Source: an optimization exercise on an open RTL-to-GDS flow (aim: small area, a short achievable clock period and few clock cycles per item). Production flows keep margins and buffers that such runs may drop. Function was checked by simulation only, so behaviour that the tests miss may differ from the original. Not every run is shown, and edits may drop behaviour that the tests do not exercise.

### design/flow/config.mk
export PLATFORM = sky130hd
export DESIGN_NAME = alu_unit
export DESIGN_NICKNAME = alu_unit
export VERILOG_FILES = /design/flow/design.v
export SDC_FILE = /design/flow/constraint.sdc
export NUM_CORES = 4
export LEC_CHECK = 0
export ABC_AREA = 1
export CAP_MARGIN = 10
export CORE_MARGIN = 2
export CORE_UTILIZATION = 40
export SLEW_MARGIN = 10
### design/flow/constraint.sdc
create_clock -name core_clock -period 85.0 [get_ports {clk}]
set_input_delay 17.0000 -clock core_clock [delete_from_list [all_inputs] [get_ports {clk}]]
set_output_delay 17.0000 -clock core_clock [all_outputs]
set_load 0.01 [all_outputs]
### design/flow/design.v
module ALU #(parameter W = 32) (
    input  [W-1:0] x,
    input  [W-1:0] y,
    input          ci,
    output [W-1:0] s,
    output         co
);
    wire [W:0] c;
    assign c[0] = ci;
    genvar j;
    generate for (j = 0; j < W; j = j + 1) begin : g
        assign s[j]   = x[j] ^ y[j] ^ c[j];
        assign c[j+1] = (x[j] & y[j]) | (c[j] & (x[j] ^ y[j]));
    end endgenerate
    assign co = c[W];
endmodule
module alu_unit (
    input             clk,
    input             rst,
    input             in_valid,
    output            in_ready,
    input      [3:0]  op,
    input      [31:0] a,
    input      [31:0] b,
    output            out_valid,
    output     [63:0] result
);
    localparam OP_AND = 4'd0, OP_OR = 4'd1, OP_ADD = 4'd2, OP_SUB = 4'd3,
               OP_NEG = 4'd4, OP_NOT = 4'd5, OP_SHL = 4'd6, OP_SHR = 4'd7,
               OP_ROL = 4'd8, OP_ROR = 4'd9, OP_MUL = 4'd10, OP_DIV = 4'd11;
    reg [31:0] ra, rb;
    reg [63:0] rr;
    reg [5:0]  cnt;
    reg        rdy, rdy_o, ov;
    reg        bprev, sgn_a, sgn_q;
    reg s_first, s_mul, s_dalign, s_diter, s_dfixr, s_dfixq;
    reg f_and, f_or, f_not, f_add, f_subneg, f_shl, f_shr, f_rot, f_rneg,
        f_mul, f_div;
    reg xs_acc, xs_rp, xs_a, xs_lo, xinv, xsgn_a, mm_mul, mm_p1, mm_m1,
        m_signed, m_first;
    assign in_ready  = rdy_o;
    assign out_valid = ov;
    assign result    = rr;
    wire accept = in_valid & rdy;
    function [5:0] lzc32;
        input [31:0] x;
        reg [1:0] c2 [0:15]; reg z2 [0:15];
        reg [2:0] c4 [0:7];  reg z4 [0:7];
        reg [3:0] c8 [0:3];  reg z8 [0:3];
        reg [4:0] c16 [0:1]; reg z16 [0:1];
        integer i;
        begin
            for (i = 0; i < 16; i = i + 1) begin
                z2[i] = ~(x[2*i+1] | x[2*i]);
                c2[i] = {1'b0, ~x[2*i+1]};
            end
            for (i = 0; i < 8; i = i + 1) begin
                z4[i] = z2[2*i+1] & z2[2*i];
                c4[i] = z2[2*i+1] ? {1'b1, c2[2*i][0:0]} : {1'b0, c2[2*i+1][0:0]};
            end
            for (i = 0; i < 4; i = i + 1) begin
                z8[i] = z4[2*i+1] & z4[2*i];
                c8[i] = z4[2*i+1] ? {1'b1, c4[2*i][1:0]} : {1'b0, c4[2*i+1][1:0]};
            end
            for (i = 0; i < 2; i = i + 1) begin
                z16[i] = z8[2*i+1] & z8[2*i];
                c16[i] = z8[2*i+1] ? {1'b1, c8[2*i][2:0]} : {1'b0, c8[2*i+1][2:0]};
            end
            lzc32 = (z16[1] & z16[0]) ? 6'd32 :
                    z16[1] ? {2'b01, c16[0][3:0]} : {2'b00, c16[1][3:0]};
        end
    endfunction
    wire inv_a = s_first & ra[31];
    wire [5:0] clz_a = lzc32(ra ^ {32{inv_a}});
    wire [5:0] clz_b = lzc32(rb ^ {32{rb[31]}});
    wire [6:0] nq0 = {1'b0, clz_b} - {1'b0, clz_a} + {6'd0, inv_a} + 7'd1;
    wire       nq_le0 = nq0[6] | (nq0 == 7'd0);
    wire [5:0] nq = (!nq0[6] && nq0 > 7'd32) ? 6'd32 : nq0[5:0];
    wire       b_zero = (rb == 32'd0);
    wire       d_first = s_first & f_div;
    wire       d_quick = d_first & (b_zero | nq_le0);    
    wire       d_abs   = d_first & ~d_quick & ra[31];    
    wire       d_go    = d_first & ~d_quick & ~ra[31];   
    wire [31:0] rprime = {rr[62:32], rr[31]};
    wire [32:0] xop = (({33{xs_acc}} & {rr[63], rr[63:32]})
                     | ({33{xs_rp}}  & {1'b0, rprime})
                     | ({33{xs_a}}   & {ra[31] & xsgn_a, ra})
                     | ({33{xs_lo}}  & {1'b0, rr[31:0]})) ^ {33{xinv}};
    wire        cin = xinv;
    wire [31:0] mult = m_first ? ra : rr[31:0];
    wire [8:0]  mb = mm_mul ? {mult[7:0], bprev & ~m_first} : {{8{mm_m1}}, mm_p1};
    wire [32:0] mext = {rb[31] & m_signed, rb};
    function [33:0] booth_row;
        input [2:0]  bits;    
        input [32:0] m;
        reg one, two;
        reg [33:0] mag;
        begin
            one = bits[1] ^ bits[0];
            two = (bits[2] & ~bits[1] & ~bits[0]) | (~bits[2] & bits[1] & bits[0]);
            mag = ({34{one}} & {m[32], m}) | ({34{two}} & {m, 1'b0});
            booth_row = mag ^ {34{bits[2]}};
        end
    endfunction
    wire [33:0] pp0 = booth_row(mb[2:0], mext);
    wire [33:0] pp1 = booth_row(mb[4:2], mext);
    wire [33:0] pp2 = booth_row(mb[6:4], mext);
    wire [33:0] pp3 = booth_row(mb[8:6], mext);
    wire [3:0]  pneg = {mb[8], mb[6], mb[4], mb[2]};
    wire [39:0] msum;
    wire t0_s = xop[4] ^ pp0[4];
    wire t0_c = xop[4] & pp0[4];
    wire t1_s = xop[5] ^ pp0[5];
    wire t1_c = xop[5] & pp0[5];
    wire t2_s = xop[6] ^ pp0[6] ^ pp1[4];
    wire t2_c = (xop[6] & pp0[6]) | (xop[6] & pp1[4]) | (pp0[6] & pp1[4]);
    wire t3_s = pp2[2] ^ pp3[0];
    wire t3_c = pp2[2] & pp3[0];
    wire t4_s = xop[7] ^ pp0[7] ^ pp1[5];
    wire t4_c = (xop[7] & pp0[7]) | (xop[7] & pp1[5]) | (pp0[7] & pp1[5]);
    wire t5_s = pp2[3] ^ pp3[1];
    wire t5_c = pp2[3] & pp3[1];
    wire t6_s = xop[8] ^ pp0[8] ^ pp1[6];
    wire t6_c = (xop[8] & pp0[8]) | (xop[8] & pp1[6]) | (pp0[8] & pp1[6]);
    wire t7_s = pp2[4] ^ pp3[2];
    wire t7_c = pp2[4] & pp3[2];
    wire t8_s = xop[9] ^ pp0[9] ^ pp1[7];
    wire t8_c = (xop[9] & pp0[9]) | (xop[9] & pp1[7]) | (pp0[9] & pp1[7]);
    wire t9_s = pp2[5] ^ pp3[3];
    wire t9_c = pp2[5] & pp3[3];
    wire t10_s = xop[10] ^ pp0[10] ^ pp1[8];
    wire t10_c = (xop[10] & pp0[10]) | (xop[10] & pp1[8]) | (pp0[10] & pp1[8]);
    wire t11_s = pp2[6] ^ pp3[4];
    wire t11_c = pp2[6] & pp3[4];
    wire t12_s = xop[11] ^ pp0[11] ^ pp1[9];
    wire t12_c = (xop[11] & pp0[11]) | (xop[11] & pp1[9]) | (pp0[11] & pp1[9]);
    wire t13_s = pp2[7] ^ pp3[5];
    wire t13_c = pp2[7] & pp3[5];
    wire t14_s = xop[12] ^ pp0[12] ^ pp1[10];
    wire t14_c = (xop[12] & pp0[12]) | (xop[12] & pp1[10]) | (pp0[12] & pp1[10]);
    wire t15_s = pp2[8] ^ pp3[6];
    wire t15_c = pp2[8] & pp3[6];
    wire t16_s = xop[13] ^ pp0[13] ^ pp1[11];
    wire t16_c = (xop[13] & pp0[13]) | (xop[13] & pp1[11]) | (pp0[13] & pp1[11]);
    wire t17_s = pp2[9] ^ pp3[7];
    wire t17_c = pp2[9] & pp3[7];
    wire t18_s = xop[14] ^ pp0[14] ^ pp1[12];
    wire t18_c = (xop[14] & pp0[14]) | (xop[14] & pp1[12]) | (pp0[14] & pp1[12]);
    wire t19_s = pp2[10] ^ pp3[8];
    wire t19_c = pp2[10] & pp3[8];
    wire t20_s = xop[15] ^ pp0[15] ^ pp1[13];
    wire t20_c = (xop[15] & pp0[15]) | (xop[15] & pp1[13]) | (pp0[15] & pp1[13]);
    wire t21_s = pp2[11] ^ pp3[9];
    wire t21_c = pp2[11] & pp3[9];
    wire t22_s = xop[16] ^ pp0[16] ^ pp1[14];
    wire t22_c = (xop[16] & pp0[16]) | (xop[16] & pp1[14]) | (pp0[16] & pp1[14]);
    wire t23_s = pp2[12] ^ pp3[10];
    wire t23_c = pp2[12] & pp3[10];
    wire t24_s = xop[17] ^ pp0[17] ^ pp1[15];
    wire t24_c = (xop[17] & pp0[17]) | (xop[17] & pp1[15]) | (pp0[17] & pp1[15]);
    wire t25_s = pp2[13] ^ pp3[11];
    wire t25_c = pp2[13] & pp3[11];
    wire t26_s = xop[18] ^ pp0[18] ^ pp1[16];
    wire t26_c = (xop[18] & pp0[18]) | (xop[18] & pp1[16]) | (pp0[18] & pp1[16]);
    wire t27_s = pp2[14] ^ pp3[12];
    wire t27_c = pp2[14] & pp3[12];
    wire t28_s = xop[19] ^ pp0[19] ^ pp1[17];
    wire t28_c = (xop[19] & pp0[19]) | (xop[19] & pp1[17]) | (pp0[19] & pp1[17]);
    wire t29_s = pp2[15] ^ pp3[13];
    wire t29_c = pp2[15] & pp3[13];
    wire t30_s = xop[20] ^ pp0[20] ^ pp1[18];
    wire t30_c = (xop[20] & pp0[20]) | (xop[20] & pp1[18]) | (pp0[20] & pp1[18]);
    wire t31_s = pp2[16] ^ pp3[14];
    wire t31_c = pp2[16] & pp3[14];
    wire t32_s = xop[21] ^ pp0[21] ^ pp1[19];
    wire t32_c = (xop[21] & pp0[21]) | (xop[21] & pp1[19]) | (pp0[21] & pp1[19]);
    wire t33_s = pp2[17] ^ pp3[15];
    wire t33_c = pp2[17] & pp3[15];
    wire t34_s = xop[22] ^ pp0[22] ^ pp1[20];
    wire t34_c = (xop[22] & pp0[22]) | (xop[22] & pp1[20]) | (pp0[22] & pp1[20]);
    wire t35_s = pp2[18] ^ pp3[16];
    wire t35_c = pp2[18] & pp3[16];
    wire t36_s = xop[23] ^ pp0[23] ^ pp1[21];
    wire t36_c = (xop[23] & pp0[23]) | (xop[23] & pp1[21]) | (pp0[23] & pp1[21]);
    wire t37_s = pp2[19] ^ pp3[17];
    wire t37_c = pp2[19] & pp3[17];
    wire t38_s = xop[24] ^ pp0[24] ^ pp1[22];
    wire t38_c = (xop[24] & pp0[24]) | (xop[24] & pp1[22]) | (pp0[24] & pp1[22]);
    wire t39_s = pp2[20] ^ pp3[18];
    wire t39_c = pp2[20] & pp3[18];
    wire t40_s = xop[25] ^ pp0[25] ^ pp1[23];
    wire t40_c = (xop[25] & pp0[25]) | (xop[25] & pp1[23]) | (pp0[25] & pp1[23]);
    wire t41_s = pp2[21] ^ pp3[19];
    wire t41_c = pp2[21] & pp3[19];
    wire t42_s = xop[26] ^ pp0[26] ^ pp1[24];
    wire t42_c = (xop[26] & pp0[26]) | (xop[26] & pp1[24]) | (pp0[26] & pp1[24]);
    wire t43_s = pp2[22] ^ pp3[20];
    wire t43_c = pp2[22] & pp3[20];
    wire t44_s = xop[27] ^ pp0[27] ^ pp1[25];
    wire t44_c = (xop[27] & pp0[27]) | (xop[27] & pp1[25]) | (pp0[27] & pp1[25]);
    wire t45_s = pp2[23] ^ pp3[21];
    wire t45_c = pp2[23] & pp3[21];
    wire t46_s = xop[28] ^ pp0[28] ^ pp1[26];
    wire t46_c = (xop[28] & pp0[28]) | (xop[28] & pp1[26]) | (pp0[28] & pp1[26]);
    wire t47_s = pp2[24] ^ pp3[22];
    wire t47_c = pp2[24] & pp3[22];
    wire t48_s = xop[29] ^ pp0[29] ^ pp1[27];
    wire t48_c = (xop[29] & pp0[29]) | (xop[29] & pp1[27]) | (pp0[29] & pp1[27]);
    wire t49_s = pp2[25] ^ pp3[23];
    wire t49_c = pp2[25] & pp3[23];
    wire t50_s = xop[30] ^ pp0[30] ^ pp1[28];
    wire t50_c = (xop[30] & pp0[30]) | (xop[30] & pp1[28]) | (pp0[30] & pp1[28]);
    wire t51_s = pp2[26] ^ pp3[24];
    wire t51_c = pp2[26] & pp3[24];
    wire t52_s = xop[31] ^ pp0[31] ^ pp1[29];
    wire t52_c = (xop[31] & pp0[31]) | (xop[31] & pp1[29]) | (pp0[31] & pp1[29]);
    wire t53_s = pp2[27] ^ pp3[25];
    wire t53_c = pp2[27] & pp3[25];
    wire t54_s = ~xop[32] ^ pp0[32] ^ pp1[30];
    wire t54_c = (~xop[32] & pp0[32]) | (~xop[32] & pp1[30]) | (pp0[32] & pp1[30]);
    wire t55_s = pp2[28] ^ pp3[26] ^ 1'b1;
    wire t55_c = (pp2[28] & pp3[26]) | (pp2[28] & 1'b1) | (pp3[26] & 1'b1);
    wire t56_s = ~pp0[33] ^ pp1[31] ^ pp2[29];
    wire t56_c = (~pp0[33] & pp1[31]) | (~pp0[33] & pp2[29]) | (pp1[31] & pp2[29]);
    wire t57_s = pp1[32] ^ pp2[30];
    wire t57_c = pp1[32] & pp2[30];
    wire t58_s = xop[0] ^ pp0[0];
    wire t58_c = xop[0] & pp0[0];
    wire t59_s = xop[2] ^ pp0[2];
    wire t59_c = xop[2] & pp0[2];
    wire t60_s = xop[3] ^ pp0[3];
    wire t60_c = xop[3] & pp0[3];
    wire t61_s = pp1[2] ^ pp2[0] ^ pneg[2];
    wire t61_c = (pp1[2] & pp2[0]) | (pp1[2] & pneg[2]) | (pp2[0] & pneg[2]);
    wire t62_s = pp1[3] ^ pp2[1] ^ t1_s;
    wire t62_c = (pp1[3] & pp2[1]) | (pp1[3] & t1_s) | (pp2[1] & t1_s);
    wire t63_s = pneg[3] ^ t2_s ^ t3_s;
    wire t63_c = (pneg[3] & t2_s) | (pneg[3] & t3_s) | (t2_s & t3_s);
    wire t64_s = t4_s ^ t5_s ^ t2_c;
    wire t64_c = (t4_s & t5_s) | (t4_s & t2_c) | (t5_s & t2_c);
    wire t65_s = t6_s ^ t7_s ^ t4_c;
    wire t65_c = (t6_s & t7_s) | (t6_s & t4_c) | (t7_s & t4_c);
    wire t66_s = t8_s ^ t9_s ^ t6_c;
    wire t66_c = (t8_s & t9_s) | (t8_s & t6_c) | (t9_s & t6_c);
    wire t67_s = t10_s ^ t11_s ^ t8_c;
    wire t67_c = (t10_s & t11_s) | (t10_s & t8_c) | (t11_s & t8_c);
    wire t68_s = t12_s ^ t13_s ^ t10_c;
    wire t68_c = (t12_s & t13_s) | (t12_s & t10_c) | (t13_s & t10_c);
    wire t69_s = t14_s ^ t15_s ^ t12_c;
    wire t69_c = (t14_s & t15_s) | (t14_s & t12_c) | (t15_s & t12_c);
    wire t70_s = t16_s ^ t17_s ^ t14_c;
    wire t70_c = (t16_s & t17_s) | (t16_s & t14_c) | (t17_s & t14_c);
    wire t71_s = t18_s ^ t19_s ^ t16_c;
    wire t71_c = (t18_s & t19_s) | (t18_s & t16_c) | (t19_s & t16_c);
    wire t72_s = t20_s ^ t21_s ^ t18_c;
    wire t72_c = (t20_s & t21_s) | (t20_s & t18_c) | (t21_s & t18_c);
    wire t73_s = t22_s ^ t23_s ^ t20_c;
    wire t73_c = (t22_s & t23_s) | (t22_s & t20_c) | (t23_s & t20_c);
    wire t74_s = t24_s ^ t25_s ^ t22_c;
    wire t74_c = (t24_s & t25_s) | (t24_s & t22_c) | (t25_s & t22_c);
    wire t75_s = t26_s ^ t27_s ^ t24_c;
    wire t75_c = (t26_s & t27_s) | (t26_s & t24_c) | (t27_s & t24_c);
    wire t76_s = t28_s ^ t29_s ^ t26_c;
    wire t76_c = (t28_s & t29_s) | (t28_s & t26_c) | (t29_s & t26_c);
    wire t77_s = t30_s ^ t31_s ^ t28_c;
    wire t77_c = (t30_s & t31_s) | (t30_s & t28_c) | (t31_s & t28_c);
    wire t78_s = t32_s ^ t33_s ^ t30_c;
    wire t78_c = (t32_s & t33_s) | (t32_s & t30_c) | (t33_s & t30_c);
    wire t79_s = t34_s ^ t35_s ^ t32_c;
    wire t79_c = (t34_s & t35_s) | (t34_s & t32_c) | (t35_s & t32_c);
    wire t80_s = t36_s ^ t37_s ^ t34_c;
    wire t80_c = (t36_s & t37_s) | (t36_s & t34_c) | (t37_s & t34_c);
    wire t81_s = t38_s ^ t39_s ^ t36_c;
    wire t81_c = (t38_s & t39_s) | (t38_s & t36_c) | (t39_s & t36_c);
    wire t82_s = t40_s ^ t41_s ^ t38_c;
    wire t82_c = (t40_s & t41_s) | (t40_s & t38_c) | (t41_s & t38_c);
    wire t83_s = t42_s ^ t43_s ^ t40_c;
    wire t83_c = (t42_s & t43_s) | (t42_s & t40_c) | (t43_s & t40_c);
    wire t84_s = t44_s ^ t45_s ^ t42_c;
    wire t84_c = (t44_s & t45_s) | (t44_s & t42_c) | (t45_s & t42_c);
    wire t85_s = t46_s ^ t47_s ^ t44_c;
    wire t85_c = (t46_s & t47_s) | (t46_s & t44_c) | (t47_s & t44_c);
    wire t86_s = t48_s ^ t49_s ^ t46_c;
    wire t86_c = (t48_s & t49_s) | (t48_s & t46_c) | (t49_s & t46_c);
    wire t87_s = t50_s ^ t51_s ^ t48_c;
    wire t87_c = (t50_s & t51_s) | (t50_s & t48_c) | (t51_s & t48_c);
    wire t88_s = t52_s ^ t53_s ^ t50_c;
    wire t88_c = (t52_s & t53_s) | (t52_s & t50_c) | (t53_s & t50_c);
    wire t89_s = t54_s ^ t55_s ^ t52_c;
    wire t89_c = (t54_s & t55_s) | (t54_s & t52_c) | (t55_s & t52_c);
    wire t90_s = pp3[27] ^ t56_s ^ t54_c;
    wire t90_c = (pp3[27] & t56_s) | (pp3[27] & t54_c) | (t56_s & t54_c);
    wire t91_s = pp3[28] ^ 1'b1 ^ t57_s;
    wire t91_c = (pp3[28] & 1'b1) | (pp3[28] & t57_s) | (1'b1 & t57_s);
    wire t92_s = ~pp1[33] ^ pp2[31] ^ pp3[29];
    wire t92_c = (~pp1[33] & pp2[31]) | (~pp1[33] & pp3[29]) | (pp2[31] & pp3[29]);
    wire t93_s = pp2[32] ^ pp3[30];
    wire t93_c = pp2[32] & pp3[30];
    wire t94_s = pneg[0] ^ cin;
    wire t94_c = pneg[0] & cin;
    wire t95_s = xop[1] ^ pp0[1] ^ t58_c;
    wire t95_c = (xop[1] & pp0[1]) | (xop[1] & t58_c) | (pp0[1] & t58_c);
    wire t96_s = pp1[0] ^ pneg[1] ^ t59_s;
    wire t96_c = (pp1[0] & pneg[1]) | (pp1[0] & t59_s) | (pneg[1] & t59_s);
    wire t97_s = pp1[1] ^ t60_s ^ t59_c;
    wire t97_c = (pp1[1] & t60_s) | (pp1[1] & t59_c) | (t60_s & t59_c);
    wire t98_s = t0_s ^ t61_s ^ t60_c;
    wire t98_c = (t0_s & t61_s) | (t0_s & t60_c) | (t61_s & t60_c);
    wire t99_s = t0_c ^ t62_s ^ t61_c;
    wire t99_c = (t0_c & t62_s) | (t0_c & t61_c) | (t62_s & t61_c);
    wire t100_s = t1_c ^ t63_s ^ t62_c;
    wire t100_c = (t1_c & t63_s) | (t1_c & t62_c) | (t63_s & t62_c);
    wire t101_s = t3_c ^ t64_s ^ t63_c;
    wire t101_c = (t3_c & t64_s) | (t3_c & t63_c) | (t64_s & t63_c);
    wire t102_s = t5_c ^ t65_s ^ t64_c;
    wire t102_c = (t5_c & t65_s) | (t5_c & t64_c) | (t65_s & t64_c);
    wire t103_s = t7_c ^ t66_s ^ t65_c;
    wire t103_c = (t7_c & t66_s) | (t7_c & t65_c) | (t66_s & t65_c);
    wire t104_s = t9_c ^ t67_s ^ t66_c;
    wire t104_c = (t9_c & t67_s) | (t9_c & t66_c) | (t67_s & t66_c);
    wire t105_s = t11_c ^ t68_s ^ t67_c;
    wire t105_c = (t11_c & t68_s) | (t11_c & t67_c) | (t68_s & t67_c);
    wire t106_s = t13_c ^ t69_s ^ t68_c;
    wire t106_c = (t13_c & t69_s) | (t13_c & t68_c) | (t69_s & t68_c);
    wire t107_s = t15_c ^ t70_s ^ t69_c;
    wire t107_c = (t15_c & t70_s) | (t15_c & t69_c) | (t70_s & t69_c);
    wire t108_s = t17_c ^ t71_s ^ t70_c;
    wire t108_c = (t17_c & t71_s) | (t17_c & t70_c) | (t71_s & t70_c);
    wire t109_s = t19_c ^ t72_s ^ t71_c;
    wire t109_c = (t19_c & t72_s) | (t19_c & t71_c) | (t72_s & t71_c);
    wire t110_s = t21_c ^ t73_s ^ t72_c;
    wire t110_c = (t21_c & t73_s) | (t21_c & t72_c) | (t73_s & t72_c);
    wire t111_s = t23_c ^ t74_s ^ t73_c;
    wire t111_c = (t23_c & t74_s) | (t23_c & t73_c) | (t74_s & t73_c);
    wire t112_s = t25_c ^ t75_s ^ t74_c;
    wire t112_c = (t25_c & t75_s) | (t25_c & t74_c) | (t75_s & t74_c);
    wire t113_s = t27_c ^ t76_s ^ t75_c;
    wire t113_c = (t27_c & t76_s) | (t27_c & t75_c) | (t76_s & t75_c);
    wire t114_s = t29_c ^ t77_s ^ t76_c;
    wire t114_c = (t29_c & t77_s) | (t29_c & t76_c) | (t77_s & t76_c);
    wire t115_s = t31_c ^ t78_s ^ t77_c;
    wire t115_c = (t31_c & t78_s) | (t31_c & t77_c) | (t78_s & t77_c);
    wire t116_s = t33_c ^ t79_s ^ t78_c;
    wire t116_c = (t33_c & t79_s) | (t33_c & t78_c) | (t79_s & t78_c);
    wire t117_s = t35_c ^ t80_s ^ t79_c;
    wire t117_c = (t35_c & t80_s) | (t35_c & t79_c) | (t80_s & t79_c);
    wire t118_s = t37_c ^ t81_s ^ t80_c;
    wire t118_c = (t37_c & t81_s) | (t37_c & t80_c) | (t81_s & t80_c);
    wire t119_s = t39_c ^ t82_s ^ t81_c;
    wire t119_c = (t39_c & t82_s) | (t39_c & t81_c) | (t82_s & t81_c);
    wire t120_s = t41_c ^ t83_s ^ t82_c;
    wire t120_c = (t41_c & t83_s) | (t41_c & t82_c) | (t83_s & t82_c);
    wire t121_s = t43_c ^ t84_s ^ t83_c;
    wire t121_c = (t43_c & t84_s) | (t43_c & t83_c) | (t84_s & t83_c);
    wire t122_s = t45_c ^ t85_s ^ t84_c;
    wire t122_c = (t45_c & t85_s) | (t45_c & t84_c) | (t85_s & t84_c);
    wire t123_s = t47_c ^ t86_s ^ t85_c;
    wire t123_c = (t47_c & t86_s) | (t47_c & t85_c) | (t86_s & t85_c);
    wire t124_s = t49_c ^ t87_s ^ t86_c;
    wire t124_c = (t49_c & t87_s) | (t49_c & t86_c) | (t87_s & t86_c);
    wire t125_s = t51_c ^ t88_s ^ t87_c;
    wire t125_c = (t51_c & t88_s) | (t51_c & t87_c) | (t88_s & t87_c);
    wire t126_s = t53_c ^ t89_s ^ t88_c;
    wire t126_c = (t53_c & t89_s) | (t53_c & t88_c) | (t89_s & t88_c);
    wire t127_s = t55_c ^ t90_s ^ t89_c;
    wire t127_c = (t55_c & t90_s) | (t55_c & t89_c) | (t90_s & t89_c);
    wire t128_s = t56_c ^ t91_s ^ t90_c;
    wire t128_c = (t56_c & t91_s) | (t56_c & t90_c) | (t91_s & t90_c);
    wire t129_s = t57_c ^ t92_s ^ t91_c;
    wire t129_c = (t57_c & t92_s) | (t57_c & t91_c) | (t92_s & t91_c);
    wire t130_s = 1'b1 ^ t93_s ^ t92_c;
    wire t130_c = (1'b1 & t93_s) | (1'b1 & t92_c) | (t93_s & t92_c);
    wire t131_s = ~pp2[33] ^ pp3[31] ^ t93_c;
    wire t131_c = (~pp2[33] & pp3[31]) | (~pp2[33] & t93_c) | (pp3[31] & t93_c);
    wire t132_s = pp3[32] ^ 1'b1;
    wire t132_c = pp3[32] & 1'b1;
    wire [39:0] csa_a = {~pp3[33], t132_s, t131_s, t130_s, t129_s, t128_s, t127_s, t126_s, t125_s, t124_s, t123_s, t122_s, t121_s, t120_s, t119_s, t118_s, t117_s, t116_s, t115_s, t114_s, t113_s, t112_s, t111_s, t110_s, t109_s, t108_s, t107_s, t106_s, t105_s, t104_s, t103_s, t102_s, t101_s, t100_s, t99_s, t98_s, t97_s, t96_s, t95_s, t58_s};
    wire [39:0] csa_b = {t132_c, t131_c, t130_c, t129_c, t128_c, t127_c, t126_c, t125_c, t124_c, t123_c, t122_c, t121_c, t120_c, t119_c, t118_c, t117_c, t116_c, t115_c, t114_c, t113_c, t112_c, t111_c, t110_c, t109_c, t108_c, t107_c, t106_c, t105_c, t104_c, t103_c, t102_c, t101_c, t100_c, t99_c, t98_c, t97_c, t96_c, t95_c, t94_c, t94_s};
    wire [24:0] rc;
    assign rc[0] = 1'b0;
    genvar gj;
    generate for (gj = 0; gj < 24; gj = gj + 1) begin : g_cpa
        assign msum[gj] = csa_a[gj] ^ csa_b[gj] ^ rc[gj];
        assign rc[gj+1] = (csa_a[gj] & csa_b[gj]) | (rc[gj] & (csa_a[gj] ^ csa_b[gj]));
    end endgenerate
    wire [40-24:0] hsum = {csa_a[39:24], 1'b1} + {csa_b[39:24], rc[24]};
    assign msum[39:24] = hsum[40-24:1];
    wire       sh_div = f_div | s_dalign;
    wire       kneg = sh_div | f_rneg;
    wire [5:0] amt6 = sh_div ? nq : {1'b0, rb[4:0]};
    wire [5:0] k    = f_shl ? rb[5:0] : kneg ? (6'd32 - amt6) : amt6;
    wire [63:0] s0 = {32'd0, ra};
    wire [63:0] s1 = k[0] ? {s0[62:0], 1'b0}  : s0;
    wire [63:0] s2 = k[1] ? {s1[61:0], 2'b0}  : s1;
    wire [63:0] s3 = k[2] ? {s2[59:0], 4'b0}  : s2;
    wire [63:0] s4 = k[3] ? {s3[55:0], 8'b0}  : s3;
    wire [63:0] s5 = k[4] ? {s4[47:0], 16'b0} : s4;
    wire [31:0] s5l = s5[31:0], s5h = s5[63:32];
    wire shl_ok = (rb[31:6] == 26'd0);
    wire shr_ok = (rb[31:5] == 27'd0);
    wire both = (f_shl & shl_ok) | sh_div;
    wire shr  = f_shr & shr_ok;
    wire g1 = (both & ~k[5]) | f_rot | (shr & k[5]);
    wire g2 = f_rot | (shr & ~k[5]);
    wire g3 = both & k[5];
    wire g4 = both & ~k[5];
    wire [31:0] sh_lo = ({32{g1}} & s5l) | ({32{g2}} & s5h);
    wire [31:0] sh_hi = ({32{g3}} & s5l) | ({32{g4}} & s5h);
    wire qbit = ~msum[32];
    wire t_shift = f_shl | f_shr | f_rot | d_go | (s_dalign & ~nq_le0);
    wire t_mul   = f_mul | s_mul;
    wire t_ra    = d_quick | (s_dalign & nq_le0);    
    wire l_sum  = f_add | f_subneg | s_dfixq;
    wire h_msum = s_dfixr | (s_diter & qbit);
    wire h_rp   = s_diter & ~qbit;
    wire [31:0] rr_lo_n =
          ({32{f_and}}   & (ra & rb))
        | ({32{f_or}}    & (ra | rb))
        | ({32{f_not}}   & ~rb)
        | ({32{l_sum}}   & msum[31:0])
        | ({32{t_shift}} & sh_lo)
        | ({32{t_mul}}   & {msum[7:0], mult[31:8]})
        | ({32{t_ra & b_zero & f_div}})
        | ({32{s_diter}} & {rr[30:0], qbit})
        | ({32{s_dfixr}} & rr[31:0]);
    wire [31:0] rr_hi_n =
          ({32{f_add}}    & {31'd0, msum[32]})
        | ({32{f_subneg}} & {32{msum[32]}})
        | ({32{t_shift}}  & sh_hi)
        | ({32{t_mul}}    & msum[39:8])
        | ({32{t_ra}}     & ra)
        | ({32{h_msum}}   & msum[31:0])
        | ({32{h_rp}}     & rprime)
        | ({32{s_dfixq}}  & rr[63:32]);
    wire [63:0] rr_n = {rr_hi_n, rr_lo_n};
    wire last_mul  = (cnt == 6'd1);
    wire first_end = s_first & ~f_mul & ~(f_div & ~d_quick);
    wire fin = first_end | (s_mul & last_mul)
             | (s_diter & last_mul & ~sgn_a & ~sgn_q)
             | (s_dfixr & ~sgn_q) | s_dfixq;
    wire sa_n = d_first ? ra[31] : sgn_a;
    wire sq_n = d_first ? (ra[31] ^ rb[31]) : sgn_q;
    wire n_mul    = (s_first & f_mul) | (s_mul & ~last_mul);
    wire n_dalign = d_abs;
    wire n_diter  = d_go | (s_dalign & ~nq_le0) | (s_diter & ~last_mul);
    wire n_dfixr  = (s_dalign & nq_le0) | (s_diter & last_mul & sgn_a);
    wire n_dfixq  = (s_diter & last_mul & ~sgn_a & sgn_q) | (s_dfixr & sgn_q);
    wire [5:0] cnt_n = (f_mul) ? 6'd3 :
                       (d_go | s_dalign) ? nq : cnt - 6'd1;
    wire busy_n = (n_mul & (cnt_n != 6'd1)) | n_dalign
                | (n_diter & ~((cnt_n == 6'd1) & ~sa_n & ~sq_n))
                | (n_dfixr & sq_n);
    wire busy_o_n = (n_mul & cnt_n[1]) | n_dalign
                  | (n_diter & ~((cnt_n == 6'd1) & ~sa_n & ~sq_n))
                  | (n_dfixr & sq_n);
    wire op_multi = (op == OP_MUL) || (op == OP_DIV);
    wire rb_ld = ~(n_mul | n_dalign | n_diter);
    always @(posedge clk) begin
        if (rst) begin
            rdy <= 1'b1; rdy_o <= 1'b1; ov <= 1'b0;
            s_first <= 1'b0; s_mul <= 1'b0; s_dalign <= 1'b0;
            s_diter <= 1'b0; s_dfixr <= 1'b0; s_dfixq <= 1'b0;
        end else begin
            rdy <= accept ? ~op_multi : ~busy_n;
            rdy_o <= accept ? ~op_multi : ~busy_o_n;
            ov  <= fin;
            s_first  <= accept;
            s_mul    <= n_mul;
            s_dalign <= n_dalign;
            s_diter  <= n_diter;
            s_dfixr  <= n_dfixr;
            s_dfixq  <= n_dfixq;
        end
        f_and    <= accept & (op == OP_AND);
        f_or     <= accept & (op == OP_OR);
        f_not    <= accept & (op == OP_NOT);
        f_add    <= accept & (op == OP_ADD);
        f_subneg <= accept & ((op == OP_SUB) | (op == OP_NEG));
        f_shl    <= accept & (op == OP_SHL);
        f_shr    <= accept & (op == OP_SHR);
        f_rot    <= accept & ((op == OP_ROL) | (op == OP_ROR));
        f_rneg   <= accept & ((op == OP_ROR) | (op == OP_SHR));
        f_mul    <= accept & (op == OP_MUL);
        f_div    <= accept & (op == OP_DIV);
        xs_acc   <= n_mul | n_dfixr;
        xs_rp    <= n_diter;
        xs_a     <= accept & ((op == OP_ADD) | (op == OP_SUB) | (op == OP_DIV));
        xs_lo    <= n_dfixq;
        xinv     <= (accept & (op == OP_DIV)) | n_dfixr | n_dfixq;
        xsgn_a   <= accept & (op == OP_DIV);
        mm_mul   <= (accept & (op == OP_MUL)) | n_mul;
        mm_p1    <= (accept & (op == OP_ADD)) | (n_diter & rb[31]);
        mm_m1    <= (accept & ((op == OP_SUB) | (op == OP_NEG))) | (n_diter & ~rb[31]);
        m_signed <= (accept & ((op == OP_MUL) | (op == OP_DIV))) | n_mul | n_diter;
        m_first  <= accept & (op == OP_MUL);
        ra <= d_abs ? msum[31:0] : a;
        if (rb_ld) rb <= b;
        rr    <= rr_n;
        cnt   <= cnt_n;
        bprev <= mult[7];
        sgn_a <= sa_n;
        sgn_q <= sq_n;
    end
endmodule
### design/flow/flow/run.sh
#!/bin/bash
# The standard layout (standard synthesis and ORFS steps unchanged) with
# two differences: the port buffers are buf_2 cells instead of the default
# delay buffer, and after the floorplan the flip-flops that drive the result
# port get the next drive strength of the same cell (dfxtp_1 -> dfxtp_2).
set -euo pipefail
export BUFFER_PORTS_ARGS="-buffer_cell sky130_fd_sc_hd__buf_2"
RES=orfs/results/${FLOW_PLATFORM}/alu_unit/base
bash standard.sh synth > synth.log 2>&1
bash standard.sh floorplan > floorplan.log 2>&1
cat > upsize.tcl <<EOS
read_liberty $FLOW_HOME/platforms/$FLOW_PLATFORM/lib/sky130_fd_sc_hd__tt_025C_1v80.lib
read_db $RES/2_floorplan.odb
set n 0
foreach inst [get_cells rr*] {
  set m [get_property \$inst ref_name]
  if {\$m eq "sky130_fd_sc_hd__dfxtp_1"} {
    replace_cell \$inst sky130_fd_sc_hd__dfxtp_2
    incr n
  }
}
puts "upsized \$n result flip-flops"
write_db $RES/2_floorplan.odb
EOS
openroad -no_init -exit upsize.tcl > upsize.log 2>&1
bash standard.sh place > place.log 2>&1
bash standard.sh cts > cts.log 2>&1
bash standard.sh route > route.log 2>&1
bash standard.sh finish > finish.log 2>&1
### design/flow/standard.sh
#!/bin/bash
# synth_recipe.tcl (not shown) runs the flow's synth.tcl, then flattens the netlist and writes it again
# the make line also repeats each setting of config.mk as NAME=value (left out here)
make -C /OpenROAD-flow-scripts/flow DESIGN_CONFIG=/design/flow/config.mk WORK_HOME=/design/flow/orfs CLKGATE_MAP_FILE= SYNTH_SCRIPT=/design/flow/synth_recipe.tcl "${@:-finish}"
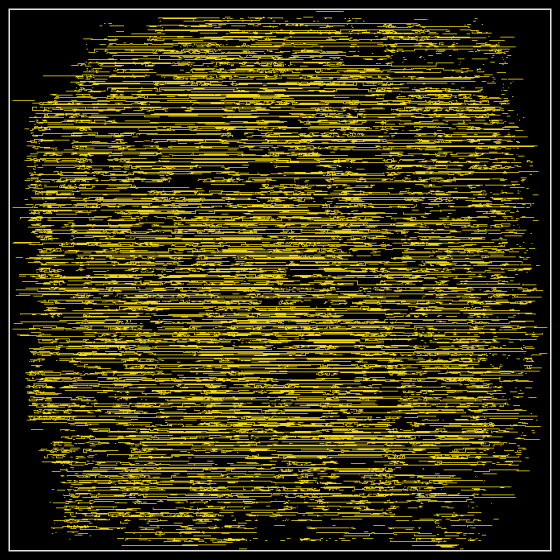
Run 1: M1 wires
longest straight run: 100 µm
share of all routed wire: 41%
main direction: horizontal
GRT met1 Usage: 53.0%
Vias: 23094
Detailed Route WL: 106000 µm

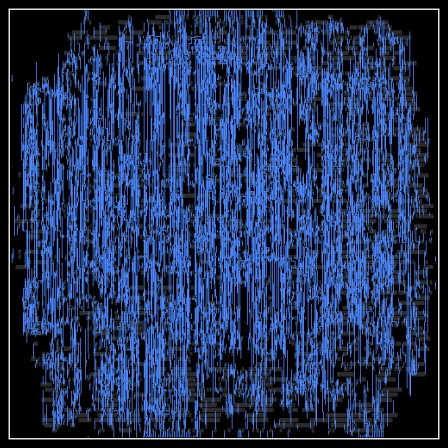
Run 1: the metal 2 layer
Cells faint in the background.
share of all routed wire: 42%
nets with wire on the layer: 2629
main direction: vertical

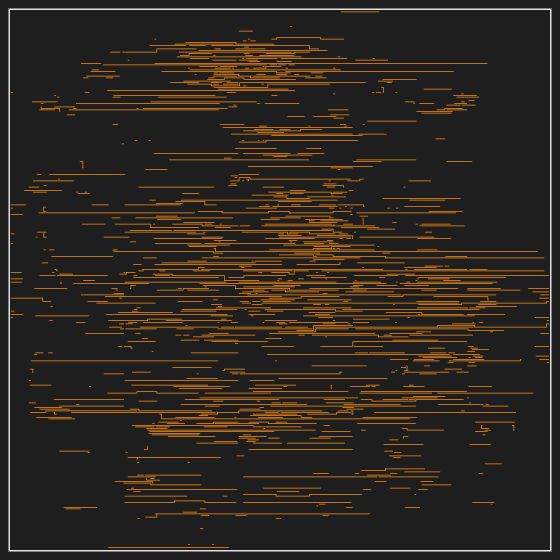
Run 1: M3 wires
share of all routed wire: 11%
longest straight run: 141 µm
wire length on this layer: 11900 µm
main direction: horizontal
M3 GR Usage: 10.4%

==> impl_metrics.yaml, run 1 <==
logic_synthesis:
  synthesis.nets: 3160
  syn_inst: 2901
  synthFlopType: "dfxtp_1"
  synthAdderAreaFrac_pct: 16.1
  netlist.area_leader.share_pct: 13.3
  yosys.area.top_type: "dfxtp_1"
  ys_seq_area_share_pct: 18.1
  ys_types: 62
die:
  core_um2: 49900
  die-area_um2: 52100
  dieHeight_um: 228
  initial_core_util_pct: 40.3
worst_setup_path:
  cp_data_arrival_time_ps: 1170
  critPathCaptureType: "primary output"
  r2r_start: "ra[1]$_DFF_P_"
cells_and_area:
  nNetsFinal: 3173
  nFillCells: 5314
sta:
  fin_worst_skew_ps: 18.0
  final.min_clock_period_ps: 18170
  period_share_pct: 21.4
  setup_ws_ps: 66830
  worst_slew_pin_slew_ps: 1270
cts:
  root_buffer: "clkbuf_16"
  insertion_delay_ps: 510
placed_design:
  dp_hpwl_um: 82000
status:
  status: "timing/DRC/antenna clean"
global_route:
  overflow: 0
Testbench counts for the RTL of run 1, summed over its fixed seeds: cycles 40,837, items 24,000.
-- run 1: how the worst max path moves through the flow --
stage | slack, ps | cells past startpoint | endpoint | start
2_1_floorplan | 67290 | 6 | rdy$_SDFF_PP1_ | in_valid
3_3_place_gp | 67030 | 7 | rdy$_SDFF_PP1_ | in_valid
3_5_place_dp | 67020 | 7 | rdy_o$_SDFF_PP1_ | in_valid
4_1_cts | 66820 | 1 | result[7] | rr[7]$_DFF_P_
5_1_grt | 66850 | 1 | result[7] | rr[7]$_DFF_P_
6_report | 66830 | 1 | result[7] | rr[7]$_DFF_P_
-- run 1: cells in the final DEF (no fill, tap or decap), types with 29 or more instances in the layout --
cell	count
buf_2	137
nand3_1	365
a21oi_1	152
dfxtp_2	65
fa_1	119
a221oi_1	52
dfxtp_1	69
nor2_1	156
buf_4	46
ha_1	69
o211ai_1	29
edfxtp_1	32
xor2_1	197
nand2_1	506
o22ai_1	187
inv_1	314
o21ai_0	131
-- run 1: metal layers --
layer  part of all wire, %  track usage (%)  wire, µm  up-vias
met3                    11             10.4     11900      331
li1                      -                -         -     9982
met2                    42             58.4     44500     1467
met5                 0.010                0        11        -
met1                    41             53.0     43000    11312
met4                   6.3             21.9      6680        2
-- run 1: metrics by stage --
step	area [µm²]
3_3_place_gp	21200
5_1_grt	21800
6_report	21800
3_5_place_dp	21200
4_1_cts	21800
2_1_floorplan	20100
-- run 1: registers in the layout, indices dropped and copies added, names as in the netlist, 6 cells and up --
| name | flops |
|---|---|
| rr | 64 |
| ra | 32 |
| rb | 32 |
| cnt | 6 |
-- run 1: layout make-up --
class                           count  area (µm²)  area share [%]
Inverter                          346        1300            5.95
Multi-Input combinational cell   2200       14300            65.6
Tap cell                          672         841            3.85
Antenna cell                        1        2.50          0.0115
Sequential cell                   166        3720            17.1
Timing Repair Buffer              183        1030            4.72
Clock buffer                       17         425            1.95
Clock inverter                     15         176           0.808
-- run 1: worst register-to-register path: cells and delay by family (launching register included) --
| family | cells | cell delay (ps) |
|---|---|---|
| fa+ha+maj | 24 | 10210 |
| simple gates | 14 | 1800 |
| buf+inv | 8 | 1930 |
| flops | 1 | 580 |
| compound gates | 5 | 1040 |
| xor+xnor | 2 | 790 |
-- run 1: Yosys cell counts (12+ instances only) --
library cell	n
a22oi_1	14
nand3_1	365
o2111ai_1	28
nor3_1	25
clkbuf_1	105
nand2_1	506
a31oi_1	14
nor4_1	14
o21ai_0	131
xor2_1	197
inv_2	15
a2111oi_0	14
fa_1	119
o21ai_1	15
a211oi_1	12
inv_1	315
buf_4	12
buf_2	43
clkinv_1	16
edfxtp_1	32
o211ai_1	29
a21oi_1	152
ha_1	69
a221oi_1	52
dfxtp_1	134
o22ai_1	187
nor2_1	161
buf_1	17
nand2_2	15
-- run 1: cells by family after synthesis --
| family | count (synthesis) |
|---|---|
| adder cells (fa/ha/maj) | 188 |
| AND/OR/NAND/NOR | 1132 |
| buffers and inverters | 535 |
| flip-flops | 166 |
| XOR/XNOR | 202 |
| AO/OA/AOI/OAI | 677 |
| multiplexers | 1 |
==> inputs of run 2 (changes only) <==
--- a/design/flow/design.v
+++ b/design/flow/design.v
@@ -37,7 +37,7 @@
     reg f_and, f_or, f_not, f_add, f_subneg, f_shl, f_shr, f_rot, f_rneg,
         f_mul, f_div;
     reg xs_acc, xs_rp, xs_a, xs_lo, xinv, xsgn_a, mm_mul, mm_p1, mm_m1,
-        m_signed, m_first;
+        m_signed, m_first, xs_one;
     assign in_ready  = rdy_o;
     assign out_valid = ov;
     assign result    = rr;
@@ -85,7 +85,8 @@
     wire [32:0] xop = (({33{xs_acc}} & {rr[63], rr[63:32]})
                      | ({33{xs_rp}}  & {1'b0, rprime})
                      | ({33{xs_a}}   & {ra[31] & xsgn_a, ra})
-                     | ({33{xs_lo}}  & {1'b0, rr[31:0]})) ^ {33{xinv}};
+                     | ({33{xs_lo}}  & {1'b0, rr[31:0]})
+                     | {32'd0, xs_one}) ^ {33{xinv}};
     wire        cin = xinv;
     wire [31:0] mult = m_first ? ra : rr[31:0];
     wire [8:0]  mb = mm_mul ? {mult[7:0], bprev & ~m_first} : {{8{mm_m1}}, mm_p1};
@@ -410,13 +411,12 @@
     wire t_shift = f_shl | f_shr | f_rot | d_go | (s_dalign & ~nq_le0);
     wire t_mul   = f_mul | s_mul;
     wire t_ra    = d_quick | (s_dalign & nq_le0);    
-    wire l_sum  = f_add | f_subneg | s_dfixq;
+    wire l_sum  = f_add | f_subneg | f_not | s_dfixq;
     wire h_msum = s_dfixr | (s_diter & qbit);
     wire h_rp   = s_diter & ~qbit;
     wire [31:0] rr_lo_n =
           ({32{f_and}}   & (ra & rb))
         | ({32{f_or}}    & (ra | rb))
-        | ({32{f_not}}   & ~rb)
         | ({32{l_sum}}   & msum[31:0])
         | ({32{t_shift}} & sh_lo)
         | ({32{t_mul}}   & {msum[7:0], mult[31:8]})
@@ -486,11 +486,12 @@
         xs_rp    <= n_diter;
         xs_a     <= accept & ((op == OP_ADD) | (op == OP_SUB) | (op == OP_DIV));
         xs_lo    <= n_dfixq;
-        xinv     <= (accept & (op == OP_DIV)) | n_dfixr | n_dfixq;
+        xinv     <= (accept & ((op == OP_DIV) | (op == OP_NOT))) | n_dfixr | n_dfixq;
+        xs_one   <= accept & (op == OP_NOT);
         xsgn_a   <= accept & (op == OP_DIV);
         mm_mul   <= (accept & (op == OP_MUL)) | n_mul;
         mm_p1    <= (accept & (op == OP_ADD)) | (n_diter & rb[31]);
-        mm_m1    <= (accept & ((op == OP_SUB) | (op == OP_NEG))) | (n_diter & ~rb[31]);
+        mm_m1    <= (accept & ((op == OP_SUB) | (op == OP_NEG) | (op == OP_NOT))) | (n_diter & ~rb[31]);
         m_signed <= (accept & ((op == OP_MUL) | (op == OP_DIV))) | n_mul | n_diter;
         m_first  <= accept & (op == OP_MUL);
         ra <= d_abs ? msum[31:0] : a;
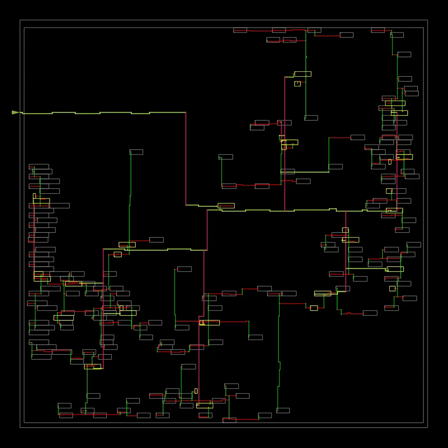
Run 2: clock routing
CTS Sinks: 166
clock latency on the worst-skew pair: 510 ps
CLK BUF: 19

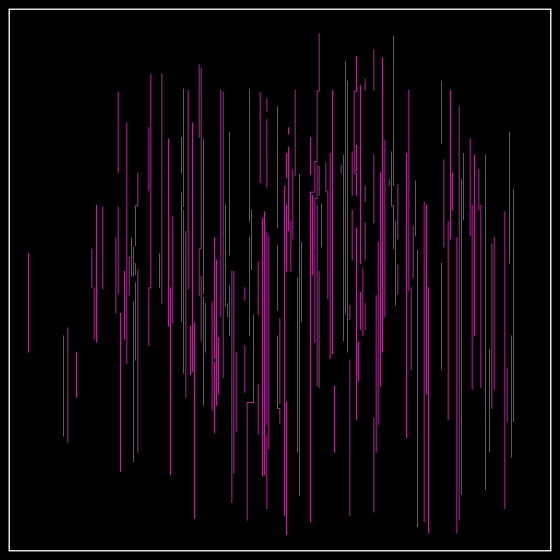
Run 2: M4 wires
nets with wire on the layer: 131
longest straight run: 174 µm

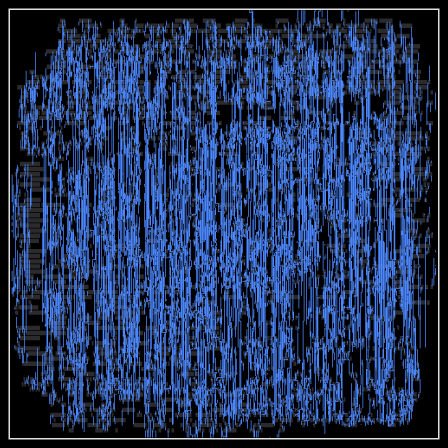
Run 2: the metal 2 layer
Cells faint in the background.
Vias: 23200
Detailed Route WL: 109000 µm

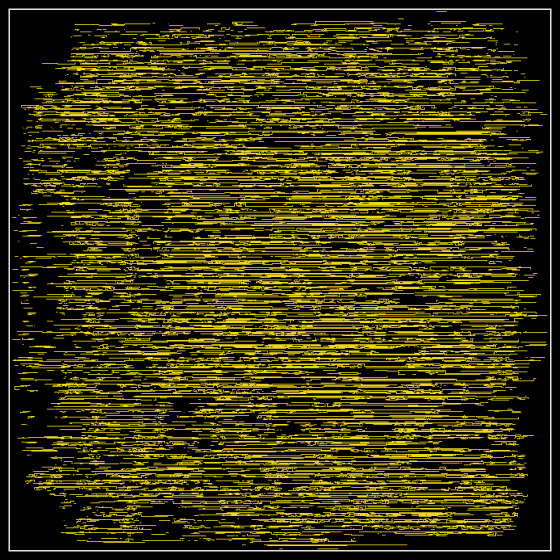
Run 2: M1 wires
nets with wire on the layer: 2981
wire length on this layer: 43.3 mm
share of all routed wire: 40%
longest straight run: 96.1 µm
GRT met1 Usage: 54.7%

==> impl_metrics.yaml, run 2 <==
sta:
  fmax_mhz: 54.9
  hold_viol: 0
  worst_slew_pin_slew_ps: 1280
  final.min_clock_period_ps: 18220
  period_share_pct: 21.4
  setup_viol: 0
  fin_worst_skew_ps: 23.2
  maxSlewHeadroom_pct: 13.9
cells_and_area:
  top_register: "rr"
  regArea_um2: 3720
  nFillCells: 5233
  final_common_cell: "nand2_1"
  mostFrequentLayoutCells: "552 x nand2_1, 356 x nand3_1, 304 x inv_1, 194 x xor2_1, 188 x nor2_1"
  nNetsFinal: 3214
  fin_area_um2: 21800
  multi_input_area_um2: 14300
  largest_register_ffs: 64
  top_regs: "rr: 64 flops, ra: 32 flops, rb: 32 flops"
worst_setup_path:
  cp_data_arrival_time_ps: 1220
  start_kind: "register"
  critPathCaptureType: "primary output"
  crit_fanout: 5
global_route:
  first_global_vias: 21451
  overflow: 0
  antenna_found_initial: 5
  grt.total_usage_pct: 42.0
placed_design:
  dpl_cell_area_um2: 21200
  numPortBuffers: 136
  dp_hpwl_um: 84900
die:
  core_um2: 49100
  die-area_um2: 51700
  initial_core_util_pct: 40.7
  dieHeight_um: 227
logic_synthesis:
  synthesis.nets: 3179
  ys_types: 61
  syn_inst: 2920
  yosysMostFrequentCell: "nand2_1"
  synthAdderAreaFrac_pct: 16.3
  ys_seq_area_share_pct: 18.3
  synth_area_um2: 20000
  yosys.area.top_type: "dfxtp_1"
  netlist_top_cells_count: "552 x nand2_1, 356 x nand3_1, 305 x inv_1"
  synth_top_family_by_area: "simple AND/OR/NAND/NOR gates"
  netlist.area_leader.share_pct: 13.4
  ys_async_sr_fraction_pct: 0
  synthFlopType: "dfxtp_1"
status:
  status: "timing/DRC/antenna clean"
detailed_routing:
  vias_per_cell: 6.38
  first_iter_violations: 3364
  ant_nets: 0
cts:
  root_buffer: "clkbuf_16"
  cts_tree: "built"
  hold_buffers: 0
  post_cts_buffers: 0
run:
  drv_cap: 0
Testbench counts for the RTL of run 2, summed over its fixed seeds: cycles 40,837, items 24,000.
[run 2: changes by cell type in the layout (fill, tap and decap cells not counted), moves of 14 or more]
| cell | delta |
|---|---|
| o311ai_0 | +16 |
| nor2_1 | +32 |
| o211ai_1 | -17 |
| a21oi_1 | +14 |
| nand2_1 | +46 |
[run 2: layout make-up]
cell class / instances / share of cell area [%]
Multi-Input combinational cell: 2236 / 65.4
Sequential cell: 166 / 17.1
Timing Repair Buffer: 195 / 5.15
Clock inverter: 13 / 0.654
Inverter: 339 / 5.84
Clock buffer: 19 / 2.03
Tap cell: 664 / 3.81
Antenna cell: 2 / 0.0230
[run 2: routing by layer]
metal,routed length [µm],track usage [%],up-vias
met4,9020,30.4,4
met5,23,0,-
met2,44600,60.2,1676
met1,43300,54.7,11107
met3,12200,10.5,374
li1,-,-,10039
[run 2: kinds of logic after synthesis]
family                     Yosys count
adders and majority gates          188
AOI/OAI and AO/OA                  648
xor gates and xnor gates           198
buffers and inverters              518
and+or+nand+nor                   1201
muxes                                1
DFF                                166
[run 2: through the flow]
stage	util (%)	worst slack [ps]	std cells
3_5_place_dp	43.2	67060	3600
6_report	44.5	66780	3634
3_3_place_gp	43.2	67040	3600
5_1_grt	44.4	66810	3632
2_1_floorplan	-	67340	2920
4_1_cts	44.4	66820	3632
[run 2: final timing paths]
kind	slack, ps	end	start	depth (start not counted)
worst max-delay path	66780	result[32]	rr[32]$_DFF_P_	1
worst min-delay path	510	s_first$_SDFF_PP0_	rdy$_SDFF_PP1_	2
worst max register to register	68390	rr[54]$_DFF_P_	ra[1]$_DFF_P_	49
worst min register to register	510	s_first$_SDFF_PP0_	rdy$_SDFF_PP1_	2
==> inputs of run 3 (changes only) <==
--- a/design/flow/flow/run.sh
+++ b/design/flow/flow/run.sh
@@ -1,10 +1,10 @@
 #!/bin/bash
 # The standard layout (standard synthesis and ORFS steps unchanged) with
-# two differences: the port buffers are buf_2 cells instead of the default
+# two differences: the port buffers are buf_1 cells instead of the default
 # delay buffer, and after the floorplan the flip-flops that drive the result
 # port get the next drive strength of the same cell (dfxtp_1 -> dfxtp_2).
 set -euo pipefail
-export BUFFER_PORTS_ARGS="-buffer_cell sky130_fd_sc_hd__buf_2"
+export BUFFER_PORTS_ARGS="-buffer_cell sky130_fd_sc_hd__buf_1"
 RES=orfs/results/${FLOW_PLATFORM}/alu_unit/base
 bash standard.sh synth > synth.log 2>&1
 bash standard.sh floorplan > floorplan.log 2>&1
--- a/design/flow/config.mk
+++ b/design/flow/config.mk
@@ -8,5 +8,5 @@
 export ABC_AREA = 1
 export CAP_MARGIN = 10
 export CORE_MARGIN = 2
-export CORE_UTILIZATION = 40
+export CORE_UTILIZATION = 50
 export SLEW_MARGIN = 10
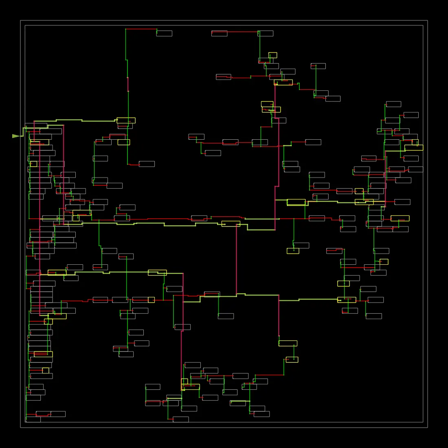
Run 3: clock routing
Worst Skew: 20.1 ps
flip-flop and latch count: 166
CLK BUF: 17
CTS buffer count: 17

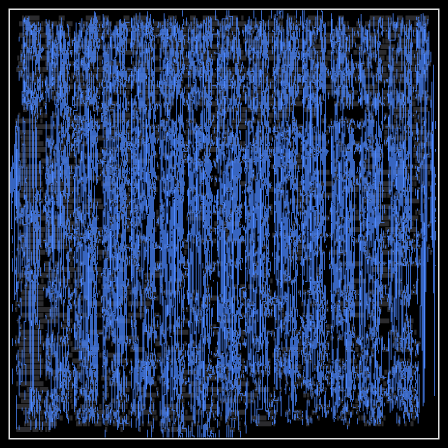
Run 3: the metal 2 layer
Cells faint in the background.
main direction: vertical
share of all routed wire: 40%
longest straight run: 118 µm
wire length on this layer: 43.1 mm
nets with wire on the layer: 2654

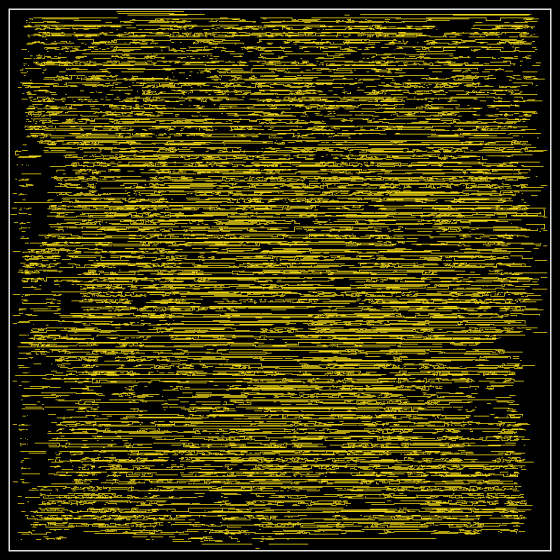
Run 3: M1 wires
longest straight run: 80.5 µm
wire length on this layer: 38.6 mm
share of all routed wire: 36%
Vias: 23764
GRT met1 Usage: 62.0%

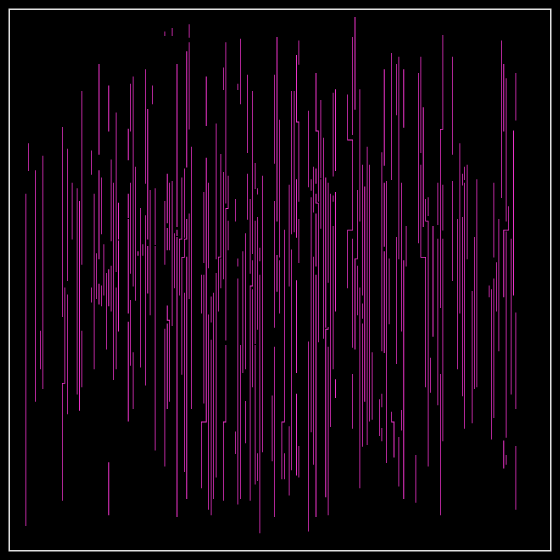
Run 3: M4 wires
Detailed Route WL: 106000 µm

==> impl_metrics.yaml, run 3 <==
status:
  status: "timing/DRC/antenna clean"
worst_setup_path:
  reg2reg_to: "rr[48]$_DFF_P_"
  cp_data_arrival_time_ps: 1160
  critPathCaptureType: "primary output"
  start_kind: "register"
  startpoint: "rr[31]$_DFF_P_"
  r2r_start: "f_mul$_DFF_P_"
  crit_fanout: 6
cells_and_area:
  multi_input_area_um2: 14300
  final_common_cell: "nand2_1"
  largest_register_ffs: 64
  regArea_um2: 3730
  nFillCells: 3959
  fin_util_pct: 54.3
  top_register: "rr"
  mostFrequentLayoutCells: "552 x nand2_1, 356 x nand3_1, 304 x inv_1, 194 x xor2_1, 188 x nor2_1"
  top_regs: "rr: 64 flops, ra: 32 flops, rb: 32 flops"
  instances_no_fill: 3494
global_route:
  grt_use_met3_pct: 17.5
  antenna_found_initial: 7
placed_design:
  dp_hpwl_um: 79400
  numPortBuffers: 136
sta:
  hold_viol: 0
  setup_ws_ps: 66840
  final.min_clock_period_ps: 18160
  maxSlewHeadroom_pct: 17.5
  fmax_mhz: 55.1
  setup_viol: 0
  period_share_pct: 21.4
  worst_slew_pin_slew_ps: 1210
logic_synthesis:
  netlist_top_cells_count: "552 x nand2_1, 356 x nand3_1, 305 x inv_1"
  ys_async_sr_fraction_pct: 0
  syn_inst: 2920
  ys_seq_area_share_pct: 18.3
  synthesis.nets: 3179
  ys_types: 61
  yosys.area.top_type: "dfxtp_1"
  synth_top_family_by_area: "simple AND/OR/NAND/NOR gates"
  synthFlopType: "dfxtp_1"
  synthAdderAreaFrac_pct: 16.3
  yosysMostFrequentCell: "nand2_1"
detailed_routing:
  ant_nets: 0
  first_iter_violations: 3990
cts:
  hold_buffers: 0
  post_cts_buffers: 0
  cts_tree: "built"
  insertion_delay_ps: 510
  root_buffer: "clkbuf_16"
  clock-sinks: 166
run:
  drv_cap: 0
die:
  dieHeight_um: 204
  initial_core_util_pct: 50.4
  core_um2: 39500
[run 3: cell counts after synthesis]
Identical to the previous run, type by type.
[run 3: cell type report]
class | instances | area share (%)
clock inverters | 15 | 0.833
clock buffers | 17 | 1.98
repair buffers | 194 | 4.39
flip-flops and latches | 166 | 17.4
inverters | 339 | 5.93
well taps | 525 | 3.06
multi-input cells | 2236 | 66.4
diodes | 2 | 0.0233
[run 3: worst reg2reg max path, delay by kind of cell, from the launching register on]
kind	cells	cell delay [ps]
adders and majority gates	25	10410
and+or+nand+nor	12	3150
buffers and inverters	8	2200
AOI/OAI and AO/OA	4	810
DFF	1	330
xor gates and xnor gates	2	330
[run 3: logic make-up (layout without fill, tap and decap cells)]
family                     Yosys count  in the layout
muxes                                1              1
buffers and inverters              518            565
adders and majority gates          188            188
DFF                                166            166
and+or+nand+nor                   1201           1201
xor gates and xnor gates           198            198
other                                0              2
AOI/OAI and AO/OA                  648            648
[run 3: worst min path at each step]
stage,endpoint,slack [ps],depth (start not counted)
after floorplan,s_first$_SDFF_PP0_,440,2
after global placement,s_first$_SDFF_PP0_,510,2
after detailed placement,s_dfixq$_SDFF_PP0_,510,2
after CTS,s_dfixq$_SDFF_PP0_,510,2
after global routing,s_dfixq$_SDFF_PP0_,520,2
final,s_dfixq$_SDFF_PP0_,510,2
[run 3: per-stage QoR]
stage / instance area, µm² / hold slack, ps
3_3_place_gp: 20900 / 510
3_5_place_dp: 20900 / 507
6_report: 21500 / 514
2_1_floorplan: 20000 / 439
4_1_cts: 21500 / 510
5_1_grt: 21500 / 517
[run 3: layer usage]
metal | part of all wire [%] | up-vias
met5 | 0.11 | -
met4 | 9.8 | 6
met3 | 13 | 552
met2 | 40 | 2054
met1 | 36 | 11105
li1 | - | 10047
--- run 4 (changed files replaced; the others as in run 3) ---
==> design/flow/design.v <==
module ALU #(parameter W = 32) (
    input  [W-1:0] x,
    input  [W-1:0] y,
    input          ci,
    output [W-1:0] s,
    output         co
);
    wire [W:0] c;
    assign c[0] = ci;
    genvar j;
    generate for (j = 0; j < W; j = j + 1) begin : g
        assign s[j]   = x[j] ^ y[j] ^ c[j];
        assign c[j+1] = (x[j] & y[j]) | (c[j] & (x[j] ^ y[j]));
    end endgenerate
    assign co = c[W];
endmodule
module alu_unit (
    input             clk,
    input             rst,
    input             in_valid,
    output            in_ready,
    input      [3:0]  op,
    input      [31:0] a,
    input      [31:0] b,
    output            out_valid,
    output     [63:0] result
);
    localparam OP_AND = 4'd0, OP_OR = 4'd1, OP_ADD = 4'd2, OP_SUB = 4'd3,
               OP_NEG = 4'd4, OP_NOT = 4'd5, OP_SHL = 4'd6, OP_SHR = 4'd7,
               OP_ROL = 4'd8, OP_ROR = 4'd9, OP_MUL = 4'd10, OP_DIV = 4'd11;
    reg [31:0] ra, rb;
    reg [63:0] rr;
    reg [5:0]  cnt;
    reg        rdy, rdy_o, ov;
    reg        bprev, sgn_a, sgn_q;
    reg s_first, s_mul, s_dalign, s_diter, s_dfixr, s_dfixq;
    reg f_and, f_or, f_not, f_add, f_subneg, f_shl, f_shr, f_rot, f_rneg,
        f_mul, f_div;
    reg xs_acc, xs_rp, xs_a, xs_lo, xinv, xsgn_a, mm_mul, mm_p1, mm_m1,
        m_signed, m_first, xs_one;
    assign in_ready  = rdy_o;
    assign out_valid = ov;
    assign result    = rr;
    wire accept = in_valid & rdy;
    function [5:0] lzc32;
        input [31:0] x;
        reg [1:0] c2 [0:15]; reg z2 [0:15];
        reg [2:0] c4 [0:7];  reg z4 [0:7];
        reg [3:0] c8 [0:3];  reg z8 [0:3];
        reg [4:0] c16 [0:1]; reg z16 [0:1];
        integer i;
        begin
            for (i = 0; i < 16; i = i + 1) begin
                z2[i] = ~(x[2*i+1] | x[2*i]);
                c2[i] = {1'b0, ~x[2*i+1]};
            end
            for (i = 0; i < 8; i = i + 1) begin
                z4[i] = z2[2*i+1] & z2[2*i];
                c4[i] = z2[2*i+1] ? {1'b1, c2[2*i][0:0]} : {1'b0, c2[2*i+1][0:0]};
            end
            for (i = 0; i < 4; i = i + 1) begin
                z8[i] = z4[2*i+1] & z4[2*i];
                c8[i] = z4[2*i+1] ? {1'b1, c4[2*i][1:0]} : {1'b0, c4[2*i+1][1:0]};
            end
            for (i = 0; i < 2; i = i + 1) begin
                z16[i] = z8[2*i+1] & z8[2*i];
                c16[i] = z8[2*i+1] ? {1'b1, c8[2*i][2:0]} : {1'b0, c8[2*i+1][2:0]};
            end
            lzc32 = (z16[1] & z16[0]) ? 6'd32 :
                    z16[1] ? {2'b01, c16[0][3:0]} : {2'b00, c16[1][3:0]};
        end
    endfunction
    wire inv_a = s_first & ra[31];
    wire [5:0] clz_a = lzc32(ra ^ {32{inv_a}});
    wire [5:0] clz_b = lzc32(rb ^ {32{rb[31]}});
    wire [6:0] nq0 = {1'b0, clz_b} - {1'b0, clz_a} + {6'd0, inv_a} + 7'd1;
    wire       nq_le0 = nq0[6] | (nq0 == 7'd0);
    wire [5:0] nq = (!nq0[6] && nq0 > 7'd32) ? 6'd32 : nq0[5:0];
    wire       b_zero = (rb == 32'd0);
    wire       d_first = s_first & f_div;
    wire       d_quick = d_first & (b_zero | nq_le0);    
    wire       d_abs   = d_first & ~d_quick & ra[31];    
    wire       d_go    = d_first & ~d_quick & ~ra[31];   
    wire [31:0] rprime = {rr[62:32], rr[31]};
    wire [32:0] xop = (({33{xs_acc}} & {rr[63], rr[63:32]})
                     | ({33{xs_rp}}  & {1'b0, rprime})
                     | ({33{xs_a}}   & {ra[31] & xsgn_a, ra})
                     | ({33{xs_lo}}  & {1'b0, rr[31:0]})
                     | {32'd0, xs_one}) ^ {33{xinv}};
    wire        cin = xinv;
    wire [31:0] mult = m_first ? ra : rr[31:0];
    wire [8:0]  mb = mm_mul ? {mult[7:0], bprev & ~m_first} : {{8{mm_m1}}, mm_p1};
    wire [32:0] mext = {rb[31] & m_signed, rb};
    function [33:0] booth_row;
        input [2:0]  bits;    
        input [32:0] m;
        reg one, two;
        reg [33:0] mag;
        begin
            one = bits[1] ^ bits[0];
            two = (bits[2] & ~bits[1] & ~bits[0]) | (~bits[2] & bits[1] & bits[0]);
            mag = ({34{one}} & {m[32], m}) | ({34{two}} & {m, 1'b0});
            booth_row = mag ^ {34{bits[2]}};
        end
    endfunction
    wire [33:0] pp0w = booth_row(mb[2:0], mext);
    wire [33:0] pp1w = booth_row(mb[4:2], mext);
    wire [33:0] pp2w = booth_row(mb[6:4], mext);
    wire [33:0] pp3w = booth_row(mb[8:6], mext);
    wire [32:0] pp0 = pp0w[32:0];
    wire [32:0] pp1 = pp1w[32:0];
    wire [32:0] pp2 = pp2w[32:0];
    wire [32:0] pp3 = pp3w[32:0];
    wire [3:0]  pneg = {mb[8], mb[6], mb[4], mb[2]};
    wire [39:0] msum;
    wire t0_s = xop[4] ^ pp0[4];
    wire t0_c = xop[4] & pp0[4];
    wire t1_s = xop[5] ^ pp0[5];
    wire t1_c = xop[5] & pp0[5];
    wire t2_s = xop[6] ^ pp0[6] ^ pp1[4];
    wire t2_c = (xop[6] & pp0[6]) | (xop[6] & pp1[4]) | (pp0[6] & pp1[4]);
    wire t3_s = pp2[2] ^ pp3[0];
    wire t3_c = pp2[2] & pp3[0];
    wire t4_s = xop[7] ^ pp0[7] ^ pp1[5];
    wire t4_c = (xop[7] & pp0[7]) | (xop[7] & pp1[5]) | (pp0[7] & pp1[5]);
    wire t5_s = pp2[3] ^ pp3[1];
    wire t5_c = pp2[3] & pp3[1];
    wire t6_s = xop[8] ^ pp0[8] ^ pp1[6];
    wire t6_c = (xop[8] & pp0[8]) | (xop[8] & pp1[6]) | (pp0[8] & pp1[6]);
    wire t7_s = pp2[4] ^ pp3[2];
    wire t7_c = pp2[4] & pp3[2];
    wire t8_s = xop[9] ^ pp0[9] ^ pp1[7];
    wire t8_c = (xop[9] & pp0[9]) | (xop[9] & pp1[7]) | (pp0[9] & pp1[7]);
    wire t9_s = pp2[5] ^ pp3[3];
    wire t9_c = pp2[5] & pp3[3];
    wire t10_s = xop[10] ^ pp0[10] ^ pp1[8];
    wire t10_c = (xop[10] & pp0[10]) | (xop[10] & pp1[8]) | (pp0[10] & pp1[8]);
    wire t11_s = pp2[6] ^ pp3[4];
    wire t11_c = pp2[6] & pp3[4];
    wire t12_s = xop[11] ^ pp0[11] ^ pp1[9];
    wire t12_c = (xop[11] & pp0[11]) | (xop[11] & pp1[9]) | (pp0[11] & pp1[9]);
    wire t13_s = pp2[7] ^ pp3[5];
    wire t13_c = pp2[7] & pp3[5];
    wire t14_s = xop[12] ^ pp0[12] ^ pp1[10];
    wire t14_c = (xop[12] & pp0[12]) | (xop[12] & pp1[10]) | (pp0[12] & pp1[10]);
    wire t15_s = pp2[8] ^ pp3[6];
    wire t15_c = pp2[8] & pp3[6];
    wire t16_s = xop[13] ^ pp0[13] ^ pp1[11];
    wire t16_c = (xop[13] & pp0[13]) | (xop[13] & pp1[11]) | (pp0[13] & pp1[11]);
    wire t17_s = pp2[9] ^ pp3[7];
    wire t17_c = pp2[9] & pp3[7];
    wire t18_s = xop[14] ^ pp0[14] ^ pp1[12];
    wire t18_c = (xop[14] & pp0[14]) | (xop[14] & pp1[12]) | (pp0[14] & pp1[12]);
    wire t19_s = pp2[10] ^ pp3[8];
    wire t19_c = pp2[10] & pp3[8];
    wire t20_s = xop[15] ^ pp0[15] ^ pp1[13];
    wire t20_c = (xop[15] & pp0[15]) | (xop[15] & pp1[13]) | (pp0[15] & pp1[13]);
    wire t21_s = pp2[11] ^ pp3[9];
    wire t21_c = pp2[11] & pp3[9];
    wire t22_s = xop[16] ^ pp0[16] ^ pp1[14];
    wire t22_c = (xop[16] & pp0[16]) | (xop[16] & pp1[14]) | (pp0[16] & pp1[14]);
    wire t23_s = pp2[12] ^ pp3[10];
    wire t23_c = pp2[12] & pp3[10];
    wire t24_s = xop[17] ^ pp0[17] ^ pp1[15];
    wire t24_c = (xop[17] & pp0[17]) | (xop[17] & pp1[15]) | (pp0[17] & pp1[15]);
    wire t25_s = pp2[13] ^ pp3[11];
    wire t25_c = pp2[13] & pp3[11];
    wire t26_s = xop[18] ^ pp0[18] ^ pp1[16];
    wire t26_c = (xop[18] & pp0[18]) | (xop[18] & pp1[16]) | (pp0[18] & pp1[16]);
    wire t27_s = pp2[14] ^ pp3[12];
    wire t27_c = pp2[14] & pp3[12];
    wire t28_s = xop[19] ^ pp0[19] ^ pp1[17];
    wire t28_c = (xop[19] & pp0[19]) | (xop[19] & pp1[17]) | (pp0[19] & pp1[17]);
    wire t29_s = pp2[15] ^ pp3[13];
    wire t29_c = pp2[15] & pp3[13];
    wire t30_s = xop[20] ^ pp0[20] ^ pp1[18];
    wire t30_c = (xop[20] & pp0[20]) | (xop[20] & pp1[18]) | (pp0[20] & pp1[18]);
    wire t31_s = pp2[16] ^ pp3[14];
    wire t31_c = pp2[16] & pp3[14];
    wire t32_s = xop[21] ^ pp0[21] ^ pp1[19];
    wire t32_c = (xop[21] & pp0[21]) | (xop[21] & pp1[19]) | (pp0[21] & pp1[19]);
    wire t33_s = pp2[17] ^ pp3[15];
    wire t33_c = pp2[17] & pp3[15];
    wire t34_s = xop[22] ^ pp0[22] ^ pp1[20];
    wire t34_c = (xop[22] & pp0[22]) | (xop[22] & pp1[20]) | (pp0[22] & pp1[20]);
    wire t35_s = pp2[18] ^ pp3[16];
    wire t35_c = pp2[18] & pp3[16];
    wire t36_s = xop[23] ^ pp0[23] ^ pp1[21];
    wire t36_c = (xop[23] & pp0[23]) | (xop[23] & pp1[21]) | (pp0[23] & pp1[21]);
    wire t37_s = pp2[19] ^ pp3[17];
    wire t37_c = pp2[19] & pp3[17];
    wire t38_s = xop[24] ^ pp0[24] ^ pp1[22];
    wire t38_c = (xop[24] & pp0[24]) | (xop[24] & pp1[22]) | (pp0[24] & pp1[22]);
    wire t39_s = pp2[20] ^ pp3[18];
    wire t39_c = pp2[20] & pp3[18];
    wire t40_s = xop[25] ^ pp0[25] ^ pp1[23];
    wire t40_c = (xop[25] & pp0[25]) | (xop[25] & pp1[23]) | (pp0[25] & pp1[23]);
    wire t41_s = pp2[21] ^ pp3[19];
    wire t41_c = pp2[21] & pp3[19];
    wire t42_s = xop[26] ^ pp0[26] ^ pp1[24];
    wire t42_c = (xop[26] & pp0[26]) | (xop[26] & pp1[24]) | (pp0[26] & pp1[24]);
    wire t43_s = pp2[22] ^ pp3[20];
    wire t43_c = pp2[22] & pp3[20];
    wire t44_s = xop[27] ^ pp0[27] ^ pp1[25];
    wire t44_c = (xop[27] & pp0[27]) | (xop[27] & pp1[25]) | (pp0[27] & pp1[25]);
    wire t45_s = pp2[23] ^ pp3[21];
    wire t45_c = pp2[23] & pp3[21];
    wire t46_s = xop[28] ^ pp0[28] ^ pp1[26];
    wire t46_c = (xop[28] & pp0[28]) | (xop[28] & pp1[26]) | (pp0[28] & pp1[26]);
    wire t47_s = pp2[24] ^ pp3[22];
    wire t47_c = pp2[24] & pp3[22];
    wire t48_s = xop[29] ^ pp0[29] ^ pp1[27];
    wire t48_c = (xop[29] & pp0[29]) | (xop[29] & pp1[27]) | (pp0[29] & pp1[27]);
    wire t49_s = pp2[25] ^ pp3[23];
    wire t49_c = pp2[25] & pp3[23];
    wire t50_s = xop[30] ^ pp0[30] ^ pp1[28];
    wire t50_c = (xop[30] & pp0[30]) | (xop[30] & pp1[28]) | (pp0[30] & pp1[28]);
    wire t51_s = pp2[26] ^ pp3[24];
    wire t51_c = pp2[26] & pp3[24];
    wire t52_s = xop[31] ^ pp0[31] ^ pp1[29];
    wire t52_c = (xop[31] & pp0[31]) | (xop[31] & pp1[29]) | (pp0[31] & pp1[29]);
    wire t53_s = pp2[27] ^ pp3[25];
    wire t53_c = pp2[27] & pp3[25];
    wire t54_s = ~xop[32] ^ ~pp0[32] ^ pp1[30];
    wire t54_c = (~xop[32] & ~pp0[32]) | (~xop[32] & pp1[30]) | (~pp0[32] & pp1[30]);
    wire t55_s = pp2[28] ^ pp3[26];
    wire t55_c = pp2[28] & pp3[26];
    wire t56_s = pp1[31] ^ pp2[29] ^ pp3[27];
    wire t56_c = (pp1[31] & pp2[29]) | (pp1[31] & pp3[27]) | (pp2[29] & pp3[27]);
    wire t57_s = xop[0] ^ pp0[0];
    wire t57_c = xop[0] & pp0[0];
    wire t58_s = xop[2] ^ pp0[2];
    wire t58_c = xop[2] & pp0[2];
    wire t59_s = xop[3] ^ pp0[3];
    wire t59_c = xop[3] & pp0[3];
    wire t60_s = pp1[2] ^ pp2[0] ^ pneg[2];
    wire t60_c = (pp1[2] & pp2[0]) | (pp1[2] & pneg[2]) | (pp2[0] & pneg[2]);
    wire t61_s = pp1[3] ^ pp2[1] ^ t1_s;
    wire t61_c = (pp1[3] & pp2[1]) | (pp1[3] & t1_s) | (pp2[1] & t1_s);
    wire t62_s = pneg[3] ^ t2_s ^ t3_s;
    wire t62_c = (pneg[3] & t2_s) | (pneg[3] & t3_s) | (t2_s & t3_s);
    wire t63_s = t4_s ^ t5_s ^ t2_c;
    wire t63_c = (t4_s & t5_s) | (t4_s & t2_c) | (t5_s & t2_c);
    wire t64_s = t6_s ^ t7_s ^ t4_c;
    wire t64_c = (t6_s & t7_s) | (t6_s & t4_c) | (t7_s & t4_c);
    wire t65_s = t8_s ^ t9_s ^ t6_c;
    wire t65_c = (t8_s & t9_s) | (t8_s & t6_c) | (t9_s & t6_c);
    wire t66_s = t10_s ^ t11_s ^ t8_c;
    wire t66_c = (t10_s & t11_s) | (t10_s & t8_c) | (t11_s & t8_c);
    wire t67_s = t12_s ^ t13_s ^ t10_c;
    wire t67_c = (t12_s & t13_s) | (t12_s & t10_c) | (t13_s & t10_c);
    wire t68_s = t14_s ^ t15_s ^ t12_c;
    wire t68_c = (t14_s & t15_s) | (t14_s & t12_c) | (t15_s & t12_c);
    wire t69_s = t16_s ^ t17_s ^ t14_c;
    wire t69_c = (t16_s & t17_s) | (t16_s & t14_c) | (t17_s & t14_c);
    wire t70_s = t18_s ^ t19_s ^ t16_c;
    wire t70_c = (t18_s & t19_s) | (t18_s & t16_c) | (t19_s & t16_c);
    wire t71_s = t20_s ^ t21_s ^ t18_c;
    wire t71_c = (t20_s & t21_s) | (t20_s & t18_c) | (t21_s & t18_c);
    wire t72_s = t22_s ^ t23_s ^ t20_c;
    wire t72_c = (t22_s & t23_s) | (t22_s & t20_c) | (t23_s & t20_c);
    wire t73_s = t24_s ^ t25_s ^ t22_c;
    wire t73_c = (t24_s & t25_s) | (t24_s & t22_c) | (t25_s & t22_c);
    wire t74_s = t26_s ^ t27_s ^ t24_c;
    wire t74_c = (t26_s & t27_s) | (t26_s & t24_c) | (t27_s & t24_c);
    wire t75_s = t28_s ^ t29_s ^ t26_c;
    wire t75_c = (t28_s & t29_s) | (t28_s & t26_c) | (t29_s & t26_c);
    wire t76_s = t30_s ^ t31_s ^ t28_c;
    wire t76_c = (t30_s & t31_s) | (t30_s & t28_c) | (t31_s & t28_c);
    wire t77_s = t32_s ^ t33_s ^ t30_c;
    wire t77_c = (t32_s & t33_s) | (t32_s & t30_c) | (t33_s & t30_c);
    wire t78_s = t34_s ^ t35_s ^ t32_c;
    wire t78_c = (t34_s & t35_s) | (t34_s & t32_c) | (t35_s & t32_c);
    wire t79_s = t36_s ^ t37_s ^ t34_c;
    wire t79_c = (t36_s & t37_s) | (t36_s & t34_c) | (t37_s & t34_c);
    wire t80_s = t38_s ^ t39_s ^ t36_c;
    wire t80_c = (t38_s & t39_s) | (t38_s & t36_c) | (t39_s & t36_c);
    wire t81_s = t40_s ^ t41_s ^ t38_c;
    wire t81_c = (t40_s & t41_s) | (t40_s & t38_c) | (t41_s & t38_c);
    wire t82_s = t42_s ^ t43_s ^ t40_c;
    wire t82_c = (t42_s & t43_s) | (t42_s & t40_c) | (t43_s & t40_c);
    wire t83_s = t44_s ^ t45_s ^ t42_c;
    wire t83_c = (t44_s & t45_s) | (t44_s & t42_c) | (t45_s & t42_c);
    wire t84_s = t46_s ^ t47_s ^ t44_c;
    wire t84_c = (t46_s & t47_s) | (t46_s & t44_c) | (t47_s & t44_c);
    wire t85_s = t48_s ^ t49_s ^ t46_c;
    wire t85_c = (t48_s & t49_s) | (t48_s & t46_c) | (t49_s & t46_c);
    wire t86_s = t50_s ^ t51_s ^ t48_c;
    wire t86_c = (t50_s & t51_s) | (t50_s & t48_c) | (t51_s & t48_c);
    wire t87_s = t52_s ^ t53_s ^ t50_c;
    wire t87_c = (t52_s & t53_s) | (t52_s & t50_c) | (t53_s & t50_c);
    wire t88_s = t54_s ^ t55_s ^ t52_c;
    wire t88_c = (t54_s & t55_s) | (t54_s & t52_c) | (t55_s & t52_c);
    wire t89_s = 1'b1 ^ t56_s ^ t54_c;
    wire t89_c = (1'b1 & t56_s) | (1'b1 & t54_c) | (t56_s & t54_c);
    wire t90_s = ~pp1[32] ^ pp2[30] ^ pp3[28];
    wire t90_c = (~pp1[32] & pp2[30]) | (~pp1[32] & pp3[28]) | (pp2[30] & pp3[28]);
    wire t91_s = pp2[31] ^ pp3[29];
    wire t91_c = pp2[31] & pp3[29];
    wire t92_s = pneg[0] ^ cin;
    wire t92_c = pneg[0] & cin;
    wire t93_s = xop[1] ^ pp0[1] ^ t57_c;
    wire t93_c = (xop[1] & pp0[1]) | (xop[1] & t57_c) | (pp0[1] & t57_c);
    wire t94_s = pp1[0] ^ pneg[1] ^ t58_s;
    wire t94_c = (pp1[0] & pneg[1]) | (pp1[0] & t58_s) | (pneg[1] & t58_s);
    wire t95_s = pp1[1] ^ t59_s ^ t58_c;
    wire t95_c = (pp1[1] & t59_s) | (pp1[1] & t58_c) | (t59_s & t58_c);
    wire t96_s = t0_s ^ t60_s ^ t59_c;
    wire t96_c = (t0_s & t60_s) | (t0_s & t59_c) | (t60_s & t59_c);
    wire t97_s = t0_c ^ t61_s ^ t60_c;
    wire t97_c = (t0_c & t61_s) | (t0_c & t60_c) | (t61_s & t60_c);
    wire t98_s = t1_c ^ t62_s ^ t61_c;
    wire t98_c = (t1_c & t62_s) | (t1_c & t61_c) | (t62_s & t61_c);
    wire t99_s = t3_c ^ t63_s ^ t62_c;
    wire t99_c = (t3_c & t63_s) | (t3_c & t62_c) | (t63_s & t62_c);
    wire t100_s = t5_c ^ t64_s ^ t63_c;
    wire t100_c = (t5_c & t64_s) | (t5_c & t63_c) | (t64_s & t63_c);
    wire t101_s = t7_c ^ t65_s ^ t64_c;
    wire t101_c = (t7_c & t65_s) | (t7_c & t64_c) | (t65_s & t64_c);
    wire t102_s = t9_c ^ t66_s ^ t65_c;
    wire t102_c = (t9_c & t66_s) | (t9_c & t65_c) | (t66_s & t65_c);
    wire t103_s = t11_c ^ t67_s ^ t66_c;
    wire t103_c = (t11_c & t67_s) | (t11_c & t66_c) | (t67_s & t66_c);
    wire t104_s = t13_c ^ t68_s ^ t67_c;
    wire t104_c = (t13_c & t68_s) | (t13_c & t67_c) | (t68_s & t67_c);
    wire t105_s = t15_c ^ t69_s ^ t68_c;
    wire t105_c = (t15_c & t69_s) | (t15_c & t68_c) | (t69_s & t68_c);
    wire t106_s = t17_c ^ t70_s ^ t69_c;
    wire t106_c = (t17_c & t70_s) | (t17_c & t69_c) | (t70_s & t69_c);
    wire t107_s = t19_c ^ t71_s ^ t70_c;
    wire t107_c = (t19_c & t71_s) | (t19_c & t70_c) | (t71_s & t70_c);
    wire t108_s = t21_c ^ t72_s ^ t71_c;
    wire t108_c = (t21_c & t72_s) | (t21_c & t71_c) | (t72_s & t71_c);
    wire t109_s = t23_c ^ t73_s ^ t72_c;
    wire t109_c = (t23_c & t73_s) | (t23_c & t72_c) | (t73_s & t72_c);
    wire t110_s = t25_c ^ t74_s ^ t73_c;
    wire t110_c = (t25_c & t74_s) | (t25_c & t73_c) | (t74_s & t73_c);
    wire t111_s = t27_c ^ t75_s ^ t74_c;
    wire t111_c = (t27_c & t75_s) | (t27_c & t74_c) | (t75_s & t74_c);
    wire t112_s = t29_c ^ t76_s ^ t75_c;
    wire t112_c = (t29_c & t76_s) | (t29_c & t75_c) | (t76_s & t75_c);
    wire t113_s = t31_c ^ t77_s ^ t76_c;
    wire t113_c = (t31_c & t77_s) | (t31_c & t76_c) | (t77_s & t76_c);
    wire t114_s = t33_c ^ t78_s ^ t77_c;
    wire t114_c = (t33_c & t78_s) | (t33_c & t77_c) | (t78_s & t77_c);
    wire t115_s = t35_c ^ t79_s ^ t78_c;
    wire t115_c = (t35_c & t79_s) | (t35_c & t78_c) | (t79_s & t78_c);
    wire t116_s = t37_c ^ t80_s ^ t79_c;
    wire t116_c = (t37_c & t80_s) | (t37_c & t79_c) | (t80_s & t79_c);
    wire t117_s = t39_c ^ t81_s ^ t80_c;
    wire t117_c = (t39_c & t81_s) | (t39_c & t80_c) | (t81_s & t80_c);
    wire t118_s = t41_c ^ t82_s ^ t81_c;
    wire t118_c = (t41_c & t82_s) | (t41_c & t81_c) | (t82_s & t81_c);
    wire t119_s = t43_c ^ t83_s ^ t82_c;
    wire t119_c = (t43_c & t83_s) | (t43_c & t82_c) | (t83_s & t82_c);
    wire t120_s = t45_c ^ t84_s ^ t83_c;
    wire t120_c = (t45_c & t84_s) | (t45_c & t83_c) | (t84_s & t83_c);
    wire t121_s = t47_c ^ t85_s ^ t84_c;
    wire t121_c = (t47_c & t85_s) | (t47_c & t84_c) | (t85_s & t84_c);
    wire t122_s = t49_c ^ t86_s ^ t85_c;
    wire t122_c = (t49_c & t86_s) | (t49_c & t85_c) | (t86_s & t85_c);
    wire t123_s = t51_c ^ t87_s ^ t86_c;
    wire t123_c = (t51_c & t87_s) | (t51_c & t86_c) | (t87_s & t86_c);
    wire t124_s = t53_c ^ t88_s ^ t87_c;
    wire t124_c = (t53_c & t88_s) | (t53_c & t87_c) | (t88_s & t87_c);
    wire t125_s = t55_c ^ t89_s ^ t88_c;
    wire t125_c = (t55_c & t89_s) | (t55_c & t88_c) | (t89_s & t88_c);
    wire t126_s = t56_c ^ t90_s ^ t89_c;
    wire t126_c = (t56_c & t90_s) | (t56_c & t89_c) | (t90_s & t89_c);
    wire t127_s = 1'b1 ^ t91_s ^ t90_c;
    wire t127_c = (1'b1 & t91_s) | (1'b1 & t90_c) | (t91_s & t90_c);
    wire t128_s = ~pp2[32] ^ pp3[30] ^ t91_c;
    wire t128_c = (~pp2[32] & pp3[30]) | (~pp2[32] & t91_c) | (pp3[30] & t91_c);
    wire t129_s = pp3[31] ^ 1'b1;
    wire t129_c = pp3[31] & 1'b1;
    wire [39:0] csa_a = {1'b1, ~pp3[32], t129_s, t128_s, t127_s, t126_s, t125_s, t124_s, t123_s, t122_s, t121_s, t120_s, t119_s, t118_s, t117_s, t116_s, t115_s, t114_s, t113_s, t112_s, t111_s, t110_s, t109_s, t108_s, t107_s, t106_s, t105_s, t104_s, t103_s, t102_s, t101_s, t100_s, t99_s, t98_s, t97_s, t96_s, t95_s, t94_s, t93_s, t57_s};
    wire [39:0] csa_b = {1'b0, t129_c, t128_c, t127_c, t126_c, t125_c, t124_c, t123_c, t122_c, t121_c, t120_c, t119_c, t118_c, t117_c, t116_c, t115_c, t114_c, t113_c, t112_c, t111_c, t110_c, t109_c, t108_c, t107_c, t106_c, t105_c, t104_c, t103_c, t102_c, t101_c, t100_c, t99_c, t98_c, t97_c, t96_c, t95_c, t94_c, t93_c, t92_c, t92_s};
    wire [24:0] rc;
    assign rc[0] = 1'b0;
    genvar gj;
    generate for (gj = 0; gj < 24; gj = gj + 1) begin : g_cpa
        assign msum[gj] = csa_a[gj] ^ csa_b[gj] ^ rc[gj];
        assign rc[gj+1] = (csa_a[gj] & csa_b[gj]) | (rc[gj] & (csa_a[gj] ^ csa_b[gj]));
    end endgenerate
    wire [40-24:0] hsum = {csa_a[39:24], 1'b1} + {csa_b[39:24], rc[24]};
    assign msum[39:24] = hsum[40-24:1];
    wire       sh_div = f_div | s_dalign;
    wire       kneg = sh_div | f_rneg;
    wire [5:0] amt6 = sh_div ? nq : {1'b0, rb[4:0]};
    wire [5:0] k    = f_shl ? rb[5:0] : kneg ? (6'd32 - amt6) : amt6;
    wire [63:0] s0 = {32'd0, ra};
    wire [63:0] s1 = k[0] ? {s0[62:0], 1'b0}  : s0;
    wire [63:0] s2 = k[1] ? {s1[61:0], 2'b0}  : s1;
    wire [63:0] s3 = k[2] ? {s2[59:0], 4'b0}  : s2;
    wire [63:0] s4 = k[3] ? {s3[55:0], 8'b0}  : s3;
    wire [63:0] s5 = k[4] ? {s4[47:0], 16'b0} : s4;
    wire [31:0] s5l = s5[31:0], s5h = s5[63:32];
    wire shl_ok = (rb[31:6] == 26'd0);
    wire shr_ok = (rb[31:5] == 27'd0);
    wire both = (f_shl & shl_ok) | sh_div;
    wire shr  = f_shr & shr_ok;
    wire g1 = (both & ~k[5]) | f_rot | (shr & k[5]);
    wire g2 = f_rot | (shr & ~k[5]);
    wire g3 = both & k[5];
    wire g4 = both & ~k[5];
    wire [31:0] sh_lo = ({32{g1}} & s5l) | ({32{g2}} & s5h);
    wire [31:0] sh_hi = ({32{g3}} & s5l) | ({32{g4}} & s5h);
    wire qbit = ~msum[32];
    wire t_shift = f_shl | f_shr | f_rot | d_go | (s_dalign & ~nq_le0);
    wire t_mul   = f_mul | s_mul;
    wire t_ra    = d_quick | (s_dalign & nq_le0);    
    wire l_sum  = f_add | f_subneg | f_not | s_dfixq;
    wire h_msum = s_dfixr | (s_diter & qbit);
    wire h_rp   = s_diter & ~qbit;
    wire [31:0] rr_lo_n =
          ({32{f_and}}   & (ra & rb))
        | ({32{f_or}}    & (ra | rb))
        | ({32{l_sum}}   & msum[31:0])
        | ({32{t_shift}} & sh_lo)
        | ({32{t_mul}}   & {msum[7:0], mult[31:8]})
        | ({32{t_ra & b_zero & f_div}})
        | ({32{s_diter}} & {rr[30:0], qbit})
        | ({32{s_dfixr}} & rr[31:0]);
    wire [31:0] rr_hi_n =
          ({32{f_add}}    & {31'd0, msum[32]})
        | ({32{f_subneg}} & {32{msum[32]}})
        | ({32{t_shift}}  & sh_hi)
        | ({32{t_mul}}    & msum[39:8])
        | ({32{t_ra}}     & ra)
        | ({32{h_msum}}   & msum[31:0])
        | ({32{h_rp}}     & rprime)
        | ({32{s_dfixq}}  & rr[63:32]);
    wire [63:0] rr_n = {rr_hi_n, rr_lo_n};
    wire last_mul  = (cnt == 6'd1);
    wire first_end = s_first & ~f_mul & ~(f_div & ~d_quick);
    wire fin = first_end | (s_mul & last_mul)
             | (s_diter & last_mul & ~sgn_a & ~sgn_q)
             | (s_dfixr & ~sgn_q) | s_dfixq;
    wire sa_n = d_first ? ra[31] : sgn_a;
    wire sq_n = d_first ? (ra[31] ^ rb[31]) : sgn_q;
    wire n_mul    = (s_first & f_mul) | (s_mul & ~last_mul);
    wire n_dalign = d_abs;
    wire n_diter  = d_go | (s_dalign & ~nq_le0) | (s_diter & ~last_mul);
    wire n_dfixr  = (s_dalign & nq_le0) | (s_diter & last_mul & sgn_a);
    wire n_dfixq  = (s_diter & last_mul & ~sgn_a & sgn_q) | (s_dfixr & sgn_q);
    wire [5:0] cnt_n = (f_mul) ? 6'd3 :
                       (d_go | s_dalign) ? nq : cnt - 6'd1;
    wire busy_n = (n_mul & (cnt_n != 6'd1)) | n_dalign
                | (n_diter & ~((cnt_n == 6'd1) & ~sa_n & ~sq_n))
                | (n_dfixr & sq_n);
    wire busy_o_n = (n_mul & cnt_n[1]) | n_dalign
                  | (n_diter & ~((cnt_n == 6'd1) & ~sa_n & ~sq_n))
                  | (n_dfixr & sq_n);
    wire op_multi = (op == OP_MUL) || (op == OP_DIV);
    wire rb_ld = ~(n_mul | n_dalign | n_diter);
    always @(posedge clk) begin
        if (rst) begin
            rdy <= 1'b1; rdy_o <= 1'b1; ov <= 1'b0;
            s_first <= 1'b0; s_mul <= 1'b0; s_dalign <= 1'b0;
            s_diter <= 1'b0; s_dfixr <= 1'b0; s_dfixq <= 1'b0;
        end else begin
            rdy <= accept ? ~op_multi : ~busy_n;
            rdy_o <= accept ? ~op_multi : ~busy_o_n;
            ov  <= fin;
            s_first  <= accept;
            s_mul    <= n_mul;
            s_dalign <= n_dalign;
            s_diter  <= n_diter;
            s_dfixr  <= n_dfixr;
            s_dfixq  <= n_dfixq;
        end
        f_and    <= accept & (op == OP_AND);
        f_or     <= accept & (op == OP_OR);
        f_not    <= accept & (op == OP_NOT);
        f_add    <= accept & (op == OP_ADD);
        f_subneg <= accept & ((op == OP_SUB) | (op == OP_NEG));
        f_shl    <= accept & (op == OP_SHL);
        f_shr    <= accept & (op == OP_SHR);
        f_rot    <= accept & ((op == OP_ROL) | (op == OP_ROR));
        f_rneg   <= accept & ((op == OP_ROR) | (op == OP_SHR));
        f_mul    <= accept & (op == OP_MUL);
        f_div    <= accept & (op == OP_DIV);
        xs_acc   <= n_mul | n_dfixr;
        xs_rp    <= n_diter;
        xs_a     <= accept & ((op == OP_ADD) | (op == OP_SUB) | (op == OP_DIV));
        xs_lo    <= n_dfixq;
        xinv     <= (accept & ((op == OP_DIV) | (op == OP_NOT))) | n_dfixr | n_dfixq;
        xs_one   <= accept & (op == OP_NOT);
        xsgn_a   <= accept & (op == OP_DIV);
        mm_mul   <= (accept & (op == OP_MUL)) | n_mul;
        mm_p1    <= (accept & (op == OP_ADD)) | (n_diter & rb[31]);
        mm_m1    <= (accept & ((op == OP_SUB) | (op == OP_NEG) | (op == OP_NOT))) | (n_diter & ~rb[31]);
        m_signed <= (accept & ((op == OP_MUL) | (op == OP_DIV))) | n_mul | n_diter;
        m_first  <= accept & (op == OP_MUL);
        ra <= d_abs ? msum[31:0] : a;
        if (rb_ld) rb <= b;
        rr    <= rr_n;
        cnt   <= cnt_n;
        bprev <= mult[7];
        sgn_a <= sa_n;
        sgn_q <= sq_n;
    end
endmodule
==> design/flow/config.mk <==
export PLATFORM = sky130hd
export DESIGN_NAME = alu_unit
export DESIGN_NICKNAME = alu_unit
export VERILOG_FILES = /design/flow/design.v
export SDC_FILE = /design/flow/constraint.sdc
export NUM_CORES = 4
export LEC_CHECK = 0
export ABC_AREA = 1
export CAP_MARGIN = 10
export CORE_MARGIN = 2
export CORE_UTILIZATION = 50
export GPL_TIMING_DRIVEN = 0
export SLEW_MARGIN = 10
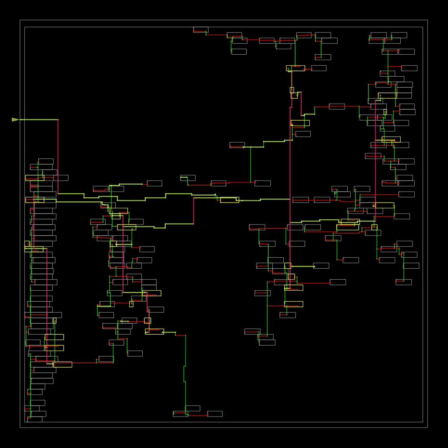
Run 4: clock routing
CLK BUF: 21

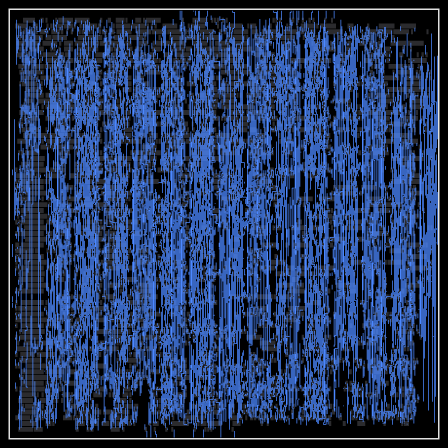
Run 4: the metal 2 layer
Cells faint in the background.
met2 global-route usage: 73.7%
Vias: 24307
Detailed Route WL: 112000 µm

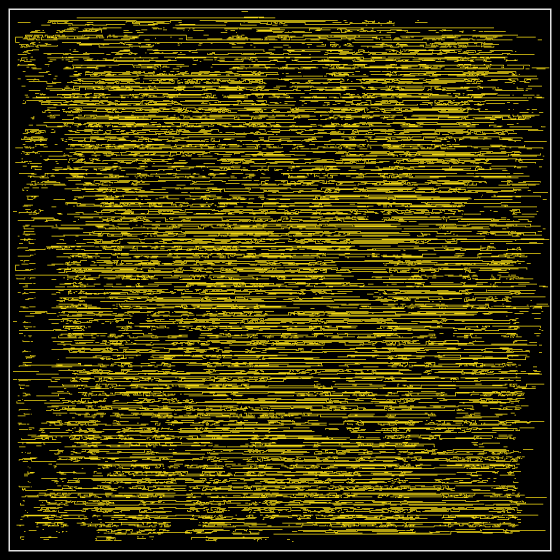
Run 4: M1 wires
nets with wire on the layer: 3057
share of all routed wire: 34%
longest straight run: 74.1 µm
wire length on this layer: 38.0 mm
main direction: horizontal

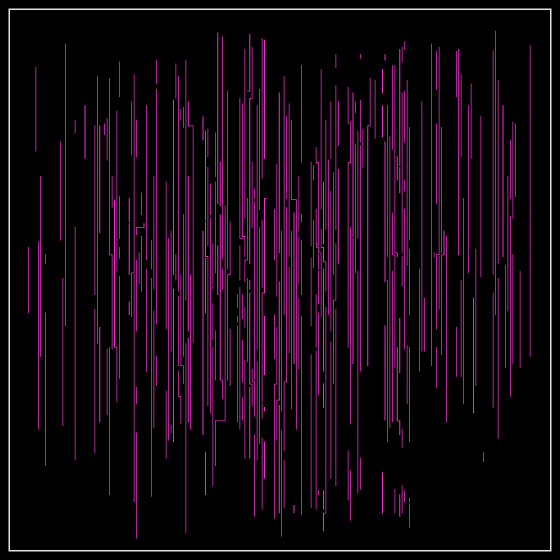
Run 4: M4 wires

==> impl_metrics.yaml, run 4 <==
status:
  status: "finished with violations"
  violations: "max-capacitance violations, max-slew violations"
logic_synthesis:
  ys_types: 59
  netlist_top_cells_count: "554 x nand2_1, 316 x inv_1, 305 x nand3_1"
  yosysMostFrequentCell: "nand2_1"
  yosys.area.top_type: "dfxtp_1"
  synthFlopType: "dfxtp_1"
  synth_top_family_by_area: "simple AND/OR/NAND/NOR gates"
  synthAdderAreaFrac_pct: 16.2
cts:
  hold_buffers: 0
  cts_tree: "built"
  clock-sinks: 166
  post_cts_buffers: 0
  insertion_delay_ps: 490
cells_and_area:
  nFillCells: 3854
  mostFrequentLayoutCells: "554 x nand2_1, 316 x inv_1, 305 x nand3_1, 188 x xor2_1, 179 x o22ai_1"
  fin_util_pct: 55.6
  largest_register_ffs: 64
  top_register: "rr"
  final_common_cell: "nand2_1"
worst_setup_path:
  critPathCaptureType: "primary output"
  reg2reg_to: "rr[48]$_DFF_P_"
placed_design:
  numPortBuffers: 135
sta:
  fin_worst_skew_ps: 24.8
  maxSlewHeadroom_pct: -11.0
  whs_ps: 538
  finalMaxSlewViolations: 2
  period_share_pct: 21.5
  fmax_mhz: 54.7
run:
  drv_cap: 1
Testbench counts for the RTL of run 4, summed over its fixed seeds: cycles 40,837, items 24,000.
[run 4: cell types whose count changed after synthesis, moves of 10 or more]
cell       change
inv_1         +11
buf_2         -11
a221oi_1      +20
nor3_1        -11
a31oi_1       +10
a21oi_1       -16
nor2_1        -26
nand3_1       -51
o211ai_1      +14
a2111oi_0     -10
[run 4: final cells by class]
type	instances	area, µm²	area share [%]
Clock buffer	21	483	2.25
Tap cell	518	648	3.01
Sequential cell	166	3720	17.3
Inverter	350	1310	6.11
Clock inverter	11	109	0.506
Antenna cell	4	10.0	0.0465
Buffer	177	823	3.83
Timing Repair Buffer	138	536	2.49
Multi-Input combinational cell	2148	13900	64.4
[run 4: metal layers]
metal / wire length (µm) / global-route usage, % / up-vias
li1: - / - / 10048
met1: 38000 / 64.4 / 11220
met2: 42200 / 73.7 / 2398
met3: 20000 / 26.1 / 635
met4: 11300 / 41.6 / 6
met5: 99 / 1.43 / -
[run 4: kinds of logic after synthesis]
family,Yosys count
AOI/OAI and AO/OA,668
xor gates and xnor gates,196
adders and majority gates,184
buffers and inverters,527
DFF,166
muxes,1
and+or+nand+nor,1099
[run 4: worst min path at each step]
| stage | to | slack [ps] | cells past startpoint |
|---|---|---|---|
| 2_1_floorplan | s_first$_SDFF_PP0_ | 440 | 2 |
| 3_3_place_gp | s_dfixq$_SDFF_PP0_ | 490 | 2 |
| 3_5_place_dp | s_dfixq$_SDFF_PP0_ | 500 | 2 |
| 4_1_cts | s_dfixq$_SDFF_PP0_ | 520 | 2 |
| 5_1_grt | s_first$_SDFF_PP0_ | 540 | 2 |
| 6_report | s_dfixq$_SDFF_PP0_ | 540 | 2 |
[run 4: through the flow]
step                      std cells  instance area, µm²
after global placement         3494               20800
after global routing           3529               21500
after CTS                      3529               21500
after floorplan                2841               19600
after detailed placement       3497               20900
final                          3533               21500
==> inputs of run 5 (changes only) <==
--- a/design/flow/config.mk
+++ b/design/flow/config.mk
@@ -9,5 +9,4 @@
 export CAP_MARGIN = 10
 export CORE_MARGIN = 2
 export CORE_UTILIZATION = 50
-export GPL_TIMING_DRIVEN = 0
 export SLEW_MARGIN = 10
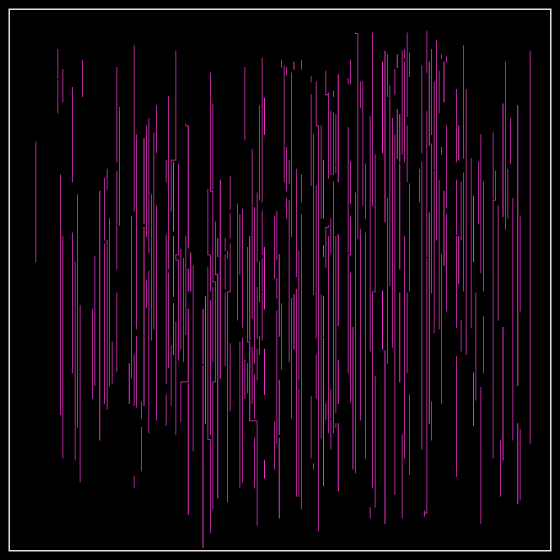
Run 5: M4 wires
wire length on this layer: 10900 µm
nets with wire on the layer: 211
share of all routed wire: 10%
longest straight run: 152 µm
main direction: vertical
Detailed Route WL: 106000 µm
Vias: 23310

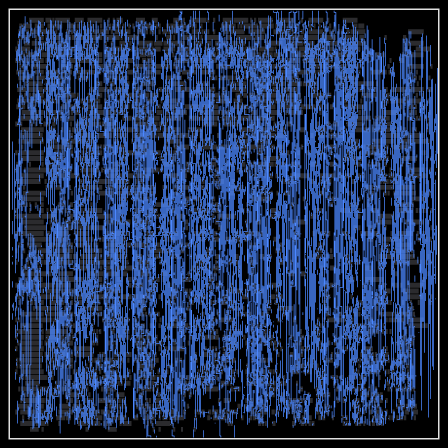
Run 5: the metal 2 layer
Cells faint in the background.
main direction: vertical
longest straight run: 116 µm
wire length on this layer: 41.0 mm
share of all routed wire: 39%
met2 global-route usage: 71.2%

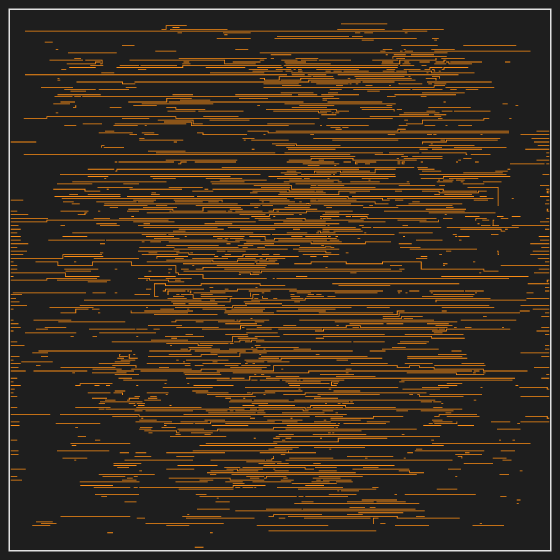
Run 5: M3 wires
nets with wire on the layer: 644
share of all routed wire: 16%

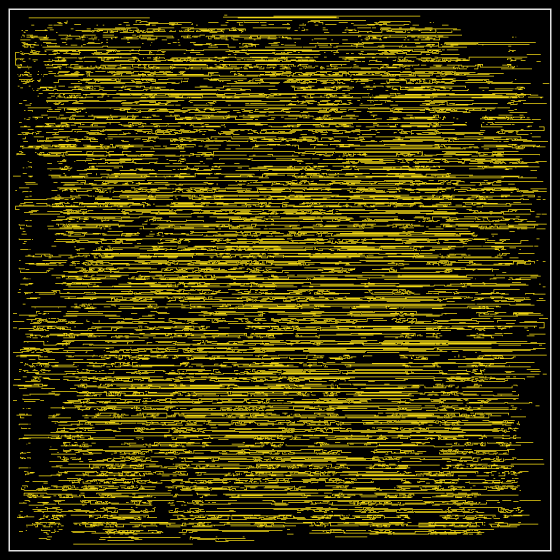
Run 5: M1 wires
GRT met1 Usage: 62.7%

==> impl_metrics.yaml, run 5 <==
cells_and_area:
  final_common_cell: "nand2_1"
  instances_no_fill: 3406
  drive_above_1_share_pct: 7.31
  nFillCells: 3827
  largest_register_ffs: 64
  top_register: "rr"
sta:
  finalMaxSlewViolations: 0
  whs_ps: 498
  fin_worst_skew_ps: 19.1
  fmax_mhz: 55.1
cts:
  insertion_delay_ps: 480
  cts_tree: "built"
  post_cts_buffers: 0
  clock-sinks: 166
worst_setup_path:
  crit_buf_inv: 1
  critPathCaptureType: "primary output"
logic_synthesis:
  yosysMostFrequentCell: "nand2_1"
  netlist_top_cells_count: "554 x nand2_1, 316 x inv_1, 305 x nand3_1"
  synthFlopType: "dfxtp_1"
  yosys.area.top_type: "dfxtp_1"
  ys_types: 59
placed_design:
  dp.cells: 3372
status:
  status: "timing/DRC/antenna clean"
-- run 5: tightest hold or removal path, stage by stage (launching register included) --
cell and delay, ps:
dfxtp_1 310, nand2_1 100, nor2_1 50
-- run 5: routing by layer --
metal | vias to the layer above | part of all wire [%] | global-route usage [%]
met5 | - | 0.051 | 0
met4 | 8 | 10 | 38.4
met3 | 617 | 16 | 20.8
met2 | 2148 | 39 | 71.2
met1 | 10757 | 35 | 62.7
li1 | 9780 | - | -
-- run 5: cell families after synthesis --
group,share of synthesized area (%)
multiplexers,0.0510
XOR/XNOR,8.75
adder cells (fa/ha/maj),16.2
AND/OR/NAND/NOR,24.1
AO/OA/AOI/OAI,21.5
flip-flops,18.6
buffers and inverters,10.9
-- run 5: area by class of cell --
type | instances | area, µm² | share of cell area (%)
repair buffers | 190 | 916 | 4.33
multi-input cells | 2148 | 13900 | 65.7
flip-flops and latches | 166 | 3730 | 17.6
inverters | 350 | 1310 | 6.21
clock buffers | 19 | 454 | 2.15
well taps | 518 | 648 | 3.06
clock inverters | 13 | 206 | 0.975
diodes | 2 | 5.00 | 0.0236
-- run 5: final timing paths --
kind / slack [ps] / cells after the start / to / startpoint
setup / recovery: 66840 / 1 / result[23] / rr[23]$_DFF_P_
hold / removal: 500 / 2 / s_first$_SDFF_PP0_ / rdy$_SDFF_PP1_
setup reg to reg: 68510 / 49 / rr[48]$_DFF_P_ / f_mul$_DFF_P_
hold reg to reg: 500 / 2 / s_first$_SDFF_PP0_ / rdy$_SDFF_PP1_
-- run 5: per-stage QoR --
step | area (µm²) | util (%)
after floorplan | 19600 | -
after global placement | 20500 | 53.0
after detailed placement | 20500 | 53.0
after CTS | 21200 | 54.8
after global routing | 21200 | 54.8
final | 21200 | 54.8
==> inputs of run 6 (changes only) <==
--- a/design/flow/config.mk
+++ b/design/flow/config.mk
@@ -6,7 +6,8 @@
 export NUM_CORES = 4
 export LEC_CHECK = 0
 export ABC_AREA = 1
-export CAP_MARGIN = 10
+export CAP_MARGIN = 15
 export CORE_MARGIN = 2
 export CORE_UTILIZATION = 50
+export PLACE_DENSITY = 0.75
 export SLEW_MARGIN = 10
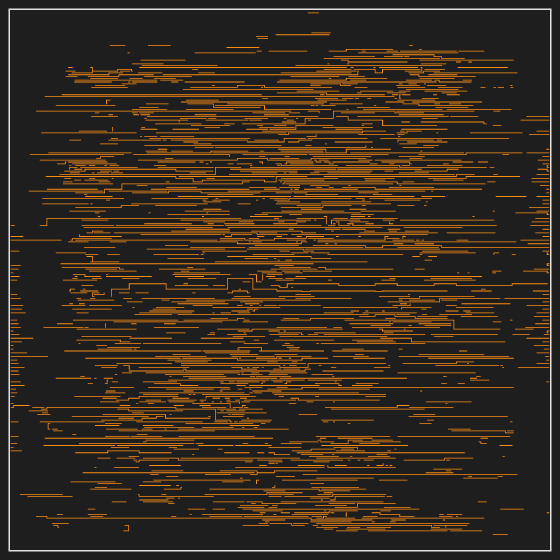
Run 6: M3 wires
longest straight run: 131 µm
main direction: horizontal
share of all routed wire: 16%
wire length on this layer: 16800 µm

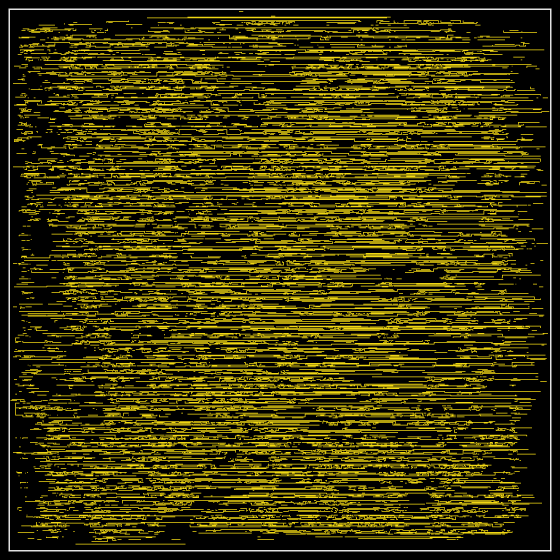
Run 6: M1 wires
Vias: 23517
GRT met1 Usage: 62.6%

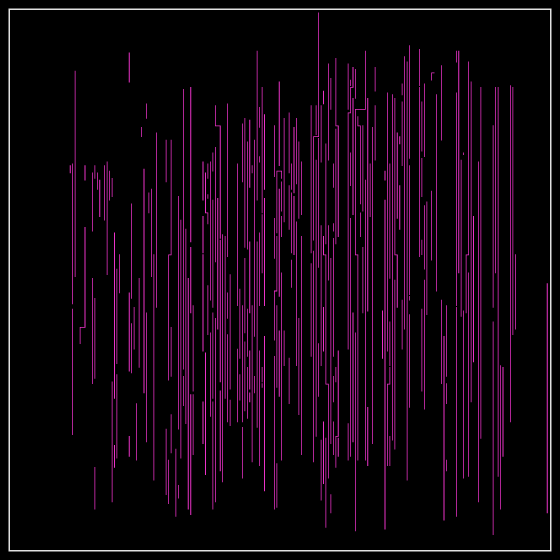
Run 6: M4 wires
main direction: vertical
wire length on this layer: 10400 µm
share of all routed wire: 9.7%

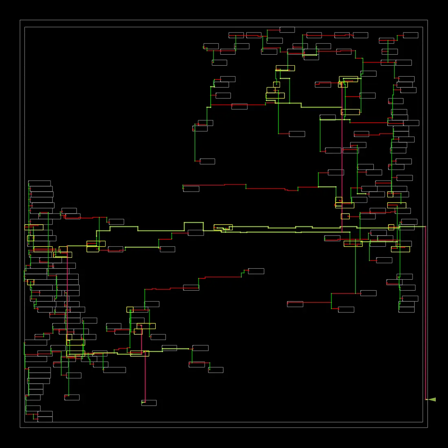
Run 6: clock routing
CLK BUF: 17
Worst Skew: 19.3 ps
clock latency on the worst-skew pair: 480 ps

==> impl_metrics.yaml, run 6 <==
worst_setup_path:
  crit_buf_inv: 1
  start_kind: "register"
  r2r_slack_ps: 69160
  r2r_start: "f_mul$_DFF_P_"
  worst-path-stages: 1
  reg2reg_to: "rr[54]$_DFF_P_"
  critPathCaptureType: "primary output"
  r2r_cells: 47
  crit_required_ps: 68000
global_route:
  busiest_layer: "met2"
  grt_use_met3_pct: 22.2
  grtUsageMet2_pct: 72.2
  overflow: 0
cells_and_area:
  top_register: "rr"
  final_common_cell: "nand2_1"
  areaGrowthSynthToFinish_pct: 7.46
  mostFrequentLayoutCells: "554 x nand2_1, 315 x inv_1, 305 x nand3_1, 190 x xor2_1, 179 x o22ai_1"
  largest_register_ffs: 64
  drive_above_1_share_pct: 7.28
  fin_util_pct: 54.5
  nFillCells: 3756
  fin_area_um2: 21100
cts:
  clock-sinks: 166
  root_buffer: "clkbuf_16"
  htree_num_levels: 4
  hold_buffers: 0
  cts_tree: "built"
  post_cts_buffers: 0
logic_synthesis:
  synth_top_family_by_area: "simple AND/OR/NAND/NOR gates"
  yosys.area_share.simple_pct: 24.1
  ys_types: 59
  synth_edf_count: 32
  netlist.area_leader.share_pct: 13.7
  synthXorXnorAreaFrac_pct: 8.75
  synthAdderAreaFrac_pct: 16.2
  synth_mux_area_share_pct: 0.0510
  synthFlopType: "dfxtp_1"
  yosys.area.top_type: "dfxtp_1"
  yosysMostFrequentCell: "nand2_1"
  synth_compound_area_share_pct: 21.5
  syn_avg_cell_area_um2: 6.90
  netlist_top_cells_count: "554 x nand2_1, 316 x inv_1, 305 x nand3_1"
worst_hold_path:
  min_path_cells: 2
  holdPathEnd: "s_first$_SDFF_PP0_"
  hp-start: "rdy$_SDFF_PP1_"
placed_design:
  pre_cts_ws_ps: 67090
  dpl_cell_area_um2: 20500
sta:
  finalMaxSlewViolations: 0
  whs_ps: 498
  fmax_mhz: 54.9
  tns_ps: 0
detailed_routing:
  drc_errors: 0
  wl_um: 107000
  vias_per_cell: 6.90
die:
  die-area_um2: 40800
  core_um2: 38600
status:
  status: "timing/DRC/antenna clean"
## run 6: cell types whose count changed in the layout (fill, tap and decap cells not counted), moves of 2 or more
cell / change
a2111oi_0: -2
a2111oi_1: +2
bufinv_16: -4
clkinvlp_4: +3
## run 6: cell type report
type | instances | area [µm²] | share of cell area [%]
Multi-Input combinational cell | 2148 | 13900 | 66.0
Tap cell | 518 | 648 | 3.08
Sequential cell | 166 | 3730 | 17.7
Clock inverter | 15 | 140 | 0.665
Inverter | 350 | 1310 | 6.23
Clock buffer | 17 | 425 | 2.02
Timing Repair Buffer | 190 | 913 | 4.33
Antenna cell | 3 | 7.51 | 0.0356
## run 6: worst register-to-register path, delay by kind of cell (launching register included)
family	cells	cell delay (ps)
DFF	1	320
adders and majority gates	24	9900
AOI/OAI and AO/OA	2	460
xor gates and xnor gates	2	290
buffers and inverters	9	2680
and+or+nand+nor	10	1990
## run 6: cells by family after synthesis
kind of cell               Yosys count
xor gates and xnor gates           196
AOI/OAI and AO/OA                  668
and+or+nand+nor                   1099
muxes                                1
DFF                                166
adders and majority gates          184
buffers and inverters              527
## run 6: worst max path at each step
| stage | from | to | slack (ps) |
|---|---|---|---|
| after detailed placement | op[1] | mm_m1$_DFF_P_ | 67090 |
| after floorplan | in_valid | xinv$_DFF_P_ | 67340 |
| after global routing | rr[17]$_DFF_P_ | result[17] | 66780 |
| final | rr[17]$_DFF_P_ | result[17] | 66770 |
| after CTS | rr[32]$_DFF_P_ | result[32] | 66820 |
| after global placement | op[2] | xinv$_DFF_P_ | 67080 |
## run 6: per-stage QoR
step / std cells
final: 3407
after global routing: 3404
after CTS: 3403
after detailed placement: 3371
after global placement: 3371
after floorplan: 2841
## run 6: layer usage
metal  share of wire (%)  up-vias
li1                    -     9761
met1                  35    10923
met2                  39     2237
met3                  16      592
met4                 9.7        4
met5               0.026        -
==> inputs of run 7 (changes only) <==
--- a/design/flow/config.mk
+++ b/design/flow/config.mk
@@ -6,8 +6,8 @@
 export NUM_CORES = 4
 export LEC_CHECK = 0
 export ABC_AREA = 1
-export CAP_MARGIN = 15
+export CAP_MARGIN = 20
 export CORE_MARGIN = 2
-export CORE_UTILIZATION = 50
-export PLACE_DENSITY = 0.75
+export CORE_UTILIZATION = 55
+export PLACE_DENSITY = 0.7
 export SLEW_MARGIN = 10
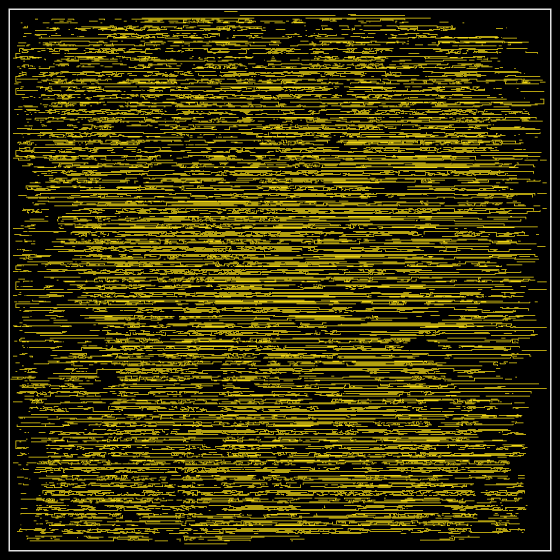
Run 7: M1 wires
wire length on this layer: 35.7 mm
longest straight run: 82.8 µm
main direction: horizontal
nets with wire on the layer: 2930
share of all routed wire: 34%
Vias: 23709
Detailed Route WL: 104000 µm
GRT met1 Usage: 66.8%

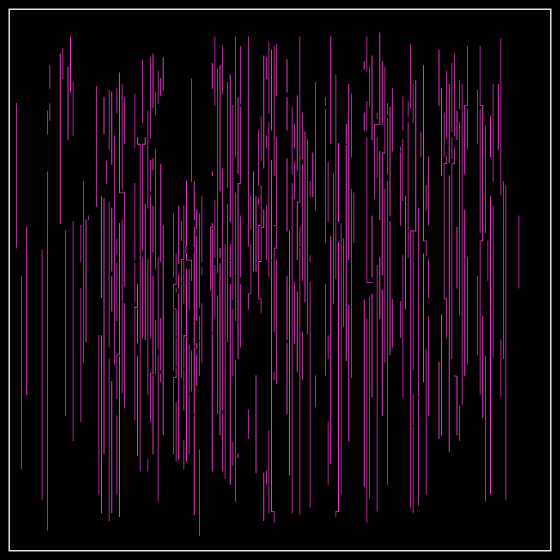
Run 7: M4 wires

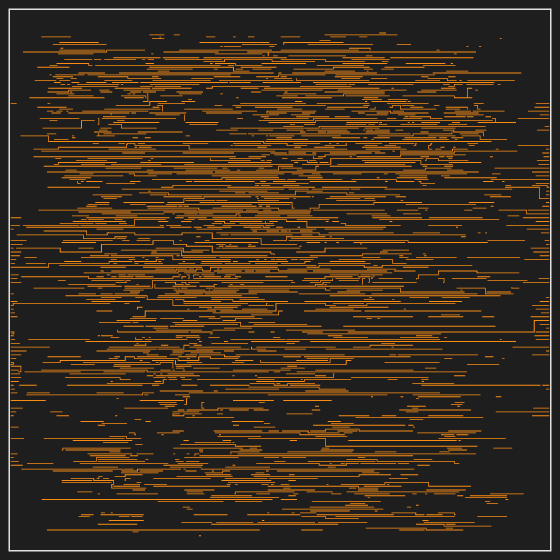
Run 7: M3 wires
main direction: horizontal
wire length on this layer: 17200 µm
nets with wire on the layer: 684
M3 GR Usage: 25.1%

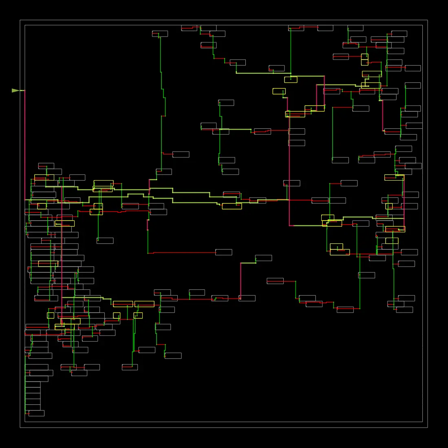
Run 7: clock routing
CLK BUF: 18
Worst Skew: 21.2 ps

==> impl_metrics.yaml, run 7 <==
logic_synthesis:
  syn_avg_cell_area_um2: 6.90
  yosysMostFrequentCell: "nand2_1"
  ys_types: 59
  netlist.area_leader.share_pct: 13.7
  netlist_top_cells_count: "554 x nand2_1, 316 x inv_1, 305 x nand3_1"
  synthFlopType: "dfxtp_1"
detailed_routing:
  vias_per_cell: 7.08
  drc_errors: 0
cells_and_area:
  final_common_cell: "nand2_1"
  mostFrequentLayoutCells: "554 x nand2_1, 315 x inv_1, 305 x nand3_1, 190 x xor2_1, 179 x o22ai_1"
  drive_above_1_share_pct: 7.34
  fin_util_pct: 59.7
  largest_register_ffs: 64
  areaGrowthSynthToFinish_pct: 7.46
  top_register: "rr"
die:
  die-area_um2: 37200
  core_um2: 35300
status:
  status: "timing/DRC/antenna clean"
worst_setup_path:
  critPathCaptureType: "primary output"
  crit_buf_inv: 1
  crit_required_ps: 68000
  r2r_start: "f_mul$_DFF_P_"
  start_kind: "register"
cts:
  htree_num_levels: 4
  insertion_delay_ps: 480
  post_cts_buffers: 0
  hold_buffers: 0
  clock-sinks: 166
  cts_tree: "built"
global_route:
  overflow: 0
placed_design:
  dp.cells: 3314
  dpl_cell_area_um2: 20400
sta:
  fmax_mhz: 54.9
  finalMaxSlewViolations: 0
worst_hold_path:
  hp-start: "rdy$_SDFF_PP1_"
## run 7: logic make-up (layout without fill, tap and decap cells)
| logic type | count (synthesis) | in the layout | share of synthesized area [%] |
|---|---|---|---|
| and+or+nand+nor | 1099 | 1099 | 24.1 |
| AOI/OAI and AO/OA | 668 | 668 | 21.5 |
| buffers and inverters | 527 | 573 | 10.9 |
| xor gates and xnor gates | 196 | 196 | 8.75 |
| adders and majority gates | 184 | 184 | 16.2 |
| DFF | 166 | 166 | 18.6 |
| muxes | 1 | 1 | 0.0510 |
| other | 0 | 3 | 0 |
## run 7: final timing paths
path	endpoint	slack, ps	cells past startpoint
setup / recovery	result[24]	66790	1
hold / removal	s_first$_SDFF_PP0_	470	2
setup reg to reg	rr[48]$_DFF_P_	67780	49
hold reg to reg	s_first$_SDFF_PP0_	470	2
## run 7: per-stage QoR
step,hold slack [ps],setup slack [ps]
final,467,66790
after global routing,502,66810
after CTS,473,66850
after detailed placement,462,67070
after global placement,477,67070
after floorplan,439,67340
## run 7: layout make-up
cell class              count  area (µm²)
diodes                      3        7.51
clock buffers              18         450
flip-flops and latches    166        3730
fillers                  3168       14200
clock inverters            14         175
inverters                 350        1310
multi-input cells        2148       13900
well taps                 461         577
repair buffers            191         926
## run 7: layer usage
layer	vias up	wire, µm	GRT usage, %
met3	721	17200	25.1
met1	10831	35700	66.8
met4	8	11500	45.9
li1	9788	-	-
met5	-	138	3.57
met2	2361	39700	76.0

==> gallery <==
M3 wires.
(a)
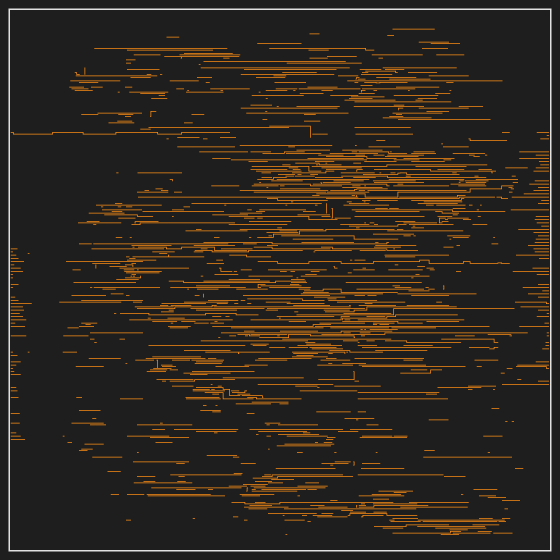
(b)
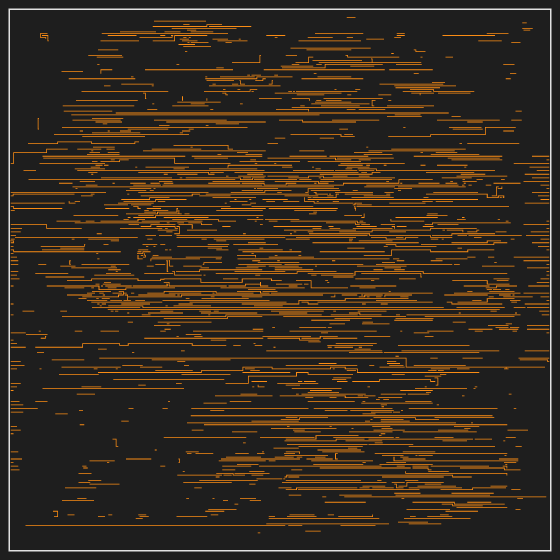
(c)
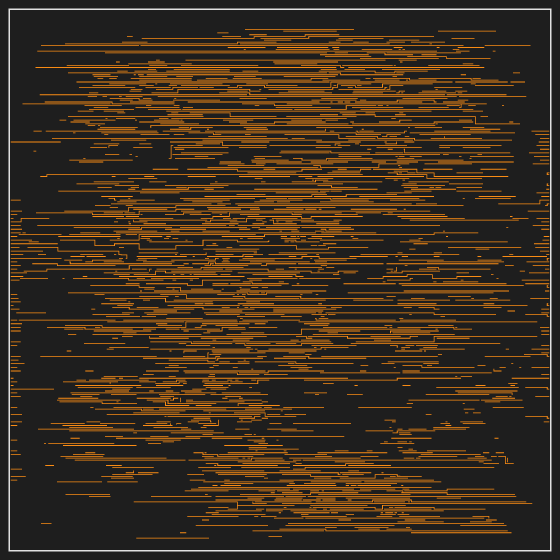
| picture | from |
|---|---|
| (b) | run 3 |
| (a) | run 2 |
| (c) | run 4 |

## port drivers added, routing unchanged
The flow's constraints put no driver on any port. The routed layouts listed below were extracted and timed again, unchanged, in two steps. Step 1 (the two cells are an assumption about what drives the block):
set clk [get_ports {clk}]
set_driving_cell -lib_cell sky130_fd_sc_hd__clkbuf_16 $clk
set_driving_cell -lib_cell sky130_fd_sc_hd__buf_2 [delete_from_list [all_inputs] $clk]
Step 2 moves the port delays by t, midway between the first and last clock arrival at a register: inputs arrive t later, outputs are due t later. That takes back most of the time a late clock gives input paths. a / b / c = ideal ports / drivers / drivers and shift; a / b = the first two.
run	shift t [ns]	setup slack, ns	cell pins on the clock port's net
run 1	0.561	66.826 / 66.766 / 67.004	1
run 2	0.555	66.777 / 66.724 / 67.032	1
run 3	0.560	66.836 / 66.779 / 67.037	1
run 4	0.533	66.731 / 66.677 / 66.918	1
run 5	0.528	66.837 / 66.783 / 66.973	1
run 6	0.528	66.770 / 66.712 / 67.009	1
run 7	0.530	66.793 / 66.736 / 66.986	1
